From an optimization exercise on the open Yosys and OpenROAD flow, aimed at small area, a short achievable clock period and few clock cycles per item; shortcuts taken in it are not production practice. RTL that was checked went through simulation tests only; none was proved equivalent to the original. The series may have gaps, and a smaller design here may also do less where the tests do not look. The RTL of runs 16 and 17 was laid out without a check of its function. No driver is modelled on the clock port, so clocking that relies on it looks cheaper here than on a real chip.

==> flow/design.v, too long to show whole: its modules and the start of the top module <==
// module booth_fsm: 3121 lines
// module lookahead_adder_64: 869 lines
// module mul_fa: 10 lines
// module mul_ha: 9 lines
// module mul_cfa: 9 lines
// module mul_xor: 7 lines
// module mul_maj: 8 lines
// module mul_enc: 10 lines
// module mul_sel: 10 lines
// module mul_sel0: 8 lines
// module mul_pg0: 9 lines
// module mul_gpn: 11 lines
// module mul_gpp: 11 lines
// module mul_aoi21: 8 lines
// module mul_oai21: 8 lines
// module mul_xnor: 7 lines
module booth_fsm
# (parameter DATAWIDTH = 32)
(
  input                        clk,
  input                        rstn,
  input                        en,
  input        [DATAWIDTH-1:0] multiplier,
  input        [DATAWIDTH-1:0] multiplicand,
  output reg                   done,
  output reg [2*DATAWIDTH-1:0] product
);
  // ...
==> flow/flow/run.sh <==
#!/bin/bash
# Own layout flow: the standard ORFS flow with two changes.
#  - ports are buffered with a plain buffer (buf_2) instead of the delay
#    buffer buffer_ports picks by default; every port still gets a buffer;
#  - before floorplanning, combinational cells that synthesis upsized are set
#    back to their smallest drive strength (registers are left alone); the
#    resizer then upsizes only what timing needs.
set -euo pipefail
here=$(pwd)
export BUFFER_PORTS_ARGS="-buffer_cell sky130_fd_sc_hd__buf_2"
export PRE_FLOORPLAN_TCL="$here/flow/downsize.tcl"
bash standard.sh > "$here/standard.log" 2>&1
==> flow/flow/downsize.tcl <==
# Set every combinational cell to the smallest-area cell of the library with
# the same function and pins (registers, clock, tap and tie cells unchanged).
set lib_cells [get_lib_cells */sky130_fd_sc_hd__*]
proc base_name {name} {
  if {[regexp {^(sky130_fd_sc_hd__[a-z0-9]+)_[0-9]+$} $name -> b]} { return $b }
  return ""
}
set area_of [dict create]
set group [dict create]
foreach c $lib_cells {
  set n [get_name $c]
  set b [base_name $n]
  if {$b eq ""} { continue }
  if {[get_property $c dont_use]} { continue }
  dict set area_of $n [get_property $c area]
  dict lappend group $b $n
}
set n_changed 0
foreach inst [get_cells *] {
  set m [get_name [get_lib_cells -of_objects $inst]]
  set b [base_name $m]
  if {$b eq "" || ![dict exists $group $b]} { continue }
  if {[regexp {(df|dl|sdf|edf|clk|conb|tap|fill|decap|buf|inv|probe|lpflow)} $b]} { continue }
  set best $m
  set best_area [dict get $area_of $m]
  foreach cand [dict get $group $b] {
    set a [dict get $area_of $cand]
    if {$a < $best_area || ($a == $best_area && [string match *_1 $cand])} {
      set best $cand
      set best_area $a
    }
  }
  if {$best ne $m} {
    replace_cell $inst $best
    incr n_changed
  }
}
puts "downsize: $n_changed cells set to their smallest drive strength"
==> flow/standard.sh <==
#!/bin/bash
# synth_recipe.tcl (not shown) runs the flow's synth.tcl, then flattens the netlist and writes it again
# the make line also repeats each setting of config.mk as NAME=value (left out here)
make -C /OpenROAD-flow-scripts/flow DESIGN_CONFIG=/design/flow/config.mk WORK_HOME=/design/flow/orfs CLKGATE_MAP_FILE= SYNTH_SCRIPT=/design/flow/synth_recipe.tcl "${@:-finish}"
==> flow/config.mk <==
export PLATFORM = sky130hd
export DESIGN_NAME = booth_fsm
export DESIGN_NICKNAME = booth_fsm
export VERILOG_FILES = /design/flow/design.v
export SDC_FILE = /design/flow/constraint.sdc
export NUM_CORES = 4
export LEC_CHECK = 0
export CAP_MARGIN = 20
export CORE_MARGIN = 2
export CORE_UTILIZATION = 40
export GPL_TIMING_DRIVEN = 0
export SLEW_MARGIN = 20
export SYNTH_HIERARCHICAL = 1
==> flow/constraint.sdc <==
create_clock -name core_clock -period 6.0 [get_ports {clk}]
set_input_delay 1.2000 -clock core_clock [delete_from_list [all_inputs] [get_ports {clk}]]
set_output_delay 1.2000 -clock core_clock [all_outputs]
set_load 0.01 [all_outputs]
Run 1, cells by drive strength:
Drawn at 2 px/um.
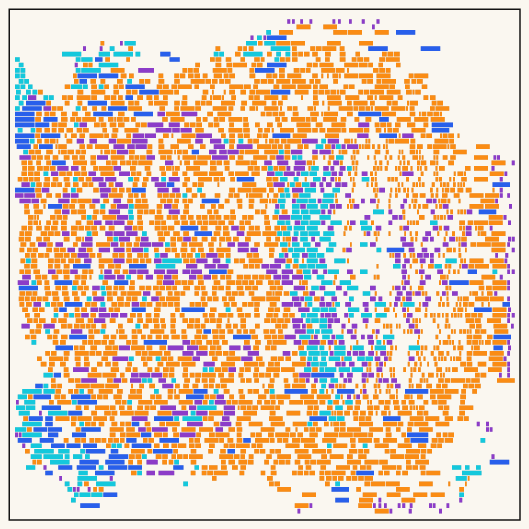
[drive 1 or less] orange | cells: 2337 | share: 71% | most used: xnor2_1
[drive 2] purple | cells: 500 | share: 15% | most used: maj3_2
[drive 6 and up] blue | cells: 129 | share: 3.9% | most used: buf_16
[drive 3 to 4] cyan | cells: 328 | share: 10% | most used: buf_4
final instance area: 34100 um^2
post-route setup slack: -0.0133 ns
synth-to-layout area growth: 35.8%
Buffers excl. clock: 370

Run 1, nets reached from selected ports:
Drawn at 2 px/um.
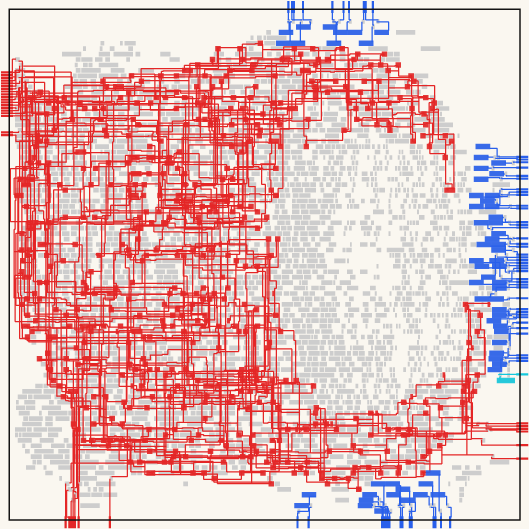
[`multiplicand`] red | bits: 32 | direction: input | end cells: 528 | buffers: 32 | wire: 23.4 mm
[`en`] cyan | bits: 1 | direction: input | end cells: 1 | buffers: 1 | wire: 12.2 um
[`product`] blue | bits: 64 | direction: output | end cells: 64 | buffers: 64 | wire: 831 um
count of buffers from port buffering: 131
I/O pin count: 132

Run 1, cells colored by class:
Drawn at 3 px/um. Fill, decap, tap and diode cells in gray.
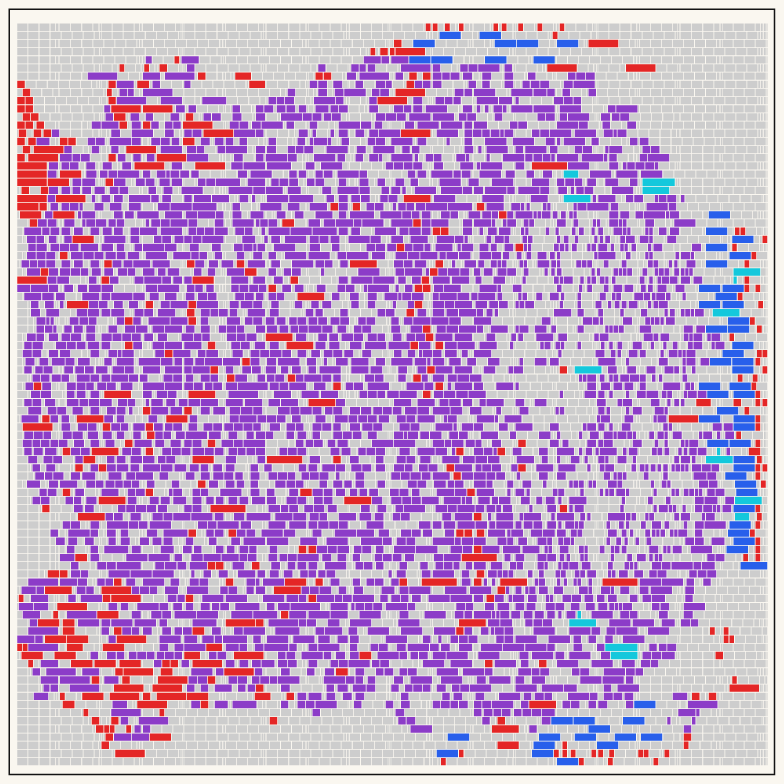
[other buffers and delay cells] red | cells: 370 | share of their area: 13%
[clock drivers and dummy loads] cyan | cells: 16 | share of their area: 0.98%
[all other logic] purple | cells: 2843 | share of their area: 82%
[flops] blue | cells: 65 | share of their area: 3.9%
Final Util: 55.1%
core area: 61900 um^2
sequential share of cell area: 3.83%
# rows: 91

Run 1, zoomed window:
Region (39, 39) to (89, 89) um. Cells in gray, sequential cells in the stronger gray; small squares are vias.
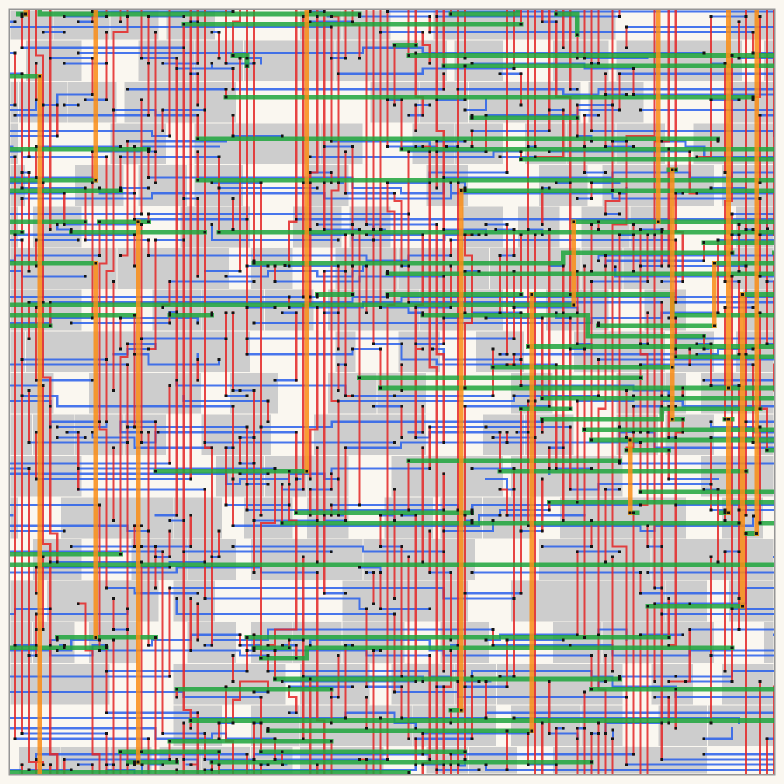
[met1] blue
[met3] green
[met2] red
[met4] orange
sequential cells in the window: 0
most frequent: xnor2_1 (38), a22oi_1 (32), fa_1 (23)
cells with their middle in the window: 154

==> run summary, run 1 <==
first-pass GRT wire length 161000 um; # placed instances 3918; Starting Density 40.6%; RSZ-0062 raised after global routing true; met1 Resource Use GR between 40% and 50%; grt peak-use layer met2; # diodes 0; Pre-antenna DRT Iters 6; fin cells approximately 4100; final setup TNS -0.0133 ns; CTS max path bufs 2; max reg flops 64; Slowest cell on crit path maj3_2; final WL 117000 um; Die X 255 um; Period minus WS final about 6 ns; Yosys warnings 7; Multi-input gate area roughly 27000 um^2; commonest cells after routing, fill and taps aside xnor2_1, a22oi_1, xor2_1, fa_1, nand2_1; filler cell count between 5000 and 6000; post-route setup slack -0.0133 ns; share of layout cells above drive strength 1 roughly 29%; setup violators final 1; commonest non-fill, non-tap cell in the layout xnor2_1; Worst Tran Pin Value between 1 and 1.5 ns; all-layer global routing usage 33.1%; CTS tree built; met3 wire len between 10000 and 15000 um; Slew headroom around 30%; Worst-path clk slew around 0.06 ns; Avg Inst Size Synth between 8 and 9 um^2; Failing Checks negative setup slack; CTS Hold Bufs 0; gpl congestion roughly 1.0; H-tree levels 3; Vias 26100; Sink Count 65; Setup crit start kind primary input; outcome finished with violations; Worst Hold Class in -> async; post-route clock period utilization 100%; Setup WS pre-CTS -1.88 ns; Critical Path RT about 6.2 ns; Mapped Cells roughly 2900; vias per cell around 6.3; Fmax achieved 0.166 GHz; Hold Slack about 0.6 ns; Die Area around 65000 um^2; TritonCTS buffer count 9; Fin. Hold Viols 0; Cell Area, Synth ~25000 um^2; CTS root buffer clkbuf_16; CP Max Fanout 11; routing usage on met2 53.8%; initial antenna violation count 0; vias in the first global route around 26000; DR top layer met5; CP peak stage delay around 0.36 ns; WS Path Type in -> reg; GR Overflow Total 0; Residual DRC 0; NumNets Final 3656; GR met3 Demand/Resource 7.13%; Met2 Routed Length just over 50000 um; register area approximately 1300 um^2; Setup crit end kind register; Final Max Slew Viols 0; post-route ant nets 0; DP HPWL ~74000 um; CP arrival 6.23 ns; max_cap viols 0; largest net degree at the start of global routing 49; wire per inst ~28 um; Iteration-0 DRC Markers 3206; die height ~250 um; WL met1 roughly 45000 um
Testbench counts for the RTL of run 1, summed over its fixed seeds: cycles 2,048, items 2,048.
==> run 1: worst max-delay path: cells and delay by family <==
kind | cells | cell delay (ns)
fa+ha+maj | 2 | 0.71
buf+inv | 4 | 0.78
xor+xnor | 11 | 2.25
compound gates | 7 | 1.09
simple gates | 1 | 0.18
==> run 1: cell type report <==
class / count / area share (%)
multi-input cells: 2773 / 78.8
plain buffers: 1 / 0.0220
flip-flops and latches: 65 / 3.83
inverters: 70 / 0.770
clock buffers: 14 / 0.774
clock inverters: 2 / 0.176
repair buffers: 369 / 12.6
well taps: 837 / 3.07
==> run 1: through the flow <==
step,cell area (um^2)
6_report,34100
5_1_grt,34100
4_1_cts,31200
3_5_place_dp,28400
3_3_place_gp,27000
2_1_floorplan,25300
==> run 1: timing repair <==
item	CTS	global route
gates cloned	6	19
setup endpoints to repair	51	47
setup buffers	103	70
pin swaps	73	212
resized for setup	306	464
==> inputs of run 2 (changes only) <==
--- a/flow/config.mk
+++ b/flow/config.mk
@@ -8,6 +8,5 @@
 export CAP_MARGIN = 20
 export CORE_MARGIN = 2
 export CORE_UTILIZATION = 40
-export GPL_TIMING_DRIVEN = 0
 export SLEW_MARGIN = 20
 export SYNTH_HIERARCHICAL = 1
Run 2, full-chip view from the flow's report step:
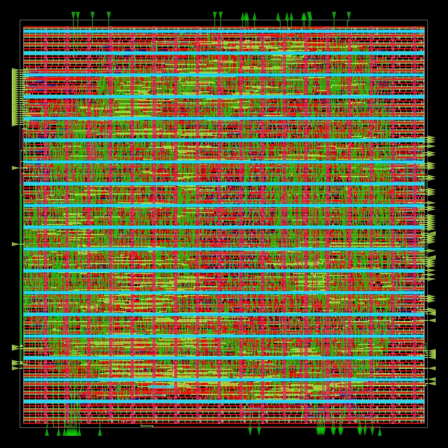
fin cells: 4542
Die X: 255 um
die height: 255 um
final WL: 97900 um
Final Util: 55.0%

==> run summary, run 2 <==
Worst Hold Class in -> async; post-route ant nets 0 (unchanged); Worst-path clk slew 0.06 ns (about the same); # placed instances 4518 (+15%); Pre-antenna DRT Iters 6 (unchanged); H-tree levels 3 (unchanged); Slew headroom 53.4% (+23 points); routing usage on met2 47.3% (-6.5 points); Cell Area, Synth 25100 um^2 (unchanged); DP HPWL 82500 um (+12%); synth-to-layout area growth 35.6%; Setup crit start kind primary input; Fmax achieved 0.169 GHz (+1.9%); GR Overflow Total 0 (unchanged); commonest non-fill, non-tap cell in the layout buf_4; setup violators final 0 (-1); max_cap viols 0 (unchanged); core area 61900 um^2 (unchanged); post-route clock period utilization 98.3% (-1.9 points); Setup crit end kind register; Period minus WS final 5.90 ns (-0.113 ns); initial antenna violation count 6 (+6); register area 1310 um^2 (unchanged); # rows 91 (unchanged); Fin. Hold Viols 0 (unchanged); Critical Path RT 6.28 ns (+0.06 ns); CP arrival 6.18 ns (-0.05 ns); Final Max Slew Viols 0 (unchanged); dpl cell area 32500 um^2 (+15%); met1 Resource Use GR 42.8% (-0.44 points); Yosys warnings 7 (unchanged); Vias 25800 (-1.3%); grt peak-use layer met2; GR met3 Demand/Resource 3.79% (-3.3 points); CTS max path bufs 2 (unchanged); Crit path depth 21 (-16%); delay-heaviest family, CP adder cells; Residual DRC 0 (unchanged); I/O pin count 132 (unchanged); CTS root buffer clkbuf_16; post-route setup slack 0.0993 ns (+0.113 ns); filler cell count 5926 (+6.4%); Hold Slack 0.614 ns (-0.0000430 ns); largest net degree at the start of global routing 36 (-27%); Worst Tran Pin Value 0.699 ns (-0.347 ns); first-pass GRT wire length 149000 um (-7.4%); TritonCTS buffer count 9 (unchanged); Mapped Cells 2903 (unchanged); # diodes 0 (unchanged); CP Max Fanout 9 (-2); count of buffers from port buffering 131 (unchanged); share of layout cells above drive strength 1 29.1% (about the same); Slowest cell on crit path fa_1; commonest cells after routing, fill and taps aside buf_4, xnor2_1, a22oi_1, xor2_1, fa_1; Avg Inst Size Synth 8.65 um^2 (unchanged); Iteration-0 DRC Markers 2589 (-19%); Starting Density 40.6% (unchanged); CP most frequent cell fa_1; Die Area 64800 um^2 (unchanged); crit-path cells buf_2 > nand3b_1 > o21ai_4 > buf_4 > buf_4 > a22oi_1 > xnor2_1 > fa_1 > fa_1 > fa_1 > fa_1 > fa_1 > nor2_1 > nor2_1 > a21oi_1 > buf_4 > o21ai_1 > a21oi_1 > o21ai_1 > a21oi_1 > xnor2_1; Multi-input gate area 24900 um^2 (-7.3%); Worst Path Buf+Inv 4 (unchanged); NumNets Final 4067 (+11%); outcome no timing/DRC/antenna violations; vias per cell 5.68 (-10%); vias in the first global route 25100 (-1.6%); gpl congestion 1.00 (-1.3%); max reg flops 64 (unchanged); all-layer global routing usage 29.9% (-3.2 points); wire per inst 21.6 um (-24%); Sink Count 65 (unchanged); Setup WS pre-CTS -0.526 ns (+1.36 ns); RSZ-0062 raised after global routing true; CP peak stage delay 0.49 ns (+0.13 ns); WS Path Type in -> reg; CTS tree built
Run 2, cells colored by class:
Drawn at 3 px/um. Fill, decap, tap and diode cells in gray.
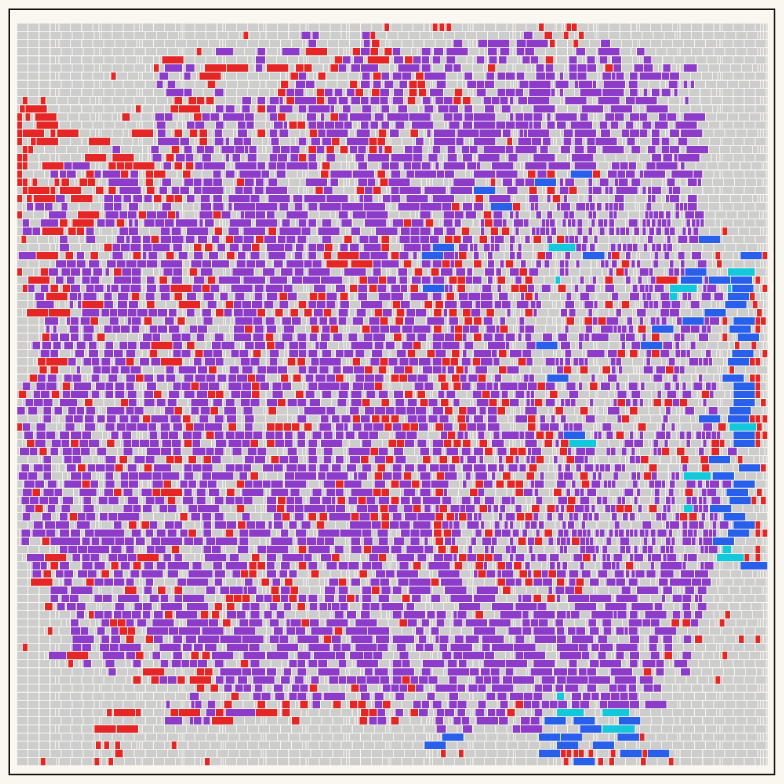
[flops] blue | cells: 65 | share of their area: 4.0%
[all other logic] purple | cells: 2843 | share of their area: 76%
[other buffers and delay cells] red | cells: 781 | share of their area: 19%
[clock drivers and dummy loads] cyan | cells: 16 | share of their area: 0.90%
sequential share of cell area: 3.83%
final instance area: 34100 um^2

-- run 2: timing repair --
item / CTS / global route
endpoints found under the setup margin: 9 / 47
hold endpoints to repair: 0 / 0
hold buffers: 0 / 0
pin swaps: 2 / 62
buffers inserted: 1 / 7
gates resized for setup: 11 / 283
-- run 2: metrics by stage --
| step | TNS, ns | util, % |
|---|---|---|
| 2_1_floorplan | 0 | - |
| 3_3_place_gp | -12.16 | 52.5 |
| 3_5_place_dp | -14.61 | 52.5 |
| 4_1_cts | 0 | 53.1 |
| 5_1_grt | -2.67 | 55.0 |
| 6_report | 0 | 55.0 |
-- run 2: area by class of cell --
cell class	instances	share of cell area (%)
multi-input combinational	2773	73.1
timing repair buffer	781	18.3
sequential	65	3.83
tap	837	3.07
inverter	70	0.771
clock buffer	10	0.672
clock inverter	6	0.198
-- run 2: layer usage --
layer | vias up | wire (um)
met2 | 1173 | 44000
met3 | 148 | 7950
li1 | 11800 | -
met5 | - | 13
met4 | 2 | 2570
met1 | 12600 | 43400
==> inputs of run 3 (changes only) <==
--- a/flow/config.mk
+++ b/flow/config.mk
@@ -8,5 +8,6 @@
 export CAP_MARGIN = 20
 export CORE_MARGIN = 2
 export CORE_UTILIZATION = 40
+export PLACE_DENSITY = 0.7
 export SLEW_MARGIN = 20
 export SYNTH_HIERARCHICAL = 1
Run 3, full-chip view from the flow's report step:
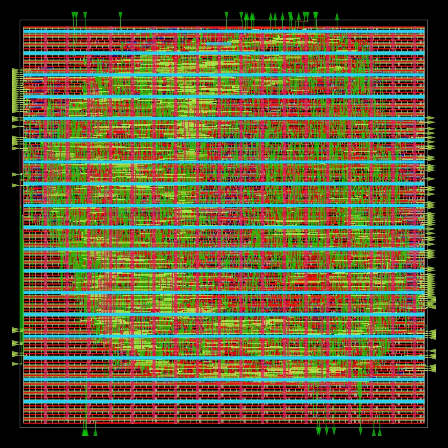
Die Area: 64800 um^2
final instance area: 33800 um^2

==> run summary, run 3 <==
outcome finished with violations; Failing Checks negative setup slack; Avg Inst Size Synth 8.65 um^2 (unchanged); Residual DRC 0 (unchanged); Worst Path Buf+Inv 8 (+4); max reg flops 64 (unchanged); Fin. Hold Viols 0 (unchanged); I/O pin count 132 (unchanged); Multi-input comb cells 2773 (unchanged); Setup crit end kind register; count of buffers from port buffering 131 (unchanged); CP most frequent cell buf_4; well tap count 837 (unchanged); first-pass GRT wire length 147000 um (-1.3%); NumNets Final 4040 (-0.66%); vias in the first global route 25300 (+0.80%); gpl congestion 0.987 (-1.8%); post-route ant nets 0 (unchanged); Buffers excl. clock 754 (-3.5%); synth-to-layout area growth 34.4%; Slew headroom 61.1% (+7.7 points); Crit path depth 25 (+19%); # diodes 0 (unchanged); vias per cell 5.81 (+2.3%); core area 61900 um^2 (unchanged); TritonCTS buffer count 9 (unchanged); Worst-path clk slew 0.06 ns (about the same); Worst Hold Class in -> async; Multi-input gate area 24600 um^2 (-1.1%); Mapped Cells 2903 (unchanged); DP HPWL 80400 um (-2.5%); Sink Count 65 (unchanged); Vias 26200 (+1.7%); GR Overflow Total 0 (unchanged); RSZ-0062 raised after global routing true; final-layout clock-cell area share 0.974% (+0.10 points); # placed instances 4478 (-0.89%); post-route setup slack -0.0231 ns (-0.122 ns); initial antenna violation count 6 (unchanged); H-tree levels 3 (unchanged); # rows 91 (unchanged); setup violators final 1 (+1); Cell Area, Synth 25100 um^2 (unchanged); Period minus WS final 6.02 ns (+0.122 ns); share of layout cells above drive strength 1 27.8% (-1.2 points); Worst Tran Pin Value 0.583 ns (-0.115 ns); Fmax achieved 0.166 GHz (-2.0%); final setup TNS -0.0231 ns (-0.0231 ns); CTS tree built; die height 255 um (unchanged); filler cell count 5745 (-3.1%); wire per inst 21.4 um (-0.67%); CP arrival 6.25 ns (+0.07 ns); commonest cells after routing, fill and taps aside xnor2_1, buf_4, a22oi_1, xor2_1, fa_1; Final Max Slew Viols 0 (unchanged); CP peak stage delay 0.51 ns (+0.02 ns); fin cells 4515 (-0.59%); Die X 255 um (unchanged); Yosys warnings 7 (unchanged); max_cap viols 0 (unchanged); delay-heaviest family, CP adder cells; CTS root buffer clkbuf_16; CTS max path bufs 2 (unchanged); Signal buf overhead 18.3% (about the same)
Run 3, cells colored by class:
Drawn at 3 px/um. Fill, decap, tap and diode cells in gray.
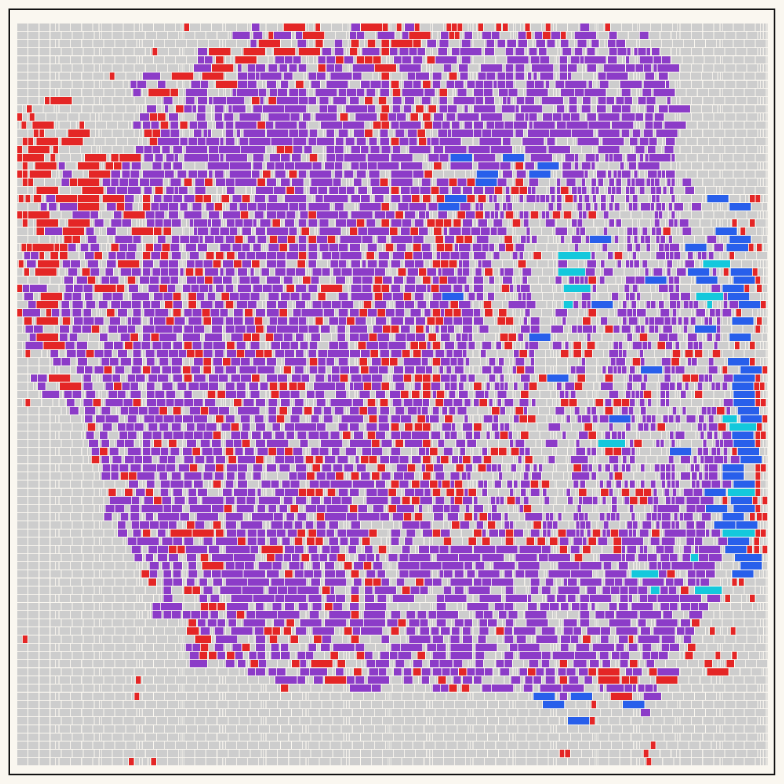
[clock drivers and dummy loads] cyan | cells: 16 | share of their area: 1.0%
[all other logic] purple | cells: 2843 | share of their area: 76%
[other buffers and delay cells] red | cells: 754 | share of their area: 19%
[flops] blue | cells: 65 | share of their area: 4.0%
sequential share of cell area: 3.87%
Final Util: 54.5%

## run 3: repair_timing
| item | CTS | global route |
|---|---|---|
| pin swaps | 0 | 62 |
| gates resized for setup | 8 | 238 |
| buffers inserted | 0 | 21 |
| setup endpoints to repair | 6 | 44 |
## run 3: metrics by stage
stage	util [%]	hold WS, ns	area [um^2]
2_1_floorplan	-	0.904	25300
3_3_place_gp	52.3	0.975	32400
3_5_place_dp	52.3	0.978	32400
4_1_cts	52.9	0.608	32700
5_1_grt	54.5	0.618	33800
6_report	54.5	0.627	33800
## run 3: routing by layer
layer	part of all wire (%)	global-route usage, %
met1	42	40.7
met2	44	45.7
met3	11	5.91
met4	3.0	7.70
met5	0.013	0
==> inputs of run 4 (changes only) <==
--- a/flow/config.mk
+++ b/flow/config.mk
@@ -8,6 +8,6 @@
 export CAP_MARGIN = 20
 export CORE_MARGIN = 2
 export CORE_UTILIZATION = 40
-export PLACE_DENSITY = 0.7
+export PLACE_DENSITY = 0.65
 export SLEW_MARGIN = 20
 export SYNTH_HIERARCHICAL = 1
Run 4, cells by drive strength:
Drawn at 2 px/um.
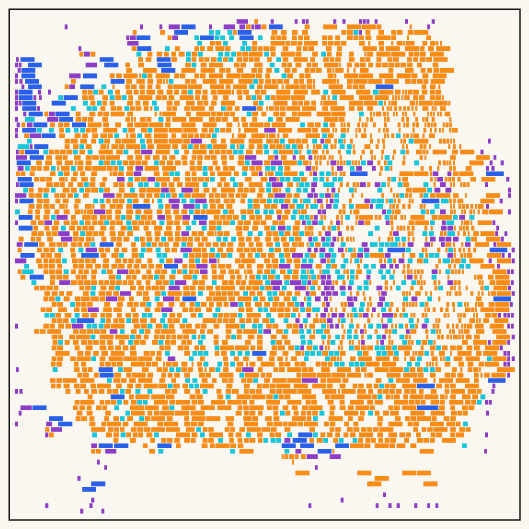
[drive 3 to 4] cyan | cells: 590 | share: 16% | most used: buf_4
[drive 1 or less] orange | cells: 2670 | share: 72% | most used: xnor2_1
[drive 6 and up] blue | cells: 83 | share: 2.2% | most used: buf_12
[drive 2] purple | cells: 347 | share: 9.4% | most used: buf_2
synth-to-layout area growth: 35.0%
post-route setup slack: -0.00713 ns

==> run summary, run 4 <==
wire per inst 21.9 um (+2.0%); Slew headroom 55.5% (-5.6 points); core area 61900 um^2 (unchanged); CP most frequent cell fa_1; DP HPWL 80100 um (-0.41%); Hold Slack 0.618 ns (-0.00950 ns); first-pass GRT wire length 150000 um (+1.9%); Sink Count 65 (unchanged); routing usage on met2 46.9% (+1.2 points); CP Max Fanout 11; post-route setup slack -0.00713 ns (+0.0160 ns); share of layout cells above drive strength 1 27.6% (-0.20 points); CTS tree built; I/O pin count 132 (unchanged); post-route clock period utilization 100%; Setup crit start kind primary input; Post-CTS Setup Repair Bufs 0 (unchanged); CTS max path bufs 2 (unchanged); Slowest cell on crit path fa_1; Cell Area, Synth 25100 um^2 (unchanged); delay-heaviest family, CP adder cells; commonest non-fill, non-tap cell in the layout xnor2_1; Die Area 64800 um^2 (unchanged); vias in the first global route 25700 (+1.6%); CTS root buffer clkbuf_16; Yosys warnings 7 (unchanged); outcome finished with violations; # rows 91 (unchanged); Starting Density between 40% and 50%; Crit path depth 22 (-12%); Vias 26200 (+0.069%); Final Max Slew Viols 0 (unchanged); count of buffers from port buffering 131 (unchanged); met1 Resource Use GR 42.1% (+1.4 points); commonest cells after routing, fill and taps aside xnor2_1, buf_4, a22oi_1, xor2_1, fa_1; grt peak-use layer met2; Residual DRC 0 (unchanged); gpl congestion 1.00 (+1.6%); max reg flops 64 (unchanged); H-tree levels 3 (unchanged); WS Path Type in -> reg; Avg Inst Size Synth 8.65 um^2 (unchanged); TritonCTS buffer count 9 (unchanged); Worst Tran Pin Value 0.668 ns (+0.0846 ns); Worst Hold Class in -> async; Die X 255 um (unchanged); Period minus WS final 6.01 ns (-0.0160 ns); CP arrival 6.25 ns (about the same); NumNets Final 4052 (+0.30%); GR met3 Demand/Resource 4.78% (-1.1 points); post_cts resized 3 (-5); Fmax achieved 0.166 GHz (+0.27%); setup violators final 1 (unchanged); Mapped Cells 2903 (unchanged); Iteration-0 DRC Markers between 3000 and 4000; # diodes 0 (unchanged); initial antenna violation count 3 (-3); Worst Path Buf+Inv 5 (-3); die height 255 um (unchanged); RSZ-0062 raised after global routing true; GR Overflow Total 0 (unchanged); max_cap viols 0 (unchanged); Setup crit end kind register; CP peak stage delay 0.49 ns (-0.02 ns); Critical Path RT approximately 6.3 ns; post-route ant nets 0 (unchanged); vias per cell 5.80 (-0.20%); Pre-antenna DRT Iters 8; Fin. Hold Viols 0 (unchanged); Final Util 54.7% (+0.21 points); Worst-path clk slew 0.07 ns (about the same); Failing Checks negative setup slack; CTS Hold Bufs 0; crit-path cells buf_2 > nand2b_4 > o21ai_4 > clkbuf_16 > a22oi_1 > xnor2_1 > fa_1 > fa_1 > fa_1 > fa_1 > fa_1 > buf_4 > nand2_1 > o21ai_1 > buf_4 > a21oi_1 > o21ai_1 > buf_4 > a21oi_1 > o21ai_1 > a21oi_2 > xnor2_1; final WL about 100000 um; largest net degree at the start of global routing 36
Run 4, nets reached from selected ports:
Drawn at 2 px/um.
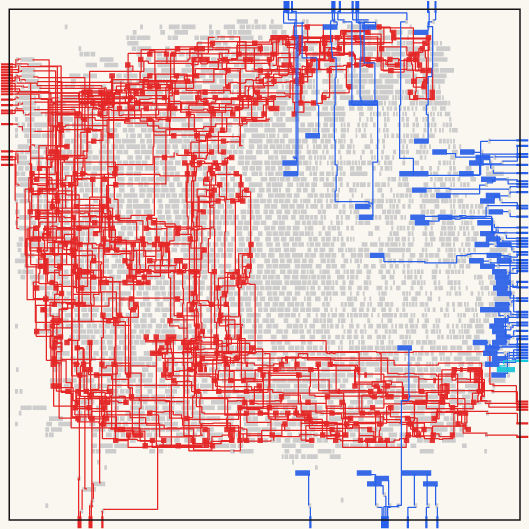
[`en`] cyan | bits: 1 | direction: input | end cells: 1 | buffers: 1 | wire: 13.6 um
[`product`] blue | bits: 64 | direction: output | end cells: 64 | buffers: 64 | wire: 2000 um
[`multiplicand`] red | bits: 32 | direction: input | end cells: 528 | buffers: 108 | wire: 19300 um

-- run 4: final cells by class --
| cell class | instances | area (um^2) |
|---|---|---|
| multi-input cells | 2773 | 24600 |
| repair buffers | 766 | 6350 |
| flip-flops and latches | 65 | 1310 |
| inverters | 70 | 263 |
| well taps | 837 | 1050 |
| clock inverters | 7 | 71.3 |
| clock buffers | 9 | 225 |
| fillers | 5775 | 28000 |
-- run 4: stage by stage --
step	instances	area [um^2]	setup slack, ns	TNS (ns)
after global placement	4496	32600	-0.490	-7.25
after floorplan	2909	25300	0.146	0
after CTS	4512	32900	0.0202	0
after detailed placement	4496	32600	-0.550	-9.50
final	4527	33900	-0.00713	-0.00713
after global routing	4527	33900	-0.184	-2.37
-- run 4: routing by layer --
| metal | share of wire (%) | up-vias |
|---|---|---|
| met5 | 0 | - |
| met4 | 3.0 | 0 |
| met1 | 42 | 12700 |
| met2 | 45 | 1548 |
| li1 | - | 11800 |
| met3 | 10 | 210 |
==> inputs of run 5 (changes only) <==
--- a/flow/config.mk
+++ b/flow/config.mk
@@ -8,6 +8,6 @@
 export CAP_MARGIN = 20
 export CORE_MARGIN = 2
 export CORE_UTILIZATION = 40
-export PLACE_DENSITY = 0.65
+export SETUP_SLACK_MARGIN = 0.3
 export SLEW_MARGIN = 20
 export SYNTH_HIERARCHICAL = 1
Run 5, cells by drive strength:
Drawn at 2 px/um.
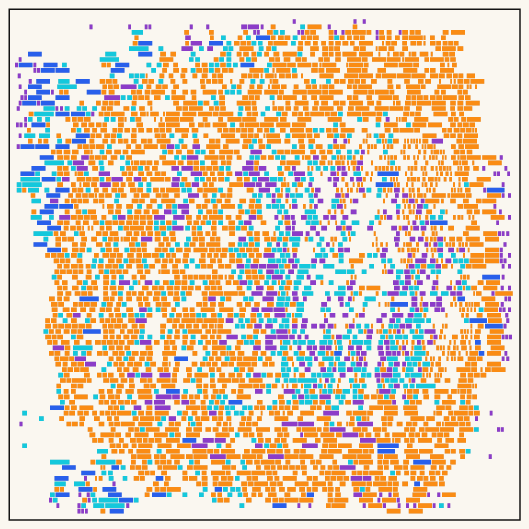
[drive 2] purple | cells: 460 | share: 12% | most used: buf_2
[drive 1 or less] orange | cells: 2466 | share: 66% | most used: xnor2_1
[drive 6 and up] blue | cells: 80 | share: 2.1% | most used: buf_12
[drive 3 to 4] cyan | cells: 724 | share: 19% | most used: buf_4
final instance area: 35400 um^2
Buffers excl. clock: 806
synth-to-layout area growth: 40.9%
post-route setup slack: 0.0928 ns

==> run summary, run 5 <==
grt peak-use layer met2; max reg flops 64 (unchanged); all-layer global routing usage a little under a third; Vias 26800 (+2.1%); CP arrival 6.18 ns (-0.07 ns); WL met1 42300 um (+0.68%); outcome no timing/DRC/antenna violations; post-route ant nets 0 (unchanged); Worst Tran Pin Value 0.782 ns (+0.114 ns); fin cells 4570 (+0.95%); vias in the first global route 27300 (+6.4%); post-route clock period utilization 98.5% (-1.7 points); Critical Path RT 6.27 ns (+0.02 ns); GR Overflow Total 0 (unchanged); Residual DRC 0 (unchanged); CTS Hold Bufs 0 (unchanged); TritonCTS buffer count 9 (unchanged); Final Max Slew Viols 0 (unchanged); DR top layer met4; Cell Area, Synth 25100 um^2 (unchanged); Pre-antenna DRT Iters 8 (unchanged); die height 255 um (unchanged); Setup crit start kind primary input; max_cap viols 0 (unchanged); commonest cells after routing, fill and taps aside buf_4, xnor2_1, a22oi_1, xor2_1, fa_1; CP most frequent cell xor2_1; CTS root buffer clkbuf_16; Avg Inst Size Synth 8.65 um^2 (unchanged); Fin. Hold Viols 0 (unchanged); gpl congestion 1.02 (+1.3%); final WL 103000 um (+3.8%); Die Area 64800 um^2 (unchanged); Met2 Routed Length 48400 um (+9.9%); Worst Hold Class in -> async; Slew headroom 47.9% (-7.6 points); Starting Density 40.6% (unchanged); WS Path Type in -> reg; RSZ-0062 raised after global routing true; largest net degree at the start of global routing 36 (unchanged); GR met3 Demand/Resource 4.16% (-0.61 points); CTS tree built; Fmax achieved 0.169 GHz (+1.7%); share of layout cells above drive strength 1 33.9% (+6.2 points); I/O pin count 132 (unchanged); first-pass GRT wire length 156000 um (+4.0%); wire per inst 22.5 um (+2.8%); # rows 91 (unchanged); met3 wire len 8580 um (-14%); H-tree levels 3 (unchanged); CP peak stage delay 0.40 ns (-0.09 ns); core area 61900 um^2 (unchanged); dpl cell area 32800 um^2 (+0.67%); Setup WS pre-CTS -0.839 ns (-0.289 ns); Slowest cell on crit path maj3_1; final setup TNS 0 ns (+0.00713 ns); CTS max path bufs 2 (unchanged); Iteration-0 DRC Markers 3002 (-5.9%); Worst-path clk slew 0.06 ns (about the same); Yosys warnings 7 (unchanged); commonest non-fill, non-tap cell in the layout buf_4; Setup crit end kind register; Sink Count 65 (unchanged); routing usage on met2 51.6% (+4.7 points); NumNets Final 4092 (+0.99%); initial antenna violation count 3 (unchanged); Die X 255 um (unchanged); Hold Slack 0.610 ns (-0.00811 ns); count of buffers from port buffering 131 (unchanged); setup violators final 0 (-1); CP Max Fanout 20 (+9); Period minus WS final 5.91 ns (-0.0999 ns); vias per cell 5.86 (+1.2%); Mapped Cells 2903 (unchanged); met1 Resource Use GR 41.0% (-1.1 points); DP HPWL 83700 um (+4.6%); # placed instances 4520 (+0.53%)
Run 5, nets reached from selected ports:
Drawn at 2 px/um.
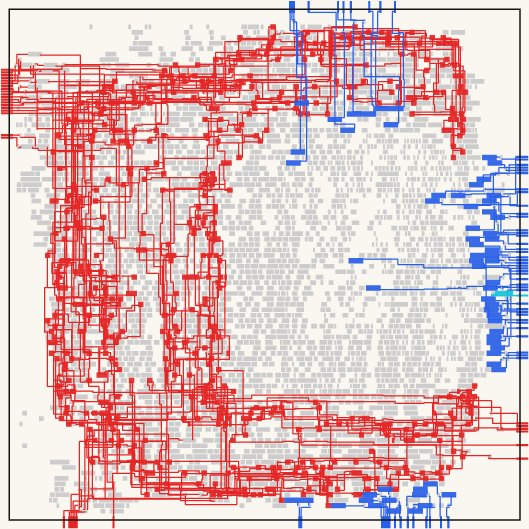
[`product`] blue | bits: 64 | direction: output | end cells: 64 | buffers: 64 | wire: 1770 um
[`en`] cyan | bits: 1 | direction: input | end cells: 1 | buffers: 1 | wire: 17.1 um
[`multiplicand`] red | bits: 32 | direction: input | end cells: 528 | buffers: 110 | wire: 19300 um

==> run 5: layout make-up <==
class / count / area, um^2
fill: 5640 / 26500
inverter: 70 / 263
clock inverter: 7 / 100
tap: 837 / 1050
sequential: 65 / 1310
multi-input combinational: 2773 / 25900
antenna: 3 / 7.51
timing repair buffer: 806 / 6530
clock buffer: 9 / 225
==> run 5: what timing repair did <==
| action | CTS | global route |
|---|---|---|
| pin swaps | 51 | 69 |
| gates cloned | 1 | 1 |
| gates resized for setup | 210 | 296 |
| buffers inserted | 17 | 12 |
| endpoints found under the setup margin | 47 | 50 |
==> run 5: critical path: cells and delay by family <==
family	cells	cell delay [ns]
buffers and inverters	5	0.73
XOR/XNOR	8	1.67
adder cells (fa/ha/maj)	3	1.10
AO/OA/AOI/OAI	8	1.14
AND/OR/NAND/NOR	2	0.31
==> run 5: through the flow <==
step	util, %
after global routing	57.1
final	57.2
after detailed placement	52.9
after CTS	54.9
after global placement	52.9
after floorplan	-
==> inputs of run 6 (changes only) <==
--- a/flow/config.mk
+++ b/flow/config.mk
@@ -7,7 +7,6 @@
 export LEC_CHECK = 0
 export CAP_MARGIN = 20
 export CORE_MARGIN = 2
-export CORE_UTILIZATION = 40
-export SETUP_SLACK_MARGIN = 0.3
+export CORE_UTILIZATION = 55
 export SLEW_MARGIN = 20
 export SYNTH_HIERARCHICAL = 1
Run 6, nets reached from selected ports:
Drawn at 2 px/um.
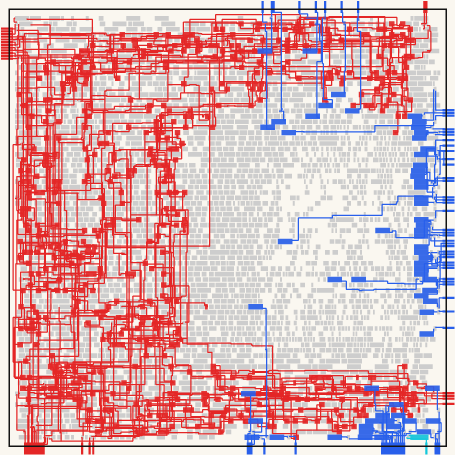
[`multiplicand`] red | bits: 32 | direction: input | end cells: 528 | buffers: 107 | wire: 18900 um
[`en`] cyan | bits: 1 | direction: input | end cells: 1 | buffers: 1 | wire: 15.4 um
[`product`] blue | bits: 64 | direction: output | end cells: 64 | buffers: 64 | wire: 1580 um

==> run summary, run 6 <==
grt peak-use layer met2; Slew headroom 49.5% (+1.7 points); CP Max Fanout 10 (-50%); Final Max Slew Viols 0 (unchanged); commonest cells after routing, fill and taps aside buf_4, xnor2_1, a22oi_1, xor2_1, fa_1; Met2 Routed Length 47400 um (-2.2%); GR Overflow Total 0 (unchanged); Worst-path clk slew 0.06 ns (about the same); CTS Hold Bufs 0 (unchanged); met1 Resource Use GR 54.2% (+13 points); core area 45200 um^2 (-27%); wire per inst 24.8 um (+10%); CP peak stage delay 0.49 ns (+0.09 ns); filler cell count 3245 (-42%); WS Path Type in -> reg; Worst Path Buf+Inv 4 (-1); Vias 27800 (+3.7%); Setup WS pre-CTS -0.789 ns (+0.0497 ns); # rows 78 (-14%); final instance area 34400 um^2 (-2.9%); Sink Count 65 (unchanged); Die X 218 um (-14%); Crit path depth 25 (-3.8%); vias in the first global route 27100 (-0.90%); routing usage on met2 66.5% (+15 points); outcome finished with violations; H-tree levels 3 (unchanged); max reg flops 64 (unchanged); Cell Area, Synth 25100 um^2 (unchanged); Residual DRC 0 (unchanged); CTS root buffer clkbuf_16; post-route setup slack -0.0471 ns (-0.140 ns); Worst Hold Class in -> async; Mapped Cells 2903 (unchanged); Starting Density 55.6% (+15 points); I/O pin count 132 (unchanged); gpl congestion 1.05 (+2.9%); DR top layer met5; Setup crit end kind register; Avg Inst Size Synth 8.65 um^2 (unchanged); largest net degree at the start of global routing 36 (unchanged); post-route clock period utilization 101% (+2.3 points); all-layer global routing usage 41.8% (+11 points); vias per cell 6.45 (+10%); Setup crit start kind primary input; Fin. Hold Viols 0 (unchanged); Worst Tran Pin Value 0.757 ns (-0.0254 ns); initial antenna violation count 4 (+1); CP most frequent cell xor2_1; count of buffers from port buffering 131 (unchanged); max_cap viols 0 (unchanged); Failing Checks negative setup slack; Slowest cell on crit path xnor2_2; met3 wire len 12600 um (+46%); final WL 107000 um (+3.9%); Pre-antenna DRT Iters 6 (-2); Yosys warnings 7 (unchanged); Period minus WS final 6.05 ns (+0.140 ns); first-pass GRT wire length 153000 um (-1.6%); TritonCTS buffer count 9 (unchanged); delay-heaviest family, CP XOR/XNOR gates; Die Area 47400 um^2 (-27%); die height 218 um (-14%); CTS tree built; final setup TNS -0.146 ns (-0.146 ns); commonest non-fill, non-tap cell in the layout buf_4; CTS max path bufs 2 (unchanged); post-route ant nets 0 (unchanged); Critical Path RT 6.26 ns (about the same); setup violators final 6 (+6); Fmax achieved 0.165 GHz (-2.3%); DP HPWL 82400 um (-1.6%); Iteration-0 DRC Markers 3446 (+15%); CP arrival 6.30 ns (+0.12 ns); dpl cell area 31900 um^2 (-2.7%); GR met3 Demand/Resource 8.59% (+4.4 points); share of layout cells above drive strength 1 32.2% (-1.7 points); WL met1 39700 um (-6.0%); RSZ-0062 raised after global routing true; NumNets Final 4061 (-0.76%); synth-to-layout area growth 36.8%
Run 6, zoomed window:
Region (29, 29) to (79, 79) um. Cells in gray, sequential cells in the stronger gray; small squares are vias.
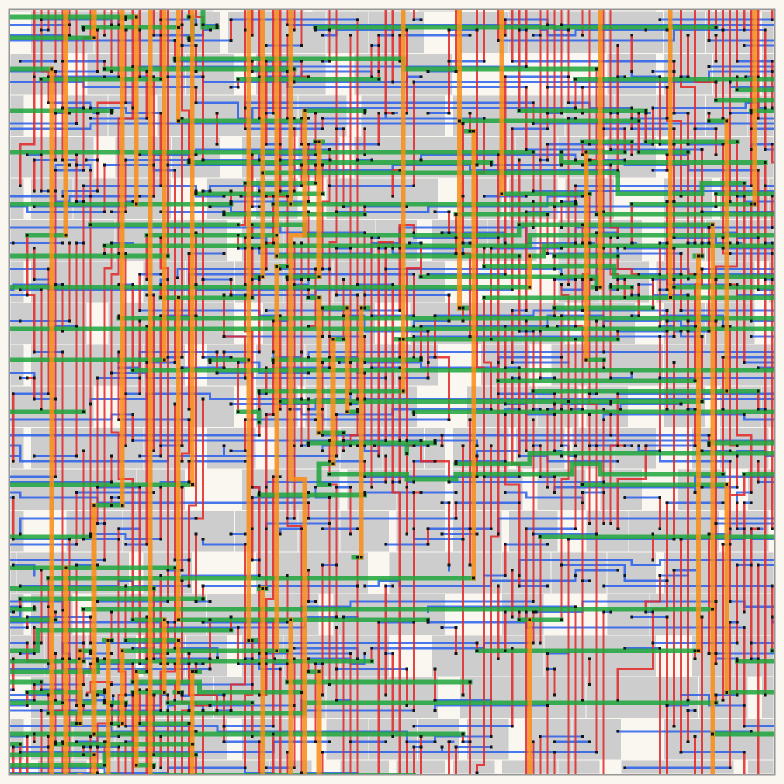
[met4] orange
[met1] blue
[met2] red
[met3] green
most frequent: a22oi_1 (43), xnor2_1 (42), buf_4 (26)
sequential cells in the window: 0
cells with their middle in the window: 191

[run 6: repair_timing]
action | in CTS | in global routing
pin swaps | 10 | 169
endpoints found under the setup margin | 21 | 42
resized for setup | 28 | 401
gates cloned | 0 | 5
buffers inserted | 2 | 36
[run 6: final cells by class]
cell class                      count  area, um^2  area share [%]
Clock buffer                       11         233           0.677
Tap cell                          600         751            2.18
Antenna cell                        3        7.51          0.0218
Sequential cell                    65        1310            3.80
Multi-Input combinational cell   2773       25500            74.1
Timing Repair Buffer              775        6270            18.3
Clock inverter                      5        56.3           0.164
Inverter                           70         263           0.764
[run 6: metrics by stage]
step | hold slack, ns | cells | utilization, %
6_report | 0.610 | 4302 | 76.1
5_1_grt | 0.601 | 4301 | 76.1
4_1_cts | 0.599 | 4258 | 71.5
3_5_place_dp | 0.978 | 4240 | 70.6
3_3_place_gp | 0.974 | 4240 | 70.6
2_1_floorplan | 0.904 | 2909 | -
==> inputs of run 7 (changes only) <==
==> flow/config.mk (replaced) <==
export PLATFORM = sky130hd
export DESIGN_NAME = booth_fsm
export DESIGN_NICKNAME = booth_fsm
export VERILOG_FILES = /design/flow/design.v
export SDC_FILE = /design/flow/constraint.sdc
export NUM_CORES = 4
export LEC_CHECK = 0
export CAP_MARGIN = 0
export CORE_MARGIN = 2
export CORE_UTILIZATION = 40
export SLEW_MARGIN = 0
export SYNTH_HIERARCHICAL = 1
Run 7, zoomed window:
Region (39, 39) to (89, 89) um. Cells in gray, sequential cells in the stronger gray; small squares are vias.
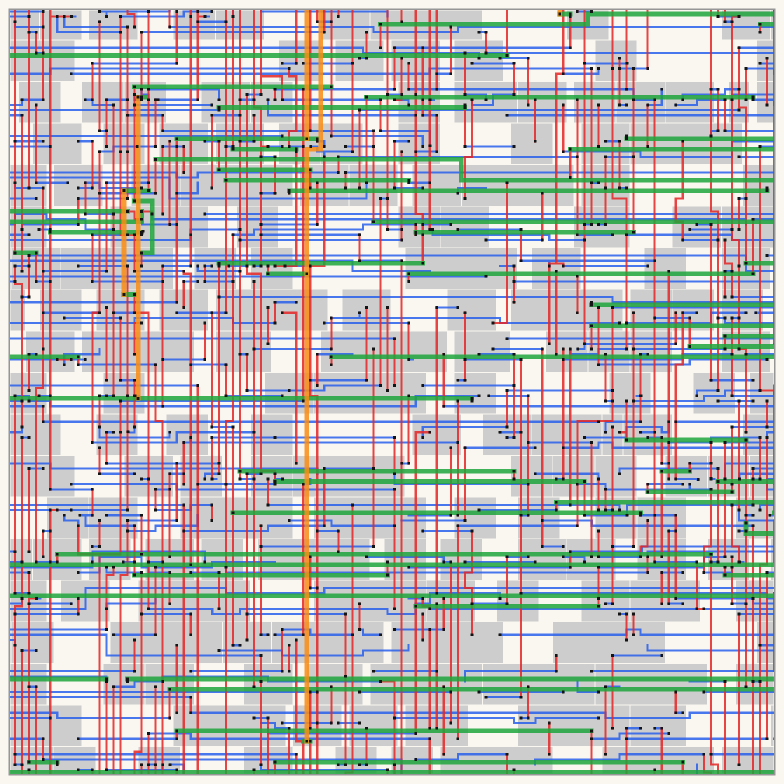
[met1] blue
[met3] green
[met4] orange
[met2] red
cells with their middle in the window: 169
most frequent: xnor2_1 (40), buf_4 (34), a22oi_1 (33)
sequential cells in the window: 0

==> run summary, run 7 <==
Residual DRC 0 (unchanged); # placed instances 4518 (+6.6%); setup violators final 0 (-6); Die Area 64800 um^2 (+37%); max_cap viols 0 (unchanged); die height 255 um (+17%); largest net degree at the start of global routing 36 (unchanged); CP arrival 6.18 ns (-0.12 ns); Setup crit end kind register; H-tree levels 3 (unchanged); Iteration-0 DRC Markers 2589 (-25%); Pre-antenna DRT Iters 6 (unchanged); share of layout cells above drive strength 1 29.1% (-3.1 points); max reg flops 64 (unchanged); CP peak stage delay 0.49 ns (about the same); Worst Tran Pin Value 0.699 ns (-0.0581 ns); Cell Area, Synth 25100 um^2 (unchanged); TritonCTS buffer count 9 (unchanged); GR Overflow Total 0 (unchanged); Period minus WS final 5.90 ns (-0.146 ns); count of buffers from port buffering 131 (unchanged); CTS Hold Bufs 0 (unchanged); fin cells 4542 (+5.6%); wire per inst 21.6 um (-13%); Critical Path RT 6.28 ns (+0.02 ns); Vias 25800 (-7.2%); WS Path Type in -> reg; # diodes 0 (-3); final setup TNS 0 ns (+0.146 ns); Slew headroom 53.4% (+3.9 points); final WL 97900 um (-8.2%); post_cts resized 11 (-61%); Mapped Cells 2903 (unchanged); all-layer global routing usage 29.9% (-12 points); Die X 255 um (+17%); Fmax achieved 0.169 GHz (+2.5%); Hold Slack 0.614 ns (+0.00402 ns); CP Max Fanout 9 (-1); Slowest cell on crit path fa_1; Crit path depth 21 (-16%); CP most frequent cell fa_1; Setup WS pre-CTS -0.526 ns (+0.263 ns); DP HPWL 82500 um (+0.12%); Worst Path Buf+Inv 4 (unchanged); CTS max path bufs 2 (unchanged); Final Util 55.0% (-21 points); Final Max Slew Viols 0 (unchanged); post-route ant nets 0 (unchanged); Worst-path clk slew 0.06 ns (about the same); initial antenna violation count 6 (+2); Avg Inst Size Synth 8.65 um^2 (unchanged); core area 61900 um^2 (+37%); dpl cell area 32500 um^2 (+2.0%); CTS root buffer clkbuf_16; Worst Hold Class in -> async; vias in the first global route 25100 (-7.4%); delay-heaviest family, CP adder cells; crit-path cells buf_2 > nand3b_1 > o21ai_4 > buf_4 > buf_4 > a22oi_1 > xnor2_1 > fa_1 > fa_1 > fa_1 > fa_1 > fa_1 > nor2_1 > nor2_1 > a21oi_1 > buf_4 > o21ai_1 > a21oi_1 > o21ai_1 > a21oi_1 > xnor2_1; Setup crit start kind primary input; Fin. Hold Viols 0 (unchanged); gpl congestion 1.00 (-3.9%); commonest cells after routing, fill and taps aside buf_4, xnor2_1, a22oi_1, xor2_1, fa_1; Post-CTS Setup Repair Bufs 1 (-1); CTS tree built; # rows 91 (+17%); vias per cell 5.68 (-12%); RSZ-0062 raised after global routing true; Yosys warnings 7 (unchanged); Sink Count 65 (unchanged); Starting Density 40.6% (-15 points); NumNets Final 4067 (+0.15%); outcome no timing/DRC/antenna violations; post-route clock period utilization 98.3% (-2.4 points); first-pass GRT wire length 149000 um (-2.8%); I/O pin count 132 (unchanged); commonest non-fill, non-tap cell in the layout buf_4
Run 7, cells by drive strength:
Drawn at 2 px/um.
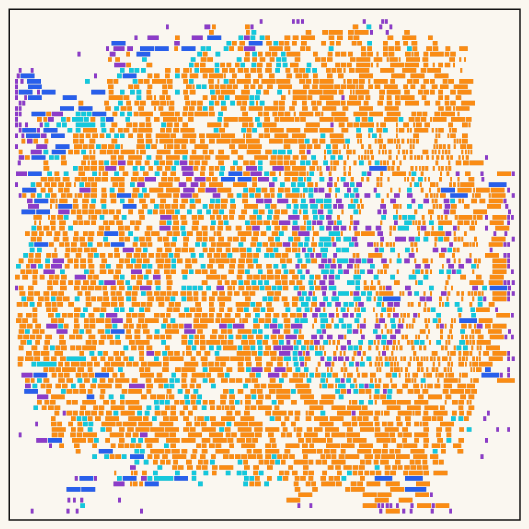
[drive 2] purple | cells: 371 | share: 10% | most used: buf_2
[drive 6 and up] blue | cells: 68 | share: 1.8% | most used: buf_12
[drive 3 to 4] cyan | cells: 638 | share: 17% | most used: buf_4
[drive 1 or less] orange | cells: 2628 | share: 71% | most used: xnor2_1
Buffers excl. clock: 781
post-route setup slack: 0.0993 ns
final instance area: 34100 um^2
synth-to-layout area growth: 35.6%

## run 7: cell count changes in the layout (fill, tap and decap cells not counted), moves of 16 or more
cell,change
a21oi_1,+18
a21oi_2,-16
maj3_1,+37
maj3_2,-37
xor2_1,+26
xor2_2,-26
## run 7: metal layers
layer | global-route usage, % | vias up | wire [um] | share of wire (%)
li1 | - | 11800 | - | -
met1 | 42.8 | 12600 | 43400 | 44
met2 | 47.3 | 1173 | 44000 | 45
met3 | 3.79 | 148 | 7950 | 8.1
met4 | 7.84 | 2 | 2570 | 2.6
met5 | 0 | - | 13 | 0.013
## run 7: layout make-up
class / instances / area, um^2
multi-input combinational: 2773 / 24900
timing repair buffer: 781 / 6240
inverter: 70 / 263
fill: 5926 / 27900
sequential: 65 / 1310
clock inverter: 6 / 67.6
clock buffer: 10 / 229
tap: 837 / 1050
==> inputs of run 8 (changes only) <==
--- a/flow/flow/run.sh
+++ b/flow/flow/run.sh
@@ -4,9 +4,12 @@
 #    buffer buffer_ports picks by default; every port still gets a buffer;
 #  - before floorplanning, combinational cells that synthesis upsized are set
 #    back to their smallest drive strength (registers are left alone); the
-#    resizer then upsizes only what timing needs.
+#    resizer then upsizes only what timing needs;
+#  - before clock tree synthesis the buffers that timing-driven placement
+#    added are taken out again (flow/rebuffer.tcl).
 set -euo pipefail
 here=$(pwd)
 export BUFFER_PORTS_ARGS="-buffer_cell sky130_fd_sc_hd__buf_2"
 export PRE_FLOORPLAN_TCL="$here/flow/downsize.tcl"
+export PRE_CTS_TCL="$here/flow/rebuffer.tcl"
 bash standard.sh > "$here/standard.log" 2>&1
==> flow/flow/rebuffer.tcl (new file) <==
# Before clock tree synthesis: take out the buffers that timing-driven global
# placement inserted, fix only slew, capacitance and fanout again, and
# legalize; the repair after clock tree synthesis then buffers or sizes only
# the paths that need it.
set bufs [get_cells -quiet place*]
puts "rebuffer: removing [llength $bufs] placement buffers"
if {[llength $bufs] > 0} {
  remove_buffers $bufs
}
estimate_parasitics -placement
repair_design -cap_margin $::env(CAP_MARGIN) -slew_margin $::env(SLEW_MARGIN)
detailed_placement
--- a/flow/config.mk
+++ b/flow/config.mk
@@ -5,8 +5,8 @@
 export SDC_FILE = /design/flow/constraint.sdc
 export NUM_CORES = 4
 export LEC_CHECK = 0
-export CAP_MARGIN = 0
+export CAP_MARGIN = 20
 export CORE_MARGIN = 2
 export CORE_UTILIZATION = 40
-export SLEW_MARGIN = 0
+export SLEW_MARGIN = 20
 export SYNTH_HIERARCHICAL = 1
Run 8, zoomed window:
Region (39, 39) to (89, 89) um. Cells in gray, sequential cells in the stronger gray; small squares are vias.
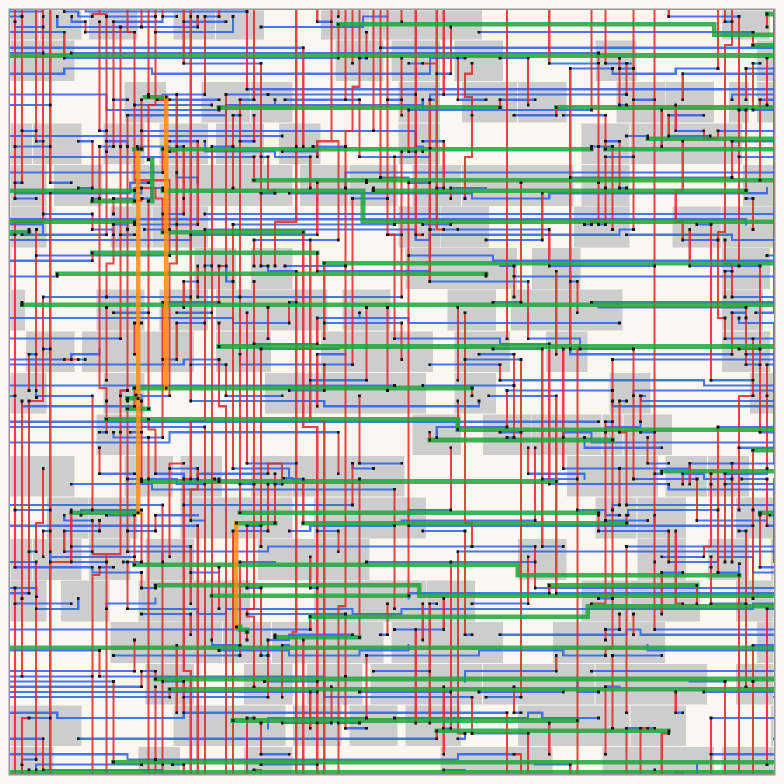
[met2] red
[met3] green
[met4] orange
[met1] blue
cells with their middle in the window: 132
sequential cells in the window: 0
most frequent: xnor2_1 (39), a22oi_1 (33), fa_1 (30)

==> run summary, run 8 <==
post-route ant nets 0 (unchanged); CP peak stage delay 0.60 ns (+0.11 ns); vias in the first global route 23000 (-8.2%); outcome no timing/DRC/antenna violations; Cell Area, Synth 25100 um^2 (unchanged); CP most frequent cell fa_1; Sink Count 65 (unchanged); CP Max Fanout 39 (+30); RSZ-0062 raised after global routing true; Residual DRC 0 (unchanged); Iteration-0 DRC Markers 2458 (-5.1%); die height 255 um (unchanged); register area 1310 um^2 (unchanged); GR Overflow Total 0 (unchanged); setup violators final 0 (unchanged); Mapped Cells 2903 (unchanged); initial antenna violation count 0 (-6); fin cells 3853 (-15%); gpl congestion 1.00 (unchanged); wire per inst 24.8 um (+15%); Pre-antenna DRT Iters 6 (unchanged); Hold Slack 0.548 ns (-0.0660 ns); Fin. Hold Viols 0 (unchanged); Setup WS pre-CTS -0.526 ns (unchanged); Worst Tran Pin Value 0.945 ns (+0.247 ns); Critical Path RT 6.23 ns (-0.05 ns); GR met3 Demand/Resource 5.07% (+1.3 points); Worst-path clk slew 0.05 ns (about the same); final instance area 29000 um^2 (-15%); max_cap viols 0 (unchanged); NumNets Final 3378 (-17%); Starting Density 40.6% (unchanged); # diodes 0 (unchanged); first-pass GRT wire length 145000 um (-2.8%); CTS tree built; Slew headroom 37.0% (-16 points); Final Max Slew Viols 0 (unchanged); CP arrival 6.12 ns (-0.06 ns); Setup crit end kind register; Period minus WS final 5.90 ns (-0.00367 ns); Setup crit start kind primary input; grt peak-use layer met2; final WL 95400 um (-2.6%); Worst Path Buf+Inv 2 (-2); all-layer global routing usage 29.1% (-0.74 points); final setup TNS 0 ns (unchanged); Fmax achieved 0.170 GHz (about the same); TritonCTS buffer count 9 (unchanged); crit-path cells nand2b_1 > o21ai_4 > buf_4 > buf_16 > a22oi_1 > xnor2_1 > fa_1 > fa_1 > fa_1 > fa_1 > maj3_1 > nor2_2 > o21ai_1 > a21oi_1 > o21ai_1 > a21oi_2 > o21ai_2 > a21oi_1 > xnor2_1; max reg flops 64 (unchanged); largest net degree at the start of global routing 49 (+36%); count of buffers from port buffering 131 (unchanged); # rows 91 (unchanged); Crit path depth 19 (-9.5%); Slowest cell on crit path fa_1; synth-to-layout area growth 15.3%; post-route setup slack 0.103 ns (+0.00367 ns); Vias 23300 (-9.5%); Final Util 46.8% (-8.2 points); # placed instances 4518 (unchanged); WS Path Type in -> reg; dpl cell area 32500 um^2 (unchanged); Die X 255 um (unchanged); delay-heaviest family, CP adder cells; met1 Resource Use GR 41.4% (-1.5 points); DP HPWL 82500 um (unchanged)
Run 8, nets reached from selected ports:
Drawn at 2 px/um.
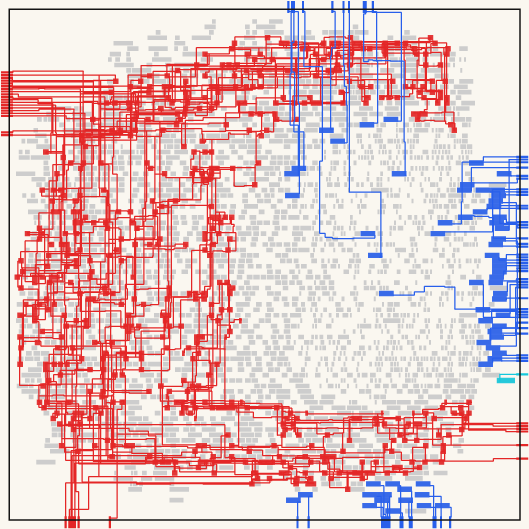
[`en`] cyan | bits: 1 | direction: input | end cells: 1 | buffers: 0 | wire: 13.0 um
[`product`] blue | bits: 64 | direction: output | end cells: 64 | buffers: 0 | wire: 1930 um
[`multiplicand`] red | bits: 32 | direction: input | end cells: 528 | buffers: 0 | wire: 16700 um

==> run 8: cell types whose count changed in the layout (fill, tap and decap cells not counted), moves of 13 or more <==
| cell | previous run | this run |
|---|---|---|
| maj3_1 | 155 | 174 |
| xor2_2 | 51 | 27 |
| buf_2 | 128 | 0 |
| nor2_1 | 132 | 164 |
| o21ai_2 | 61 | 18 |
| nor2_4 | 28 | 6 |
| maj3_2 | 20 | 1 |
| buf_4 | 594 | 52 |
| o21ai_4 | 5 | 18 |
| buf_12 | 55 | 8 |
| o21ai_1 | 118 | 150 |
| buf_16 | 0 | 29 |
==> run 8: metal layers <==
layer	up-vias	routed length (um)
met1	11600	42000
met4	0	1860
met2	1110	43100
li1	10500	-
met3	93	8410
met5	-	0
==> run 8: repair_timing <==
action	4_1_cts	5_1_grt
gates resized for setup	10	136
cloned	2	0
endpoints found under the setup margin	32	43
setup buffers	21	39
pin swaps	12	34
==> run 8: final cells by class <==
type	count	share of cell area (%)
Multi-Input combinational cell	2775	85.2
Timing Repair Buffer	90	4.71
Sequential cell	65	4.51
Tap cell	837	3.61
Inverter	70	0.907
Clock buffer	10	0.790
Clock inverter	6	0.233
==> inputs of run 9 (changes only) <==
==> flow/flow/rebuffer.tcl (replaced) <==
# Before clock tree synthesis: take out the buffers that timing-driven global
# placement inserted (keeping a buffer on every port), fix only slew, capacitance and fanout again, and
# legalize; the repair after clock tree synthesis then buffers or sizes only
# the paths that need it.
# remove_buffers takes out every buffer, the port buffers too, so the ports
# are buffered again right after, as global placement did.
puts "rebuffer: removing [llength [get_cells -quiet place*]] placement buffers"
remove_buffers
buffer_ports -buffer_cell sky130_fd_sc_hd__buf_2
estimate_parasitics -placement
repair_design -cap_margin $::env(CAP_MARGIN) -slew_margin $::env(SLEW_MARGIN)
detailed_placement
Run 9, zoomed window:
Region (39, 39) to (89, 89) um. Cells in gray, sequential cells in the stronger gray; small squares are vias.
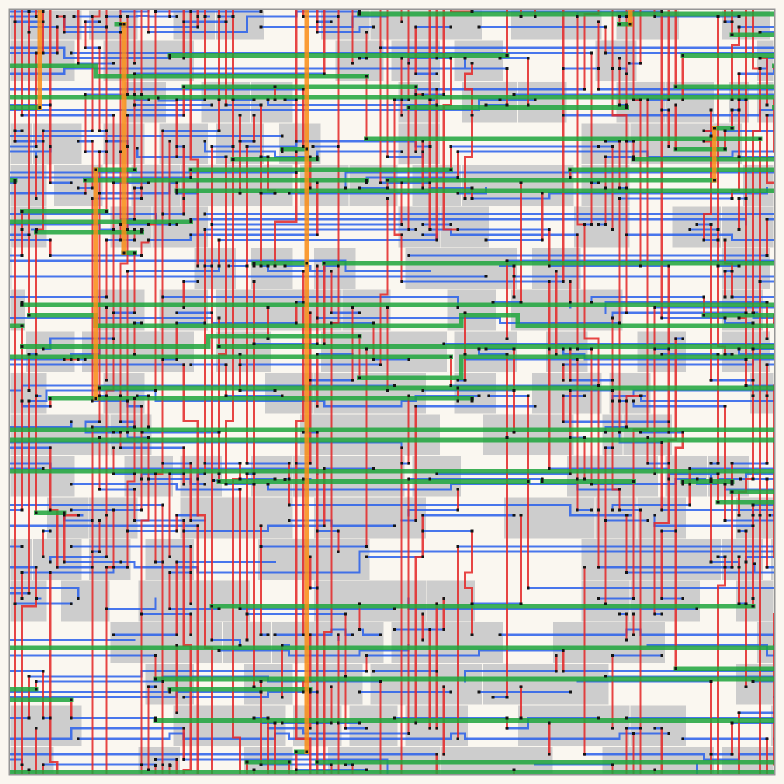
[met4] orange
[met1] blue
[met3] green
[met2] red
sequential cells in the window: 0
cells with their middle in the window: 139
most frequent: xnor2_1 (39), a22oi_1 (33), fa_1 (26)

==> run summary, run 9 <==
max_cap viols 0 (unchanged); largest net degree at the start of global routing 49 (unchanged); Slew headroom 39.5% (+2.6 points); Worst-path clk slew 0.05 ns (about the same); Worst Path Buf+Inv 4 (+2); Residual DRC 0 (unchanged); final instance area 32300 um^2 (+11%); setup violators final 0 (unchanged); Crit path depth 21 (+2); Hold Slack 0.616 ns (+0.0675 ns); Mapped Cells 2903 (unchanged); Cell Area, Synth 25100 um^2 (unchanged); commonest non-fill, non-tap cell in the layout xnor2_1; DP HPWL 82500 um (unchanged); filler cell count 5887; Starting Density 40.6% (unchanged); Die X 255 um (unchanged); DR top layer met4; all-layer global routing usage 29.7% (+0.51 points); outcome no timing/DRC/antenna violations; Multi-input gate area 26200 um^2; Worst Hold Class in -> async; GR met3 Demand/Resource 3.80% (-1.3 points); Period minus WS final 5.91 ns (+0.0153 ns); Critical Path RT 6.26 ns (+0.03 ns); Setup WS pre-CTS -0.526 ns (unchanged); Die Area 64800 um^2; dpl cell area 32500 um^2 (unchanged); Fin. Hold Viols 0 (unchanged); Fmax achieved 0.169 GHz (-0.26%); CP arrival 6.18 ns (+0.06 ns); wire per inst 25.5 um (+2.8%); WS Path Type in -> reg; post-route clock period utilization 98.5%; gpl congestion 1.00 (unchanged); Iteration-0 DRC Markers 2570 (+4.6%); Pre-antenna DRT Iters 7 (+1); post-route setup slack 0.0877 ns (-0.0153 ns); routing usage on met2 47.1%; grt peak-use layer met2; # placed instances 4518 (unchanged); register area 1310 um^2 (unchanged); NumNets Final 3573 (+5.8%); vias in the first global route 23700 (+2.9%); Met2 Routed Length 46100 um (+6.8%); fin cells 4049 (+5.1%); Setup crit start kind primary input; delay-heaviest family, CP adder cells; TritonCTS buffer count 9 (unchanged); Vias 24600 (+5.4%); commonest cells after routing, fill and taps aside xnor2_1, a22oi_1, xor2_1, fa_1, nand2_1; GR Overflow Total 0 (unchanged); final WL 103000 um (+8.0%); share of layout cells above drive strength 1 between 20% and 30%; Worst Tran Pin Value 0.907 ns (-0.0381 ns); synth-to-layout area growth 28.6%; Yosys warnings 7; Final Max Slew Viols 0 (unchanged); met3 wire len 8730 um (+3.8%); CTS tree built; final setup TNS 0 ns (unchanged); initial antenna violation count 1 (+1); Slowest cell on crit path fa_2; crit-path cells buf_16 > nand2b_1 > o21ai_4 > buf_12 > buf_16 > a22oi_1 > xnor2_1 > fa_2 > fa_1 > fa_1 > maj3_1 > xor2_2 > xor2_2 > nor2_4 > nor2_4 > nand2_2 > nor2_2 > nand2_1 > o21ai_4 > buf_12 > xor2_2; RSZ-0062 raised after global routing true; die height 255 um (unchanged); Avg Inst Size Synth 8.65 um^2; I/O pin count between 100 and 150; first-pass GRT wire length 147000 um (+1.7%); Setup crit end kind register; WL met1 44700 um (+6.3%); max reg flops 64 (unchanged); Final Util 52.1% (+5.4 points); met1 Resource Use GR 42.7% (+1.4 points); CP Max Fanout 20 (-49%); post-route ant nets 0 (unchanged); # rows 91 (unchanged); CP peak stage delay 0.54 ns (-0.06 ns); count of buffers from port buffering 131 (unchanged); vias per cell 6.07; core area 61900 um^2; Sink Count 65 (unchanged); CP most frequent cell xor2_2
Run 9, nets reached from selected ports:
Drawn at 2 px/um.
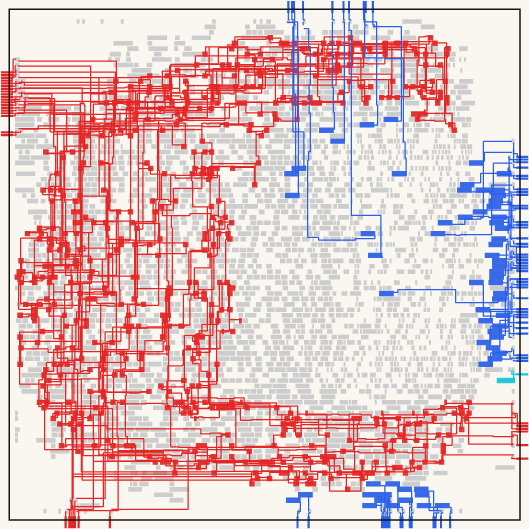
[`multiplicand`] red | bits: 32 | direction: input | end cells: 528 | buffers: 32 | wire: 16800 um
[`en`] cyan | bits: 1 | direction: input | end cells: 1 | buffers: 1 | wire: 17.0 um
[`product`] blue | bits: 64 | direction: output | end cells: 64 | buffers: 64 | wire: 2040 um

run 9: cell count changes in the layout (fill, tap and decap cells not counted), sizes merged:
cell | previous run | this run
diode | 0 | 1
bufbuf | 0 | 2
buf | 90 | 250
clkbuf | 10 | 43
run 9: layout make-up:
class                           count  share of cell area (%)
Multi-Input combinational cell   2775                    81.1
Timing Repair Buffer              285                    9.88
Sequential cell                    65                    4.04
Tap cell                          837                    3.24
Inverter                           70                   0.814
Clock buffer                       10                   0.709
Clock inverter                      6                   0.209
Antenna cell                        1                 0.00775
run 9: repair_timing:
item / in CTS / in global routing
hold buffers: 0 / 0
gates resized for setup: 190 / 395
pin swaps: 48 / 140
buffers inserted: 63 / 43
cloned: 4 / 16
endpoints found under the setup margin: 51 / 47
==> inputs of run 10 (changes only) <==
--- a/flow/flow/rebuffer.tcl
+++ b/flow/flow/rebuffer.tcl
@@ -4,6 +4,7 @@
 # the paths that need it.
 # remove_buffers takes out every buffer, the port buffers too, so the ports
 # are buffered again right after, as global placement did.
+set_dont_use $::env(DONT_USE_CELLS)
 puts "rebuffer: removing [llength [get_cells -quiet place*]] placement buffers"
 remove_buffers
 buffer_ports -buffer_cell sky130_fd_sc_hd__buf_2
--- a/flow/config.mk
+++ b/flow/config.mk
@@ -8,5 +8,6 @@
 export CAP_MARGIN = 20
 export CORE_MARGIN = 2
 export CORE_UTILIZATION = 40
+export GPL_TIMING_DRIVEN = 0
 export SLEW_MARGIN = 20
 export SYNTH_HIERARCHICAL = 1
Run 10, full-chip view from the flow's report step:
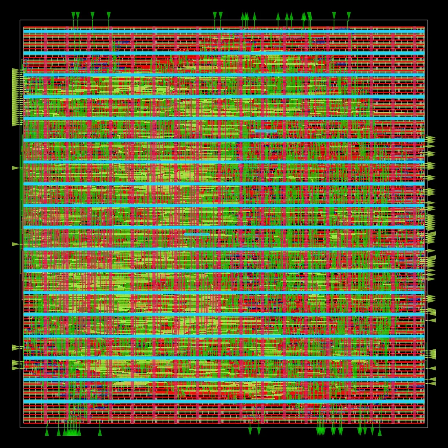
fin cells: 4185
final WL: 120000 um

==> run summary, run 10 <==
Worst Hold Class in -> async; filler cell count 5440 (-7.6%); vias in the first global route 25800 (+8.9%); # placed instances 3918 (-13%); Setup WS pre-CTS -1.88 ns (-1.36 ns); RSZ-0062 raised after global routing true; Critical Path RT 6.22 ns (-0.04 ns); first-pass GRT wire length 167000 um (+13%); setup violators final 5 (+5); share of layout cells above drive strength 1 32.2% (+9.0 points); Setup crit start kind primary input; gpl congestion 1.02 (+1.3%); Yosys warnings 7 (unchanged); CP arrival 6.31 ns (+0.13 ns); Final Max Slew Viols 0 (unchanged); delay-heaviest family, CP XOR/XNOR gates; NumNets Final 3709 (+3.8%); Die X 255 um (unchanged); Starting Density 40.6% (unchanged); Hold Slack 0.619 ns (+0.00295 ns); Vias 26500 (+7.8%); CP peak stage delay 0.39 ns (-0.15 ns); post-route setup slack -0.0878 ns (-0.175 ns); Failing Checks negative setup slack; final instance area 35000 um^2 (+8.5%); Worst-path clk slew 0.06 ns (about the same); Crit path depth 23 (+9.5%); Pre-antenna DRT Iters 6 (-1); WS Path Type in -> reg; largest net degree at the start of global routing 49 (unchanged); Slowest cell on crit path maj3_2; max reg flops 64 (unchanged); crit-path cells buf_2 > xor2_4 > buf_16 > a22oi_2 > xnor2_2 > buf_4 > xor2_1 > xor2_1 > xor2_1 > xor2_1 > maj3_2 > maj3_2 > maj3_2 > buf_6 > maj3_4 > nor2_4 > o21ai_4 > a21oi_4 > o21ai_4 > a21oi_2 > o21ai_1 > a21oi_2 > xnor2_2; CP Max Fanout 21 (+5.0%); initial antenna violation count 3 (+2); commonest non-fill, non-tap cell in the layout xnor2_1; Worst Tran Pin Value 1.02 ns (+0.116 ns); Residual DRC 0 (unchanged); core area 61900 um^2 (unchanged); register area 1310 um^2 (unchanged); commonest cells after routing, fill and taps aside xnor2_1, a22oi_1, xor2_1, fa_1, buf_4; all-layer global routing usage 34.7% (+5.0 points); Fmax achieved 0.164 GHz (-2.9%); Worst Path Buf+Inv 4 (unchanged); final setup TNS -0.218 ns (-0.218 ns); Multi-input gate area 27300 um^2 (+4.1%); Final Util 56.6% (+4.4 points); Slew headroom 31.8% (-7.8 points); Iteration-0 DRC Markers 3037 (+18%); Setup crit end kind register; post-route clock period utilization 101% (+2.9 points); outcome finished with violations; I/O pin count 132 (unchanged); Cell Area, Synth 25100 um^2 (unchanged); CP most frequent cell xor2_1; count of buffers from port buffering 131 (unchanged); post-route ant nets 0 (unchanged); max_cap viols 0 (unchanged); Mapped Cells 2903 (unchanged); Die Area 64800 um^2 (unchanged); GR Overflow Total 0 (unchanged); Avg Inst Size Synth 8.65 um^2 (unchanged); CTS tree built; Fin. Hold Viols 0 (unchanged); Sink Count 65 (unchanged); # rows 91 (unchanged); DP HPWL 73500 um (-11%); Period minus WS final 6.09 ns (+0.175 ns); vias per cell 6.33 (+4.3%); die height 255 um (unchanged); dpl cell area 28400 um^2 (-13%); wire per inst 28.6 um (+13%); TritonCTS buffer count 9 (unchanged)
Run 10, cells by drive strength:
Drawn at 2 px/um.
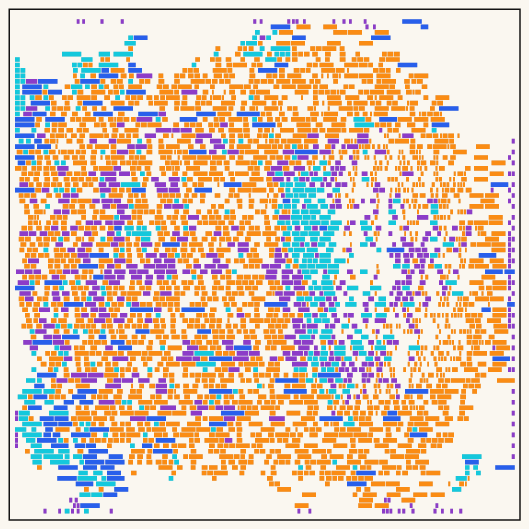
[drive 2] purple | cells: 552 | share: 16% | most used: maj3_2
[drive 3 to 4] cyan | cells: 394 | share: 12% | most used: buf_4
[drive 6 and up] blue | cells: 133 | share: 4.0% | most used: buf_16
[drive 1 or less] orange | cells: 2268 | share: 68% | most used: xnor2_1
synth-to-layout area growth: 39.5%
post-route setup slack: -0.0878 ns
Buffers excl. clock: 420

run 10: layer usage:
layer,vias to the layer above,share of wire [%],global-route usage [%]
met5,-,0.021,0
met4,4,6.2,14.1
met3,485,12,8.25
met2,1842,44,55.7
met1,13000,38,44.7
li1,11100,-,-
run 10: what timing repair did:
item / in CTS / in global routing
buffers inserted: 125 / 102
setup endpoints to repair: 52 / 48
hold buffers: 0 / 0
pin swaps: 125 / 301
cloned: 19 / 12
resized for setup: 337 / 526
run 10: area by class of cell:
cell class,count,share of cell area [%]
Multi-Input combinational cell,2776,77.8
Inverter,70,0.750
Sequential cell,65,3.73
Timing Repair Buffer,420,13.9
Clock inverter,5,0.0857
Clock buffer,11,0.721
Tap cell,837,2.99
Antenna cell,1,0.00714
==> inputs of run 11 (changes only) <==
--- a/flow/flow/rebuffer.tcl
+++ b/flow/flow/rebuffer.tcl
@@ -8,6 +8,8 @@
 puts "rebuffer: removing [llength [get_cells -quiet place*]] placement buffers"
 remove_buffers
 buffer_ports -buffer_cell sky130_fd_sc_hd__buf_2
+# and set the cells placement upsized back to their smallest size
+source [file join [file dirname [info script]] downsize.tcl]
 estimate_parasitics -placement
 repair_design -cap_margin $::env(CAP_MARGIN) -slew_margin $::env(SLEW_MARGIN)
 detailed_placement
--- a/flow/config.mk
+++ b/flow/config.mk
@@ -8,6 +8,5 @@
 export CAP_MARGIN = 20
 export CORE_MARGIN = 2
 export CORE_UTILIZATION = 40
-export GPL_TIMING_DRIVEN = 0
 export SLEW_MARGIN = 20
 export SYNTH_HIERARCHICAL = 1
==> run summary, run 11 <==
outcome did not finish; stopping stage clock tree synthesis; error msg [ERROR STA-2204] get_property NULL is not an object.; count of buffers from port buffering 131 (unchanged); die height 255 um (unchanged); Mapped Cells 2903 (unchanged); Yosys warnings 7 (unchanged); Avg Inst Size Synth 8.65 um^2 (unchanged); DP HPWL 82500 um (+12%); Starting Density 40.6% (unchanged); Die X 255 um (unchanged); gpl congestion 1.00 (-1.3%); I/O pin count 132 (unchanged); # placed instances 4518 (+15%); Cell Area, Synth 25100 um^2 (unchanged); # rows 91 (unchanged)
[run 11: metrics by stage]
step                      instance area [um^2]  setup slack, ns  hold slack (ns)  util [%]
after detailed placement                 32500           -0.526            0.976      52.5
after global placement                   32500           -0.463            0.974      52.5
after floorplan                          25300            0.146            0.904         -
==> inputs of run 12 (changes only) <==
==> flow/flow/rebuffer.tcl (replaced) <==
# Before clock tree synthesis: take out the buffers that timing-driven global
# placement inserted inside the design (port buffers stay), fix slew,
# capacitance and fanout again, and legalize; the repair after clock tree
# synthesis then buffers or sizes only the paths that need it.
set_dont_use $::env(DONT_USE_CELLS)
set n 0
set block [ord::get_db_block]
foreach inst [$block getInsts] {
  if {![string match place* [$inst getName]]} { continue }
  set in_it [$inst findITerm A]
  set out_it [$inst findITerm X]
  if {$in_it eq "NULL" || $out_it eq "NULL"} { continue }
  set in_net [$in_it getNet]
  set out_net [$out_it getNet]
  if {[llength [$out_net getBTerms]] > 0} { continue }
  foreach it [$out_net getITerms] {
    if {[$it getInst] eq $inst} { continue }
    $it disconnect
    $it connect $in_net
  }
  $in_it disconnect
  $out_it disconnect
  odb::dbInst_destroy $inst
  odb::dbNet_destroy $out_net
  incr n
}
puts "rebuffer: removed $n placement buffers"
estimate_parasitics -placement
repair_design -cap_margin $::env(CAP_MARGIN) -slew_margin $::env(SLEW_MARGIN)
detailed_placement
Run 12, cells colored by class:
Drawn at 3 px/um. Fill, decap, tap and diode cells in gray.
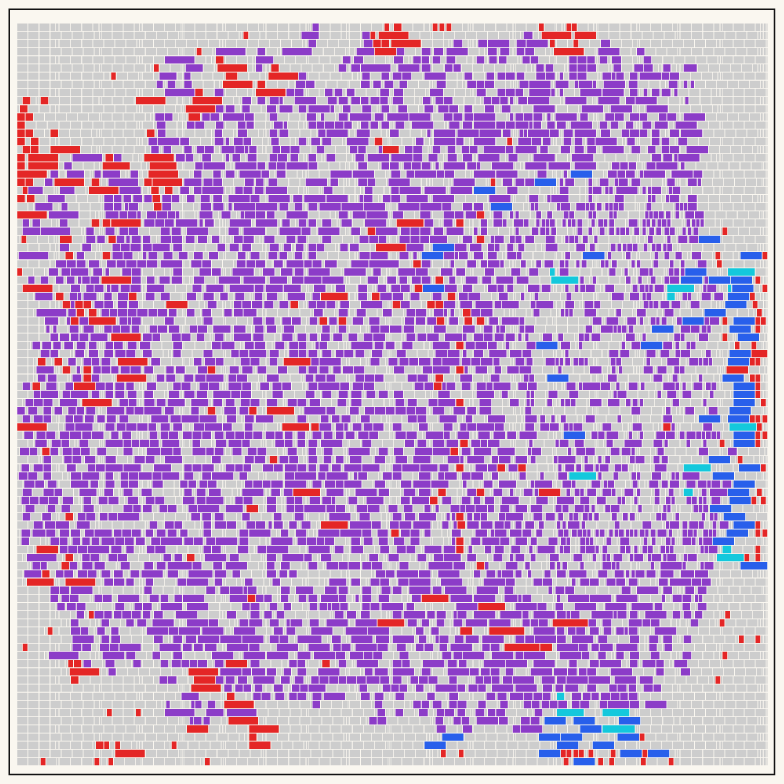
[all other logic] purple | cells: 2845 | share of their area: 85%
[flops] blue | cells: 65 | share of their area: 4.2%
[other buffers and delay cells] red | cells: 280 | share of their area: 10%
[clock drivers and dummy loads] cyan | cells: 16 | share of their area: 0.95%
final instance area: 32200 um^2
sequential share of cell area: 4.06%
Final Util: 52.0%

==> run summary, run 12 <==
outcome no timing/DRC/antenna violations; final WL roughly 100000 um; Met2 Routed Length 45600 um; setup violators final 0; Worst Tran Pin Value 0.807 ns; # diodes 0; Residual DRC 0; vias per cell between 6 and 7; Worst Path Buf+Inv 4; # rows 91 (unchanged); Mapped Cells 2903 (unchanged); all-layer global routing usage about 30%; CP peak stage delay around 0.58 ns; TritonCTS buffer count 9; gpl congestion 1.00 (unchanged); Setup WS pre-CTS -0.526 ns (unchanged); GR Overflow Total 0; max_cap viols 0; Fin. Hold Viols 0; Sink Count 65; Setup crit start kind primary input; final setup TNS 0 ns; CP arrival slightly above 6 ns; count of buffers from port buffering 131 (unchanged); Avg Inst Size Synth 8.65 um^2 (unchanged); dpl cell area 32500 um^2 (unchanged); met3 wire len approximately 9500 um; Setup crit end kind register; largest net degree at the start of global routing 49; DP HPWL 82500 um (unchanged); Vias approximately 25000; die height 255 um (unchanged); Die Area between 60000 and 70000 um^2; Iteration-0 DRC Markers 2756; filler cell count 5901; share of layout cells above drive strength 1 23.0%; Cell Area, Synth 25100 um^2 (unchanged); Fmax achieved around 0.17 GHz; post-route ant nets 0; Slew headroom a little under half; commonest cells after routing, fill and taps aside xnor2_1, a22oi_1, xor2_1, fa_1, nand2_1; Pre-antenna DRT Iters 6; first-pass GRT wire length 147000 um; WS Path Type in -> reg; post-route clock period utilization between 90% and 100%; Multi-input gate area between 20000 and 30000 um^2; CP Max Fanout 20; core area 61900 um^2; Worst-path clk slew about 0.06 ns; vias in the first global route roughly 24000; wire per inst approximately 25 um; Die X 255 um (unchanged); NumNets Final roughly 3600; fin cells between 4000 and 5000; Crit path depth 20; CP most frequent cell fa_1; # placed instances 4518 (unchanged); Final Max Slew Viols 0; Slowest cell on crit path fa_1; max reg flops between 60 and 70; I/O pin count 132 (unchanged); commonest non-fill, non-tap cell in the layout xnor2_1; Critical Path RT approximately 6.3 ns; DR top layer met4; register area ~1300 um^2; initial antenna violation count 5; Period minus WS final roughly 5.9 ns; RSZ-0062 raised after global routing true; Yosys warnings 7 (unchanged); delay-heaviest family, CP adder cells; crit-path cells buf_16 > nand2b_1 > o21ai_4 > buf_4 > buf_12 > bufbuf_16 > a22oi_1 > xnor2_1 > fa_1 > fa_1 > fa_1 > fa_1 > nor2_2 > nor2_1 > nand2_1 > nor2_2 > nand2_1 > o21ai_4 > a21oi_4 > xnor2_1; Starting Density 40.6% (unchanged); WL met1 between 40000 and 50000 um; Worst Hold Class in -> async; CTS tree built
Run 12, cells by drive strength:
Drawn at 2 px/um.
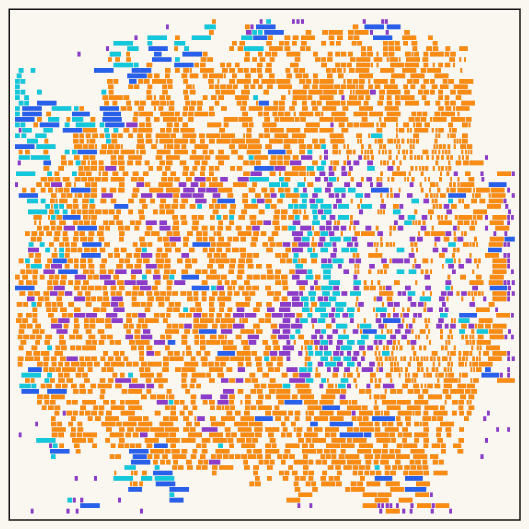
[drive 6 and up] blue | cells: 85 | share: 2.7% | most used: buf_16
[drive 3 to 4] cyan | cells: 240 | share: 7.5% | most used: buf_4
[drive 2] purple | cells: 412 | share: 13% | most used: buf_2
[drive 1 or less] orange | cells: 2469 | share: 77% | most used: xnor2_1
post-route setup slack: 0.0914 ns
synth-to-layout area growth: 28.1%
Buffers excl. clock: 280

==> run 12: stage by stage <==
step / hold WS [ns] / util, %
after global routing: 0.612 / 52.0
after global placement: 0.974 / 52.5
after floorplan: 0.904 / -
final: 0.616 / 52.0
after detailed placement: 0.976 / 52.5
after CTS: 0.595 / 48.2
==> run 12: final cells by class <==
| class | count | area share, % |
|---|---|---|
| multi-input combinational | 2775 | 81.3 |
| sequential | 65 | 4.06 |
| clock buffer | 10 | 0.711 |
| tap | 837 | 3.25 |
| clock inverter | 6 | 0.210 |
| inverter | 70 | 0.816 |
| timing repair buffer | 280 | 9.70 |
==> run 12: timing repair <==
item                                    4_1_cts  5_1_grt
gates cloned                                  5       13
pin swaps                                    49      120
hold buffers                                  0        0
endpoints found under the setup margin       51       47
setup buffers                                67       36
gates resized for setup                     166      422
==> run 12: per-layer routing <==
| layer | up-vias | GRT usage [%] |
|---|---|---|
| met3 | 186 | 4.12 |
| met2 | 1313 | 47.1 |
| met1 | 12200 | 42.8 |
| met5 | - | 0 |
| li1 | 10800 | - |
| met4 | 0 | 6.47 |
==> inputs of run 13 (changes only) <==
--- a/flow/flow/rebuffer.tcl
+++ b/flow/flow/rebuffer.tcl
@@ -3,6 +3,9 @@
 # capacitance and fanout again, and legalize; the repair after clock tree
 # synthesis then buffers or sizes only the paths that need it.
 set_dont_use $::env(DONT_USE_CELLS)
+# the repair after clock tree synthesis aims for some slack, as routed
+# wires come out slower than their placement estimates
+set ::env(SETUP_SLACK_MARGIN) 0.3
 set n 0
 set block [ord::get_db_block]
 foreach inst [$block getInsts] {
Run 13, nets reached from selected ports:
Drawn at 2 px/um.
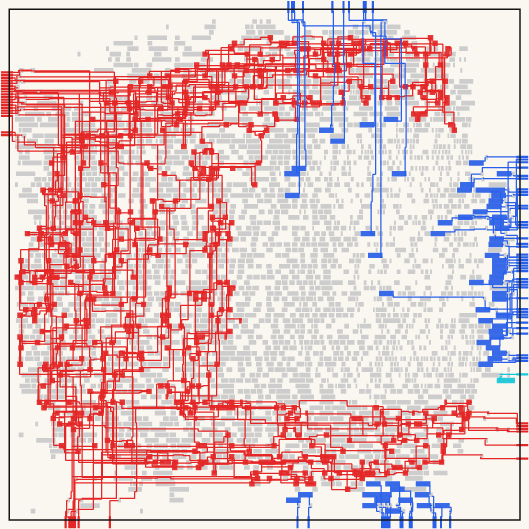
[`en`] cyan | bits: 1 | direction: input | end cells: 1 | buffers: 1 | wire: 12.2 um
[`product`] blue | bits: 64 | direction: output | end cells: 64 | buffers: 64 | wire: 1870 um
[`multiplicand`] red | bits: 32 | direction: input | end cells: 528 | buffers: 32 | wire: 17000 um

==> run summary, run 13 <==
synth-to-layout area growth 29.2%; Die X 255 um (unchanged); CP arrival 6.09 ns (-0.07 ns); Crit path depth 22 (+10%); final setup TNS 0 ns (unchanged); CTS Hold Bufs 0 (unchanged); core area 61900 um^2 (unchanged); Worst Path Buf+Inv 4 (unchanged); vias per cell 6.08 (+0.27%); Critical Path RT 6.23 ns (-0.02 ns); die height 255 um (unchanged); GR Overflow Total 0 (unchanged); RSZ-0062 raised after global routing true; commonest cells after routing, fill and taps aside xnor2_1, a22oi_1, xor2_1, fa_1, nand2_1; delay-heaviest family, CP adder cells; Fmax achieved 0.171 GHz (+0.94%); gpl congestion 1.00 (unchanged); Pre-antenna DRT Iters 6 (unchanged); post-route clock period utilization 97.6% (-0.91 points); final WL 103000 um (+1.1%); Yosys warnings 7 (unchanged); Residual DRC 0 (unchanged); TritonCTS buffer count 9 (unchanged); Worst-path clk slew 0.05 ns (about the same); Starting Density 40.6% (unchanged); largest net degree at the start of global routing 49 (unchanged); post-route setup slack 0.146 ns (+0.0548 ns); Setup WS pre-CTS -0.526 ns (unchanged); Mapped Cells 2903 (unchanged); commonest non-fill, non-tap cell in the layout xnor2_1; crit-path cells buf_16 > nand2b_4 > o21ai_4 > buf_4 > buf_6 > bufbuf_16 > a22oi_1 > xnor2_1 > ha_1 > xor2_1 > xor2_1 > fa_1 > fa_1 > fa_2 > nor2_4 > nor2_2 > nand2_1 > nor2_4 > nand2_1 > o21ai_4 > a21oi_4 > xnor2_1; Worst Hold Class in -> async; first-pass GRT wire length 155000 um (+5.5%); vias in the first global route 24700 (+4.4%); Period minus WS final 5.85 ns (-0.0548 ns); Iteration-0 DRC Markers 2751 (-0.18%); wire per inst 25.4 um (+0.33%); Fin. Hold Viols 0 (unchanged); Final Max Slew Viols 0 (unchanged); DP HPWL 82500 um (unchanged); setup violators final 0 (unchanged); Slowest cell on crit path fa_2; count of buffers from port buffering 131 (unchanged); post-route ant nets 0 (unchanged); Vias 24800 (+1.0%); Sink Count 65 (unchanged); Slew headroom 38.4% (-7.8 points); Setup crit start kind primary input; max_cap viols 0 (unchanged); Cell Area, Synth 25100 um^2 (unchanged); NumNets Final 3597 (+0.81%); CP Max Fanout 20 (unchanged); dpl cell area 32500 um^2 (unchanged); Hold Slack 0.617 ns (+0.000846 ns); filler cell count 5916 (+0.25%); Die Area 64800 um^2 (unchanged); I/O pin count 132 (unchanged); max reg flops 64 (unchanged); CP peak stage delay 0.61 ns (+0.03 ns); Setup crit end kind register; outcome no timing/DRC/antenna violations; # rows 91 (unchanged); fin cells 4073 (+0.74%); share of layout cells above drive strength 1 24.0% (+1.0 points); all-layer global routing usage 31.7% (+2.0 points); # placed instances 4518 (unchanged); final instance area 32500 um^2 (+0.88%)
Run 13, zoomed window:
Region (39, 39) to (89, 89) um. Cells in gray, sequential cells in the stronger gray; small squares are vias.
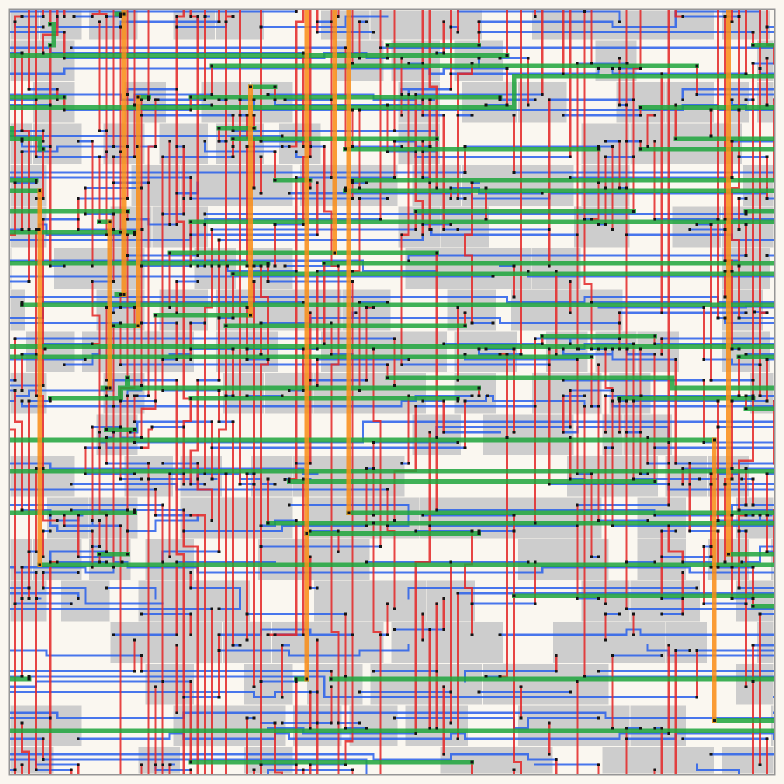
[met2] red
[met4] orange
[met1] blue
[met3] green
most frequent: xnor2_1 (39), a22oi_1 (33), fa_1 (25)
sequential cells in the window: 0
cells with their middle in the window: 137

-- run 13: layout make-up --
class	count	area (um^2)	share of cell area, %
Inverter	70	263	0.809
Sequential cell	65	1310	4.02
Antenna cell	1	2.50	0.00771
Tap cell	837	1050	3.23
Timing Repair Buffer	309	3560	11.0
Clock buffer	10	229	0.705
Clock inverter	6	67.6	0.208
Multi-Input combinational cell	2775	26000	80.1
-- run 13: routing by layer --
layer	wire, um	vias up	GRT usage (%)
li1	-	10900	-
met1	44300	12300	43.7
met2	46200	1314	50.1
met3	9100	193	5.55
met4	3770	0	10.6
met5	0	-	0
-- run 13: what timing repair did --
action / CTS / global route
endpoints found under the setup margin: 53 / 32
gates resized for setup: 511 / 57
pin swaps: 167 / 45
setup buffers: 121 / 9
cloned: 20 / 0
==> inputs of run 14 (changes only) <==
--- a/flow/flow/rebuffer.tcl
+++ b/flow/flow/rebuffer.tcl
@@ -5,7 +5,7 @@
 set_dont_use $::env(DONT_USE_CELLS)
 # the repair after clock tree synthesis aims for some slack, as routed
 # wires come out slower than their placement estimates
-set ::env(SETUP_SLACK_MARGIN) 0.3
+set ::env(SETUP_SLACK_MARGIN) 0.45
 set n 0
 set block [ord::get_db_block]
 foreach inst [$block getInsts] {
Run 14, cells by drive strength:
Drawn at 2 px/um.
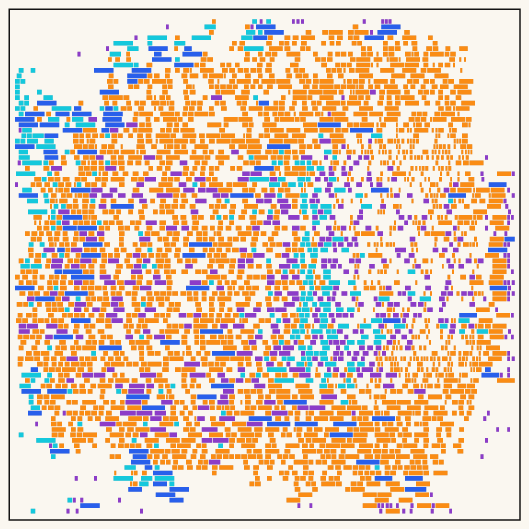
[drive 2] purple | cells: 486 | share: 15% | most used: buf_2
[drive 6 and up] blue | cells: 107 | share: 3.3% | most used: buf_16
[drive 1 or less] orange | cells: 2393 | share: 73% | most used: xnor2_1
[drive 3 to 4] cyan | cells: 290 | share: 8.9% | most used: buf_4
Buffers excl. clock: 350
final instance area: 33400 um^2
synth-to-layout area growth: 33.0%

==> run summary, run 14 <==
final setup TNS 0 ns (unchanged); first-pass GRT wire length 159000 um (+2.3%); max_cap viols 0 (unchanged); Worst Hold Class in -> async; NumNets Final 3638 (+1.1%); share of layout cells above drive strength 1 27.0% (+3.0 points); vias per cell 6.09 (about the same); Cell Area, Synth 25100 um^2 (unchanged); vias in the first global route 25200 (+2.0%); CTS Hold Bufs 0 (unchanged); register area 1310 um^2 (unchanged); setup violators final 0 (unchanged); core area 61900 um^2 (unchanged); Starting Density 40.6% (unchanged); Setup crit start kind primary input; fin cells 4116 (+1.1%); # placed instances 4518 (unchanged); filler cell count 5806 (-1.9%); Final Max Slew Viols 0 (unchanged); Mapped Cells 2903 (unchanged); WS Path Type in -> reg; Critical Path RT 6.24 ns (about the same); commonest cells after routing, fill and taps aside xnor2_1, a22oi_1, xor2_1, fa_1, buf_4; outcome no timing/DRC/antenna violations; post-route clock period utilization 96.1% (-1.5 points); largest net degree at the start of global routing 49 (unchanged); max reg flops 64 (unchanged); DP HPWL 82500 um (unchanged); I/O pin count 132 (unchanged); CP Max Fanout 20 (unchanged); initial antenna violation count 6; Sink Count 65 (unchanged); # rows 91 (unchanged); wire per inst 25.8 um (+1.5%); Vias 25000 (+1.1%); commonest non-fill, non-tap cell in the layout xnor2_1; Pre-antenna DRT Iters 7 (+1); final WL 106000 um (+2.6%); Worst Tran Pin Value 0.833 ns; Slew headroom 44.4% (+6.1 points); CP peak stage delay 0.61 ns (about the same); Setup crit end kind register; Residual DRC 0 (unchanged); Die Area 64800 um^2 (unchanged); gpl congestion 1.00 (unchanged); Avg Inst Size Synth 8.65 um^2; Crit path depth 20 (-9.1%); die height 255 um (unchanged); Worst-path clk slew 0.06 ns (about the same); GR Overflow Total 0 (unchanged); TritonCTS buffer count 9 (unchanged); CP most frequent cell fa_1; Iteration-0 DRC Markers 2807 (+2.0%); CP arrival 6.01 ns (-0.08 ns); crit-path cells buf_16 > nand2b_1 > o21ai_4 > buf_12 > buf_16 > a22oi_1 > xnor2_1 > ha_1 > fa_1 > fa_1 > fa_1 > fa_2 > nor2_4 > nor2_2 > nand2_2 > nor2_4 > nand2_2 > o21ai_4 > a21oi_2 > xnor2_1; Multi-input gate area 26300 um^2 (+1.2%); Slowest cell on crit path fa_2; Fmax achieved 0.173 GHz (+1.5%); post-route ant nets 0 (unchanged); Worst Path Buf+Inv 3 (-1); Yosys warnings 7 (unchanged); all-layer global routing usage 32.5% (+0.84 points); RSZ-0062 raised after global routing false; Die X 255 um (unchanged); count of buffers from port buffering 131 (unchanged); Fin. Hold Viols 0 (unchanged); delay-heaviest family, CP adder cells; Period minus WS final 5.77 ns (-0.0882 ns); CTS tree built
Run 14, nets reached from selected ports:
Drawn at 2 px/um.
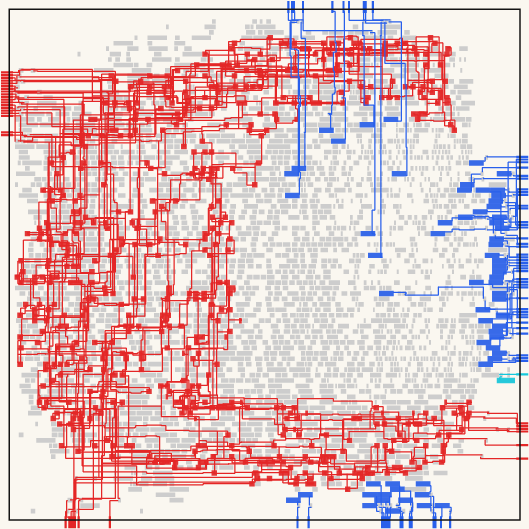
[`en`] cyan | bits: 1 | direction: input | end cells: 1 | buffers: 1 | wire: 12.2 um
[`multiplicand`] red | bits: 32 | direction: input | end cells: 528 | buffers: 32 | wire: 17100 um
[`product`] blue | bits: 64 | direction: output | end cells: 64 | buffers: 64 | wire: 1900 um

-- run 14: per-stage QoR --
stage	util [%]	instance area (um^2)	worst slack (ns)	hold slack (ns)
after floorplan	-	25300	0.146	0.904
after global placement	52.5	32500	-0.463	0.974
after detailed placement	52.5	32500	-0.526	0.976
after CTS	53.8	33300	0.367	0.595
after global routing	53.9	33400	0.00329	0.612
final	53.9	33400	0.234	0.617
-- run 14: layout make-up --
cell class | count | share of cell area [%]
clock buffer | 10 | 0.685
timing repair buffer | 350 | 12.5
sequential | 65 | 3.91
multi-input combinational | 2775 | 78.8
clock inverter | 6 | 0.202
antenna | 3 | 0.0225
tap | 837 | 3.13
inverter | 70 | 0.786
-- run 14: timing repair --
item | in CTS | in global routing
buffers inserted | 157 | 3
gates cloned | 31 | 0
setup endpoints to repair | 55 | 6
gates resized for setup | 661 | 9
pin swaps | 252 | 6
-- run 14: per-layer routing --
layer	part of all wire [%]	wire [um]	global-route usage, %
met2	44	47200	51.6
met3	9.3	9820	5.71
met5	0.0075	8	0
met4	4.2	4450	12.2
met1	42	44600	44.3
==> inputs of run 15 (changes only) <==
==> flow/flow/run.sh (replaced) <==
#!/bin/bash
# Own layout flow: the standard ORFS flow with three changes.
#  - ports are buffered with a plain buffer (buf_2) instead of the delay
#    buffer buffer_ports picks by default; every port still gets a buffer;
#  - before floorplanning, combinational cells that synthesis upsized are set
#    back to their smallest drive strength (registers are left alone); the
#    resizer then upsizes only what timing needs;
#  - before clock tree synthesis the buffers that timing-driven placement
#    added inside the design are taken out again and only slew, capacitance
#    and fanout are repaired (flow/rebuffer.tcl); the usual timing repair
#    after clock tree synthesis and global routing then does the rest.
# Each ORFS step writes its full log under orfs/logs/; make's output goes to
# standard.log here.
set -euo pipefail
here=$(pwd)
export BUFFER_PORTS_ARGS="-buffer_cell sky130_fd_sc_hd__buf_2"
export PRE_FLOORPLAN_TCL="$here/flow/downsize.tcl"
export PRE_CTS_TCL="$here/flow/rebuffer.tcl"
bash standard.sh > "$here/standard.log" 2>&1
--- a/flow/flow/rebuffer.tcl
+++ b/flow/flow/rebuffer.tcl
@@ -3,9 +3,6 @@
 # capacitance and fanout again, and legalize; the repair after clock tree
 # synthesis then buffers or sizes only the paths that need it.
 set_dont_use $::env(DONT_USE_CELLS)
-# the repair after clock tree synthesis aims for some slack, as routed
-# wires come out slower than their placement estimates
-set ::env(SETUP_SLACK_MARGIN) 0.45
 set n 0
 set block [ord::get_db_block]
 foreach inst [$block getInsts] {
Run 15, full-chip view from the flow's report step:
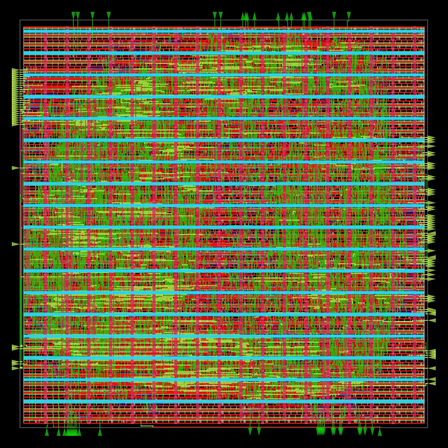
final WL: 102000 um
final instance area: 32200 um^2
fin cells: 4043

==> run summary, run 15 <==
Die X 255 um (unchanged); Mapped Cells 2903 (unchanged); vias in the first global route 23600 (-6.1%); post-route ant nets 0 (unchanged); Worst-path clk slew 0.06 ns (about the same); sequential share of cell area 4.06% (+0.15 points); final setup TNS 0 ns (unchanged); all-layer global routing usage 29.7% (-2.8 points); GR Overflow Total 0 (unchanged); Iteration-0 DRC Markers 2756 (-1.8%); first-pass GRT wire length 147000 um (-7.3%); seq_cells 65 (unchanged); Fin. Hold Viols 0 (unchanged); Setup WS pre-CTS -0.526 ns (unchanged); outcome no timing/DRC/antenna violations; Multi-input gate area 26200 um^2 (-0.63%); final-layout clock-cell area share 0.921% (+0.034 points); setup violators final 0 (unchanged); well tap count 837 (unchanged); Setup crit end kind register; Slowest cell on crit path fa_1; invs w/o clock 70 (unchanged); CTS Hold Bufs 0 (unchanged); Vias 24500 (-2.1%); I/O pin count 132 (unchanged); DP HPWL 82500 um (unchanged); NumNets Final 3568 (-1.9%); RSZ-0062 raised after global routing true; vias per cell 6.07 (-0.34%); Residual DRC 0 (unchanged); count of buffers from port buffering 131 (unchanged); commonest non-fill, non-tap cell in the layout xnor2_1; max_cap viols 0 (unchanged); CTS tree built; post-route setup slack 0.0914 ns (-0.143 ns); Avg Inst Size Synth 8.65 um^2 (unchanged); synth-to-layout area growth 28.1%; Setup crit start kind primary input; Yosys warnings 7 (unchanged); # placed instances 4518 (unchanged); post_cts resized 166 (-75%); Cell Area, Synth 25100 um^2 (unchanged); Slew headroom 46.2% (+1.7 points); largest net degree at the start of global routing 49 (unchanged); # rows 91 (unchanged); Signal buf overhead 9.70% (-2.8 points); crit-path cells buf_16 > nand2b_1 > o21ai_4 > buf_4 > buf_12 > bufbuf_16 > a22oi_1 > xnor2_1 > fa_1 > fa_1 > fa_1 > fa_1 > nor2_2 > nor2_1 > nand2_1 > nor2_2 > nand2_1 > o21ai_4 > a21oi_4 > xnor2_1; Worst Hold Class in -> async; Sink Count 65 (unchanged); Final Max Slew Viols 0 (unchanged); Period minus WS final 5.91 ns (+0.143 ns); Worst Tran Pin Value 0.807 ns (-0.0262 ns); fraction of area in multi-input gates 81.3% (+2.5 points); commonest cells after routing, fill and taps aside xnor2_1, a22oi_1, xor2_1, fa_1, nand2_1; Starting Density 40.6% (unchanged); Buffers excl. clock 280 (-20%); Fmax achieved 0.169 GHz (-2.4%); post-route clock period utilization 98.5% (+2.4 points); gpl congestion 1.00 (unchanged); Final Util 52.0% (-2.0 points); share of layout cells above drive strength 1 23.0% (-4.0 points); TritonCTS buffer count 9 (unchanged); core area 61900 um^2 (unchanged); # diodes 0 (-3); Largest cell class multi-input combinational cells; register area 1310 um^2 (unchanged); Post-CTS Setup Repair Bufs 67 (-57%); WS Path Type in -> reg; CP Max Fanout 20 (unchanged); max reg flops 64 (unchanged); Pre-antenna DRT Iters 6 (-1); CP peak stage delay 0.58 ns (-0.03 ns); Critical Path RT 6.25 ns (about the same); CP most frequent cell fa_1; die height 255 um (unchanged); filler cell count 5901 (+1.6%); initial antenna violation count 5 (-1); clock buffers 10 (unchanged); wire per inst 25.3 um (-1.9%); Multi-input comb cells 2775 (unchanged); CP arrival 6.16 ns (+0.15 ns); Die Area 64800 um^2 (unchanged)
Run 15, zoomed window:
Region (39, 39) to (89, 89) um. Cells in gray, sequential cells in the stronger gray; small squares are vias.
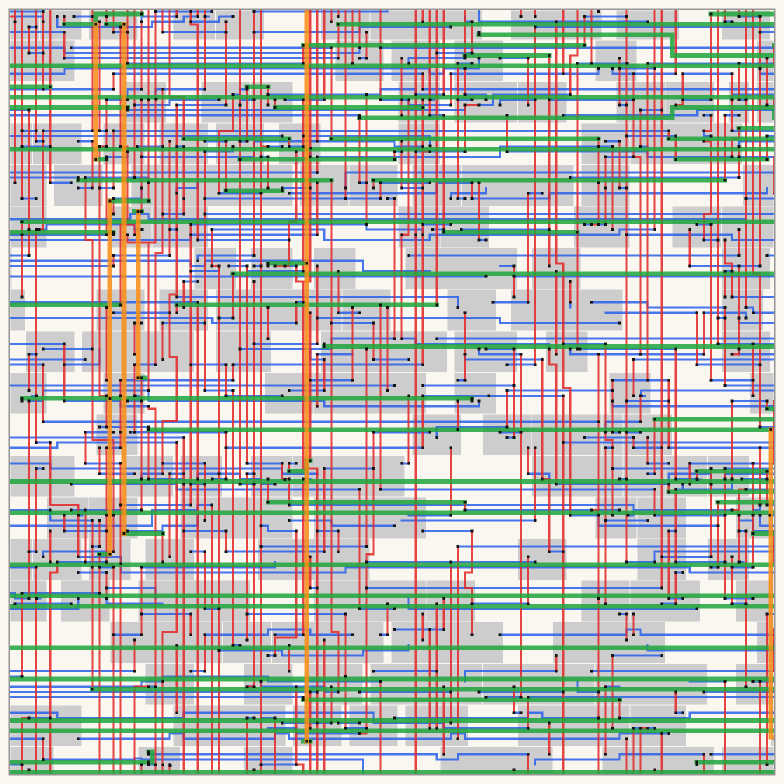
[met2] red
[met4] orange
[met1] blue
[met3] green
cells with their middle in the window: 136
most frequent: xnor2_1 (39), a22oi_1 (33), fa_1 (28)
sequential cells in the window: 0

run 15: cell types whose count changed in the layout (fill, tap and decap cells not counted), moves of 6 or more:
| cell | change |
|---|---|
| buf_16 | -11 |
| bufbuf_16 | -21 |
| fa_1 | +15 |
| buf_4 | -67 |
| clkbuf_4 | +17 |
| nand2b_4 | -7 |
| nand2b_1 | +6 |
| fa_2 | -15 |
| maj3_1 | +45 |
| clkbuf_16 | +14 |
| maj3_2 | -45 |
run 15: critical path, delay by kind of cell:
kind | cells | cell delay [ns]
AO/OA/AOI/OAI | 4 | 0.77
XOR/XNOR | 2 | 0.34
adder cells (fa/ha/maj) | 4 | 1.99
buffers and inverters | 4 | 0.72
AND/OR/NAND/NOR | 6 | 1.11
run 15: per-layer routing:
layer | vias up | share of wire [%] | track usage, %
li1 | 10800 | - | -
met1 | 12200 | 43 | 42.8
met2 | 1313 | 45 | 47.1
met3 | 186 | 9.3 | 4.12
met4 | 0 | 3.5 | 6.47
met5 | - | 0 | 0
run 15: through the flow:
stage,hold slack [ns],instance area [um^2]
after global placement,0.974,32500
after detailed placement,0.976,32500
after floorplan,0.904,25300
after CTS,0.595,29900
final,0.616,32200
after global routing,0.612,32200
==> run 16: too many edits to list; what changed since run 15 <==
flow/design.v: 4117 -> 4321 lines; modules unchanged: 15
  booth_fsm: edited, 3121 -> 3325 lines
==> flow/flow/run.sh (replaced) <==
#!/bin/bash
# Own layout flow: the standard ORFS flow with two changes.
#  - ports are buffered with a plain buffer (buf_2) instead of the delay
#    buffer buffer_ports picks by default; every port still gets a buffer;
#  - before floorplanning, combinational cells that synthesis upsized are set
#    back to their smallest drive strength (registers are left alone); the
#    resizer then upsizes only what timing needs.
set -euo pipefail
here=$(pwd)
export BUFFER_PORTS_ARGS="-buffer_cell sky130_fd_sc_hd__buf_2"
export PRE_FLOORPLAN_TCL="$here/flow/downsize.tcl"
bash standard.sh > "$here/standard.log" 2>&1
removed: flow/flow/rebuffer.tcl
Run 16, full-chip view from the flow's report step:
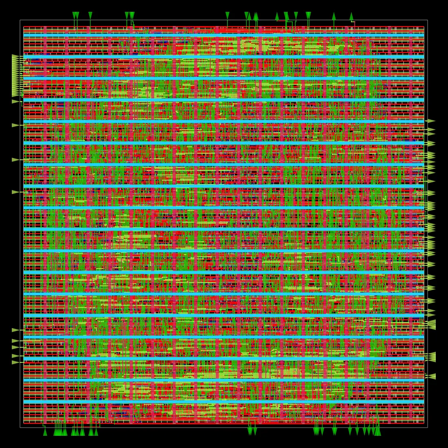
Die X: 257 um
final WL: 99500 um

==> run summary, run 16 <==
Crit path depth 25 (+25%); Worst Hold Class in -> async; Worst-path clk slew 0.07 ns (about the same); DR top layer met4; Worst Path Buf+Inv 6 (+2); Residual DRC 0 (unchanged); commonest non-fill, non-tap cell in the layout buf_4; Worst Tran Pin Value 0.710 ns (-0.0967 ns); Cell Area, Synth 25600 um^2 (+2.0%); WS Path Type in -> reg; # placed instances 4750 (+5.1%); wire per inst 20.8 um (-18%); post-route clock period utilization 98.2% (-0.24 points); max reg flops 64 (unchanged); CTS tree built; Starting Density 40.6% (about the same); RSZ-0062 raised after global routing true; Avg Inst Size Synth 8.43 um^2 (-2.5%); Pre-antenna DRT Iters 6 (unchanged); Sink Count 65 (unchanged); GR Overflow Total 0 (unchanged); Vias 26800 (+9.3%); CP arrival 6.20 ns (+0.04 ns); WL met1 43200 um (-0.92%); final setup TNS 0 ns (unchanged); met3 wire len 7370 um (-22%); I/O pin count 132 (unchanged); # diodes 0 (unchanged); Mapped Cells 3039 (+4.7%); filler cell count 5929 (+0.47%); Die Area 66100 um^2 (+2.0%); CP Max Fanout 5 (-75%); fin cells 4776 (+18%); Yosys warnings 7 (unchanged); grt peak-use layer met2; post-route setup slack 0.106 ns (+0.0144 ns); Slowest cell on crit path maj3_1; TritonCTS buffer count 9 (unchanged); core area 63200 um^2 (+2.0%); CTS max path bufs 2; H-tree levels 3; CP peak stage delay 0.41 ns (-0.17 ns); outcome no timing/DRC/antenna violations; Iteration-0 DRC Markers 2528 (-8.3%); Fmax achieved 0.170 GHz (+0.24%); max_cap viols 0 (unchanged); setup violators final 0 (unchanged); all-layer global routing usage 29.4% (-0.32 points); Setup WS pre-CTS -0.620 ns (-0.0940 ns); DP HPWL 84200 um (+2.1%); first-pass GRT wire length 152000 um (+3.3%); post-route ant nets 0 (unchanged); # rows 92 (+1.1%); Final Max Slew Viols 0 (unchanged); commonest cells after routing, fill and taps aside buf_4, xnor2_1, xor2_1, a22oi_1, maj3_1; Met2 Routed Length 46000 um (+0.88%); vias in the first global route 25900 (+9.6%); vias per cell 5.61 (-7.5%); gpl congestion 0.976 (-2.9%); CTS root buffer clkbuf_16; Setup crit start kind primary input; initial antenna violation count 0 (-5); Slew headroom 52.6% (+6.4 points); NumNets Final 4224 (+18%); Final Util 55.6% (+3.6 points); count of buffers from port buffering 131 (unchanged); share of layout cells above drive strength 1 29.0% (+6.0 points); Setup crit end kind register; met1 Resource Use GR 40.7% (-2.1 points); Fin. Hold Viols 0 (unchanged); delay-heaviest family, CP adder cells; routing usage on met2 48.5% (+1.4 points); Critical Path RT 6.30 ns (+0.05 ns); GR met3 Demand/Resource 2.90% (-1.2 points); Period minus WS final 5.89 ns (-0.0144 ns); largest net degree at the start of global routing 35 (-29%)
Run 16, cells by drive strength:
Drawn at 2 px/um.
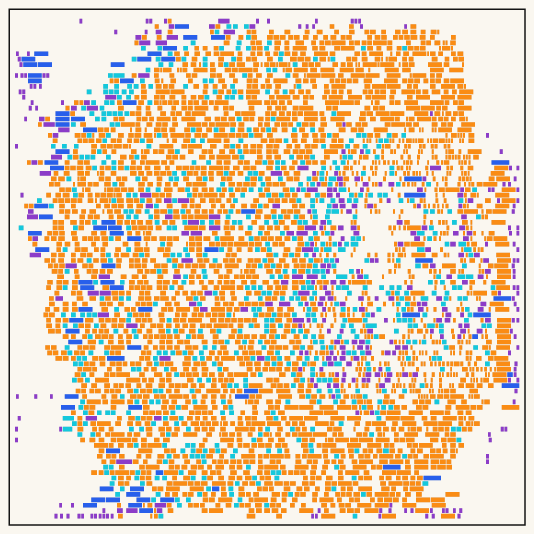
[drive 3 to 4] cyan | cells: 701 | share: 18% | most used: buf_4
[drive 6 and up] blue | cells: 77 | share: 2.0% | most used: buf_12
[drive 2] purple | cells: 363 | share: 9.2% | most used: buf_2
[drive 1 or less] orange | cells: 2789 | share: 71% | most used: xnor2_1
final instance area: 35100 um^2
Buffers excl. clock: 870
synth-to-layout area growth: 37.0%

run 16: changes by cell type in the layout (fill, tap and decap cells not counted), moves of 28 or more:
cell     change
buf_12      +51
nor2_4      -46
o21ai_4     -28
buf_4      +580
xor2_1     +184
xor2_2      -32
buf_2       +35
maj3_1      +94
o21ai_1     +31
fa_1        -64
buf_16      -38
run 16: per-stage QoR:
stage / instance area, um^2 / hold slack, ns
2_1_floorplan: 25800 / 0.904
6_report: 35100 / 0.605
3_3_place_gp: 33800 / 0.974
5_1_grt: 35100 / 0.596
3_5_place_dp: 33800 / 0.975
4_1_cts: 34100 / 0.597
run 16: cell type report:
cell class                 count  area, um^2  area share, %
clock buffer                   9         225          0.641
clock inverter                 7        78.8          0.225
inverter                      70         263          0.748
multi-input combinational   2909       25200           71.7
sequential                    65        1310           3.72
tap                          846        1060           3.01
timing repair buffer         870        7010           20.0
run 16: repair_timing:
action                     in CTS  in global routing
setup buffers                   0                  9
hold buffers                    0                  0
hold endpoints to repair        0                  0
gates resized for setup        11                237
setup endpoints to repair       8                 45
gates cloned                    0                  1
pin swaps                       0                 52
--- run 17: outline of the changes from run 16 ---
flow/design.v: 4321 -> 4534 lines; modules unchanged: 14
  booth_fsm: edited, 3325 -> 3550 lines
  lookahead_adder_64: edited, 869 -> 857 lines
Run 17, cells by drive strength:
Drawn at 2 px/um.
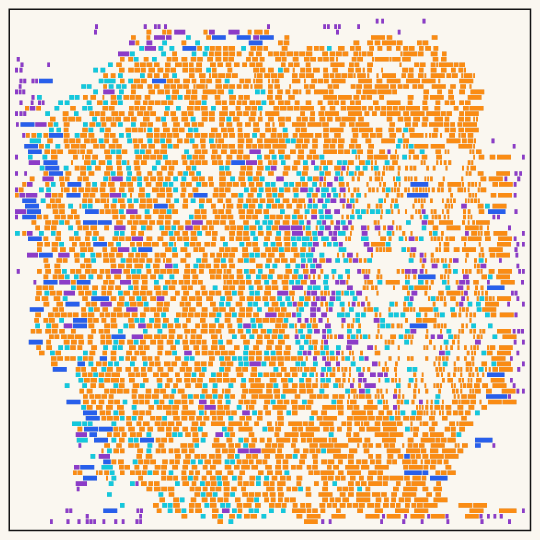
[drive 1 or less] orange | cells: 2980 | share: 74% | most used: xor2_1
[drive 3 to 4] cyan | cells: 666 | share: 16% | most used: buf_4
[drive 6 and up] blue | cells: 68 | share: 1.7% | most used: buf_12
[drive 2] purple | cells: 330 | share: 8.2% | most used: buf_2
post-route setup slack: 0.0877 ns
Buffers excl. clock: 834
final instance area: 35100 um^2

==> run summary, run 17 <==
commonest non-fill, non-tap cell in the layout xor2_1; Mapped Cells 3189 (+4.9%); initial antenna violation count 7 (+7); largest net degree at the start of global routing 36 (+2.9%); Setup crit start kind primary input; Hold Slack 0.611 ns (+0.00669 ns); CTS root buffer clkbuf_16; CP Max Fanout 8 (+3); Worst-path clk slew 0.06 ns (about the same); gpl congestion 0.950 (-2.7%); Critical Path RT 6.26 ns (-0.04 ns); Worst Tran Pin Value 0.597 ns (-0.113 ns); Setup crit end kind register; Final Max Slew Viols 0 (unchanged); post-route clock period utilization 98.5% (+0.30 points); grt peak-use layer met2; Cell Area, Synth 26200 um^2 (+2.2%); Setup WS pre-CTS -0.462 ns (+0.158 ns); CTS Hold Bufs 0 (unchanged); met3 wire len 6500 um (-12%); DR top layer met5; Vias 27500 (+2.6%); Pre-antenna DRT Iters 7 (+1); commonest cells after routing, fill and taps aside xor2_1, buf_4, xnor2_1, a22oi_1, maj3_1; post-route ant nets 0 (unchanged); # placed instances 4865 (+2.4%); CP arrival 6.18 ns (-0.02 ns); setup violators final 0 (unchanged); Fin. Hold Viols 0 (unchanged); Sink Count 65 (unchanged); die height between 200 and 300 um; synth-to-layout area growth 34.1%; final WL 101000 um (+1.8%); met1 Resource Use GR 40.1% (-0.65 points); outcome no timing/DRC/antenna violations; routing usage on met2 48.7% (+0.14 points); Met2 Routed Length 47400 um (+2.9%); CTS tree built; # diodes 0 (unchanged); Iteration-0 DRC Markers 2507 (-0.83%); Worst Hold Class in -> async; max reg flops 64 (unchanged); Slowest cell on crit path maj3_1; fin cells 4899 (+2.6%); dpl cell area 33900 um^2 (+0.24%); Slew headroom 59.9% (+7.3 points); I/O pin count 132 (unchanged); max_cap viols 0 (unchanged); Fmax achieved 0.169 GHz (-0.31%); TritonCTS buffer count 9 (unchanged); crit-path cells buf_4 > nand3b_1 > o21ai_4 > buf_4 > clkbuf_16 > a22oi_1 > xnor2_1 > maj3_1 > maj3_1 > maj3_1 > maj3_1 > maj3_1 > xor2_1 > xor2_1 > buf_4 > nor2_2 > nor2_1 > buf_4 > nand2_1 > nor2_1 > a21oi_1 > o21ai_1 > a21oi_1 > xnor2_1; Period minus WS final 5.91 ns (+0.0182 ns); RSZ-0062 raised after global routing true; CP peak stage delay 0.44 ns (+0.03 ns); all-layer global routing usage 29.2% (-0.15 points); DP HPWL 84500 um (+0.33%); count of buffers from port buffering 131 (unchanged); final setup TNS 0 ns (unchanged); GR met3 Demand/Resource 2.78% (-0.12 points); Die X 260 um (+1.1%); Yosys warnings 7 (unchanged); vias per cell 5.61 (about the same); WL met1 44300 um (+2.7%); Avg Inst Size Synth 8.21 um^2 (-2.6%); CTS max path bufs 2 (unchanged); Residual DRC 0 (unchanged); wire per inst 20.7 um (-0.73%); vias in the first global route 26700 (+3.1%); Starting Density 40.6% (about the same); Die Area 67600 um^2 (+2.2%); H-tree levels 3 (unchanged); NumNets Final 4263 (+0.92%); first-pass GRT wire length 155000 um (+2.0%); WS Path Type in -> reg; GR Overflow Total 0 (unchanged); share of layout cells above drive strength 1 26.3% (-2.7 points)
Run 17, cells colored by class:
Drawn at 3 px/um. Fill, decap, tap and diode cells in gray.
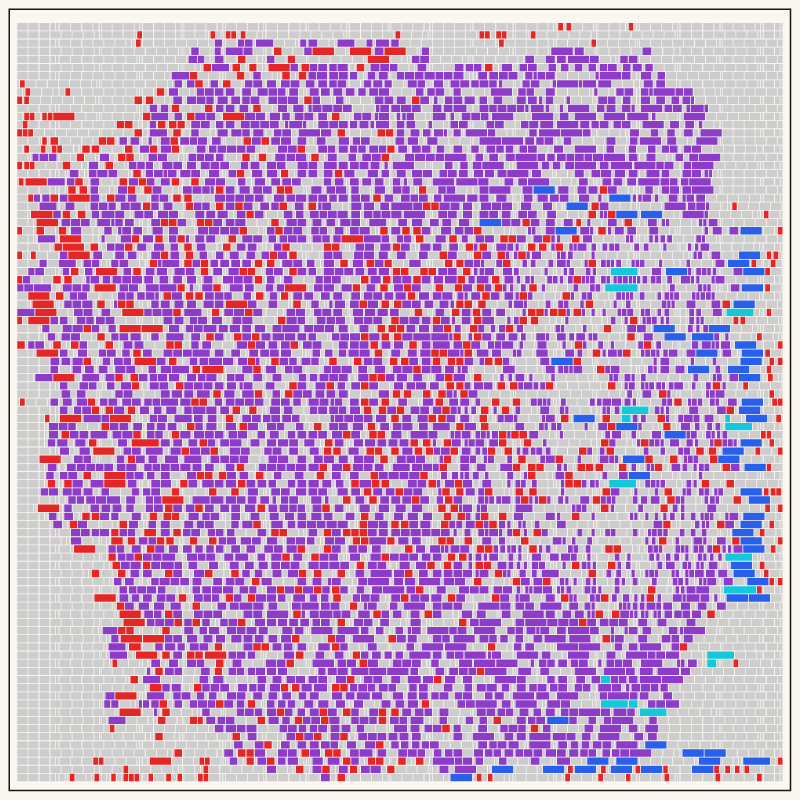
[flops] blue | cells: 65 | share of their area: 3.8%
[clock drivers and dummy loads] cyan | cells: 16 | share of their area: 0.96%
[other buffers and delay cells] red | cells: 834 | share of their area: 19%
[all other logic] purple | cells: 3129 | share of their area: 76%
# rows: 93
core area: 64600 um^2
sequential share of cell area: 3.72%
Final Util: 54.4%

==> run 17: repair_timing <==
action / 4_1_cts / 5_1_grt
buffers inserted: 0 / 17
setup endpoints to repair: 4 / 45
pin swaps: 0 / 68
gates cloned: 0 / 1
resized for setup: 3 / 202
==> run 17: critical path, delay by kind of cell <==
| family | cells | cell delay [ns] |
|---|---|---|
| adder cells (fa/ha/maj) | 5 | 2.06 |
| AO/OA/AOI/OAI | 5 | 0.79 |
| buffers and inverters | 5 | 0.77 |
| AND/OR/NAND/NOR | 5 | 0.73 |
| XOR/XNOR | 4 | 0.64 |
==> run 17: final cells by class <==
class	count	area [um^2]
Timing Repair Buffer	834	6580
Multi-Input combinational cell	3059	25600
Sequential cell	65	1310
Fill cell	6177	29500
Tap cell	855	1070
Inverter	70	263
Clock buffer	9	225
Clock inverter	7	100

[separate check: timing with driven ports]
Ports are ideal in the flow. The routed layouts listed here were re-timed in OpenROAD.
Step 1: set_driving_cell puts a clkbuf_16 on clk and a buf_2 on each other input, an assumption about the parent block.
Step 2 moves the port delays by t, midway between the first and last clock arrival at a register: inputs arrive t later, outputs are due t later. That takes back most of the time a late clock gives input paths.
Slacks: ideal / step 1 / step 2; pairs: ideal / step 1.
run	shift t [ns]	setup slack, ns	worst setup path after step 2	worst data-port slew with drivers (ns)	cell pins on the clock port's net
run 1	0.398	-0.013 / -0.220 / -0.618	input to register	0.31	1
run 2	0.398	0.099 / -0.035 / -0.433	input to register	0.19	1
run 3	0.384	-0.023 / -0.012 / -0.395	input to register	0.11	1
run 4	0.395	-0.007 / 0.017 / -0.378	input to register	0.08	1
run 5	0.394	0.093 / 0.022 / -0.372	input to register	0.14	1
run 6	0.399	-0.047 / -0.026 / -0.426	input to register	0.18	1
run 7	0.398	0.099 / -0.035 / -0.433	input to register	0.19	1
run 8	0.395	0.103 / -1.039 / -1.434	input to register	1.46	1
run 9	0.397	0.088 / -0.116 / -0.513	input to register	0.34	1
run 10	0.395	-0.088 / -0.283 / -0.677	input to register	0.32	1
run 12	0.396	0.091 / -0.131 / -0.527	input to register	0.35	1
run 13	0.396	0.146 / -0.029 / -0.425	input to register	0.32	1
run 14	0.397	0.234 / -0.003 / -0.400	input to register	0.32	1
run 15	0.396	0.091 / -0.131 / -0.527	input to register	0.35	1
run 16	0.407	0.106 / 0.123 / -0.284	input to register	0.05	1
run 17	0.394	0.088 / 0.018 / -0.376	input to register	0.19	1
With both steps, setup timing fails in 11 of these runs, where it was met with ideal ports. The setup slack of run 8, which loses most, moves by -1.142 ns with the drivers and by -1.537 ns with both steps.
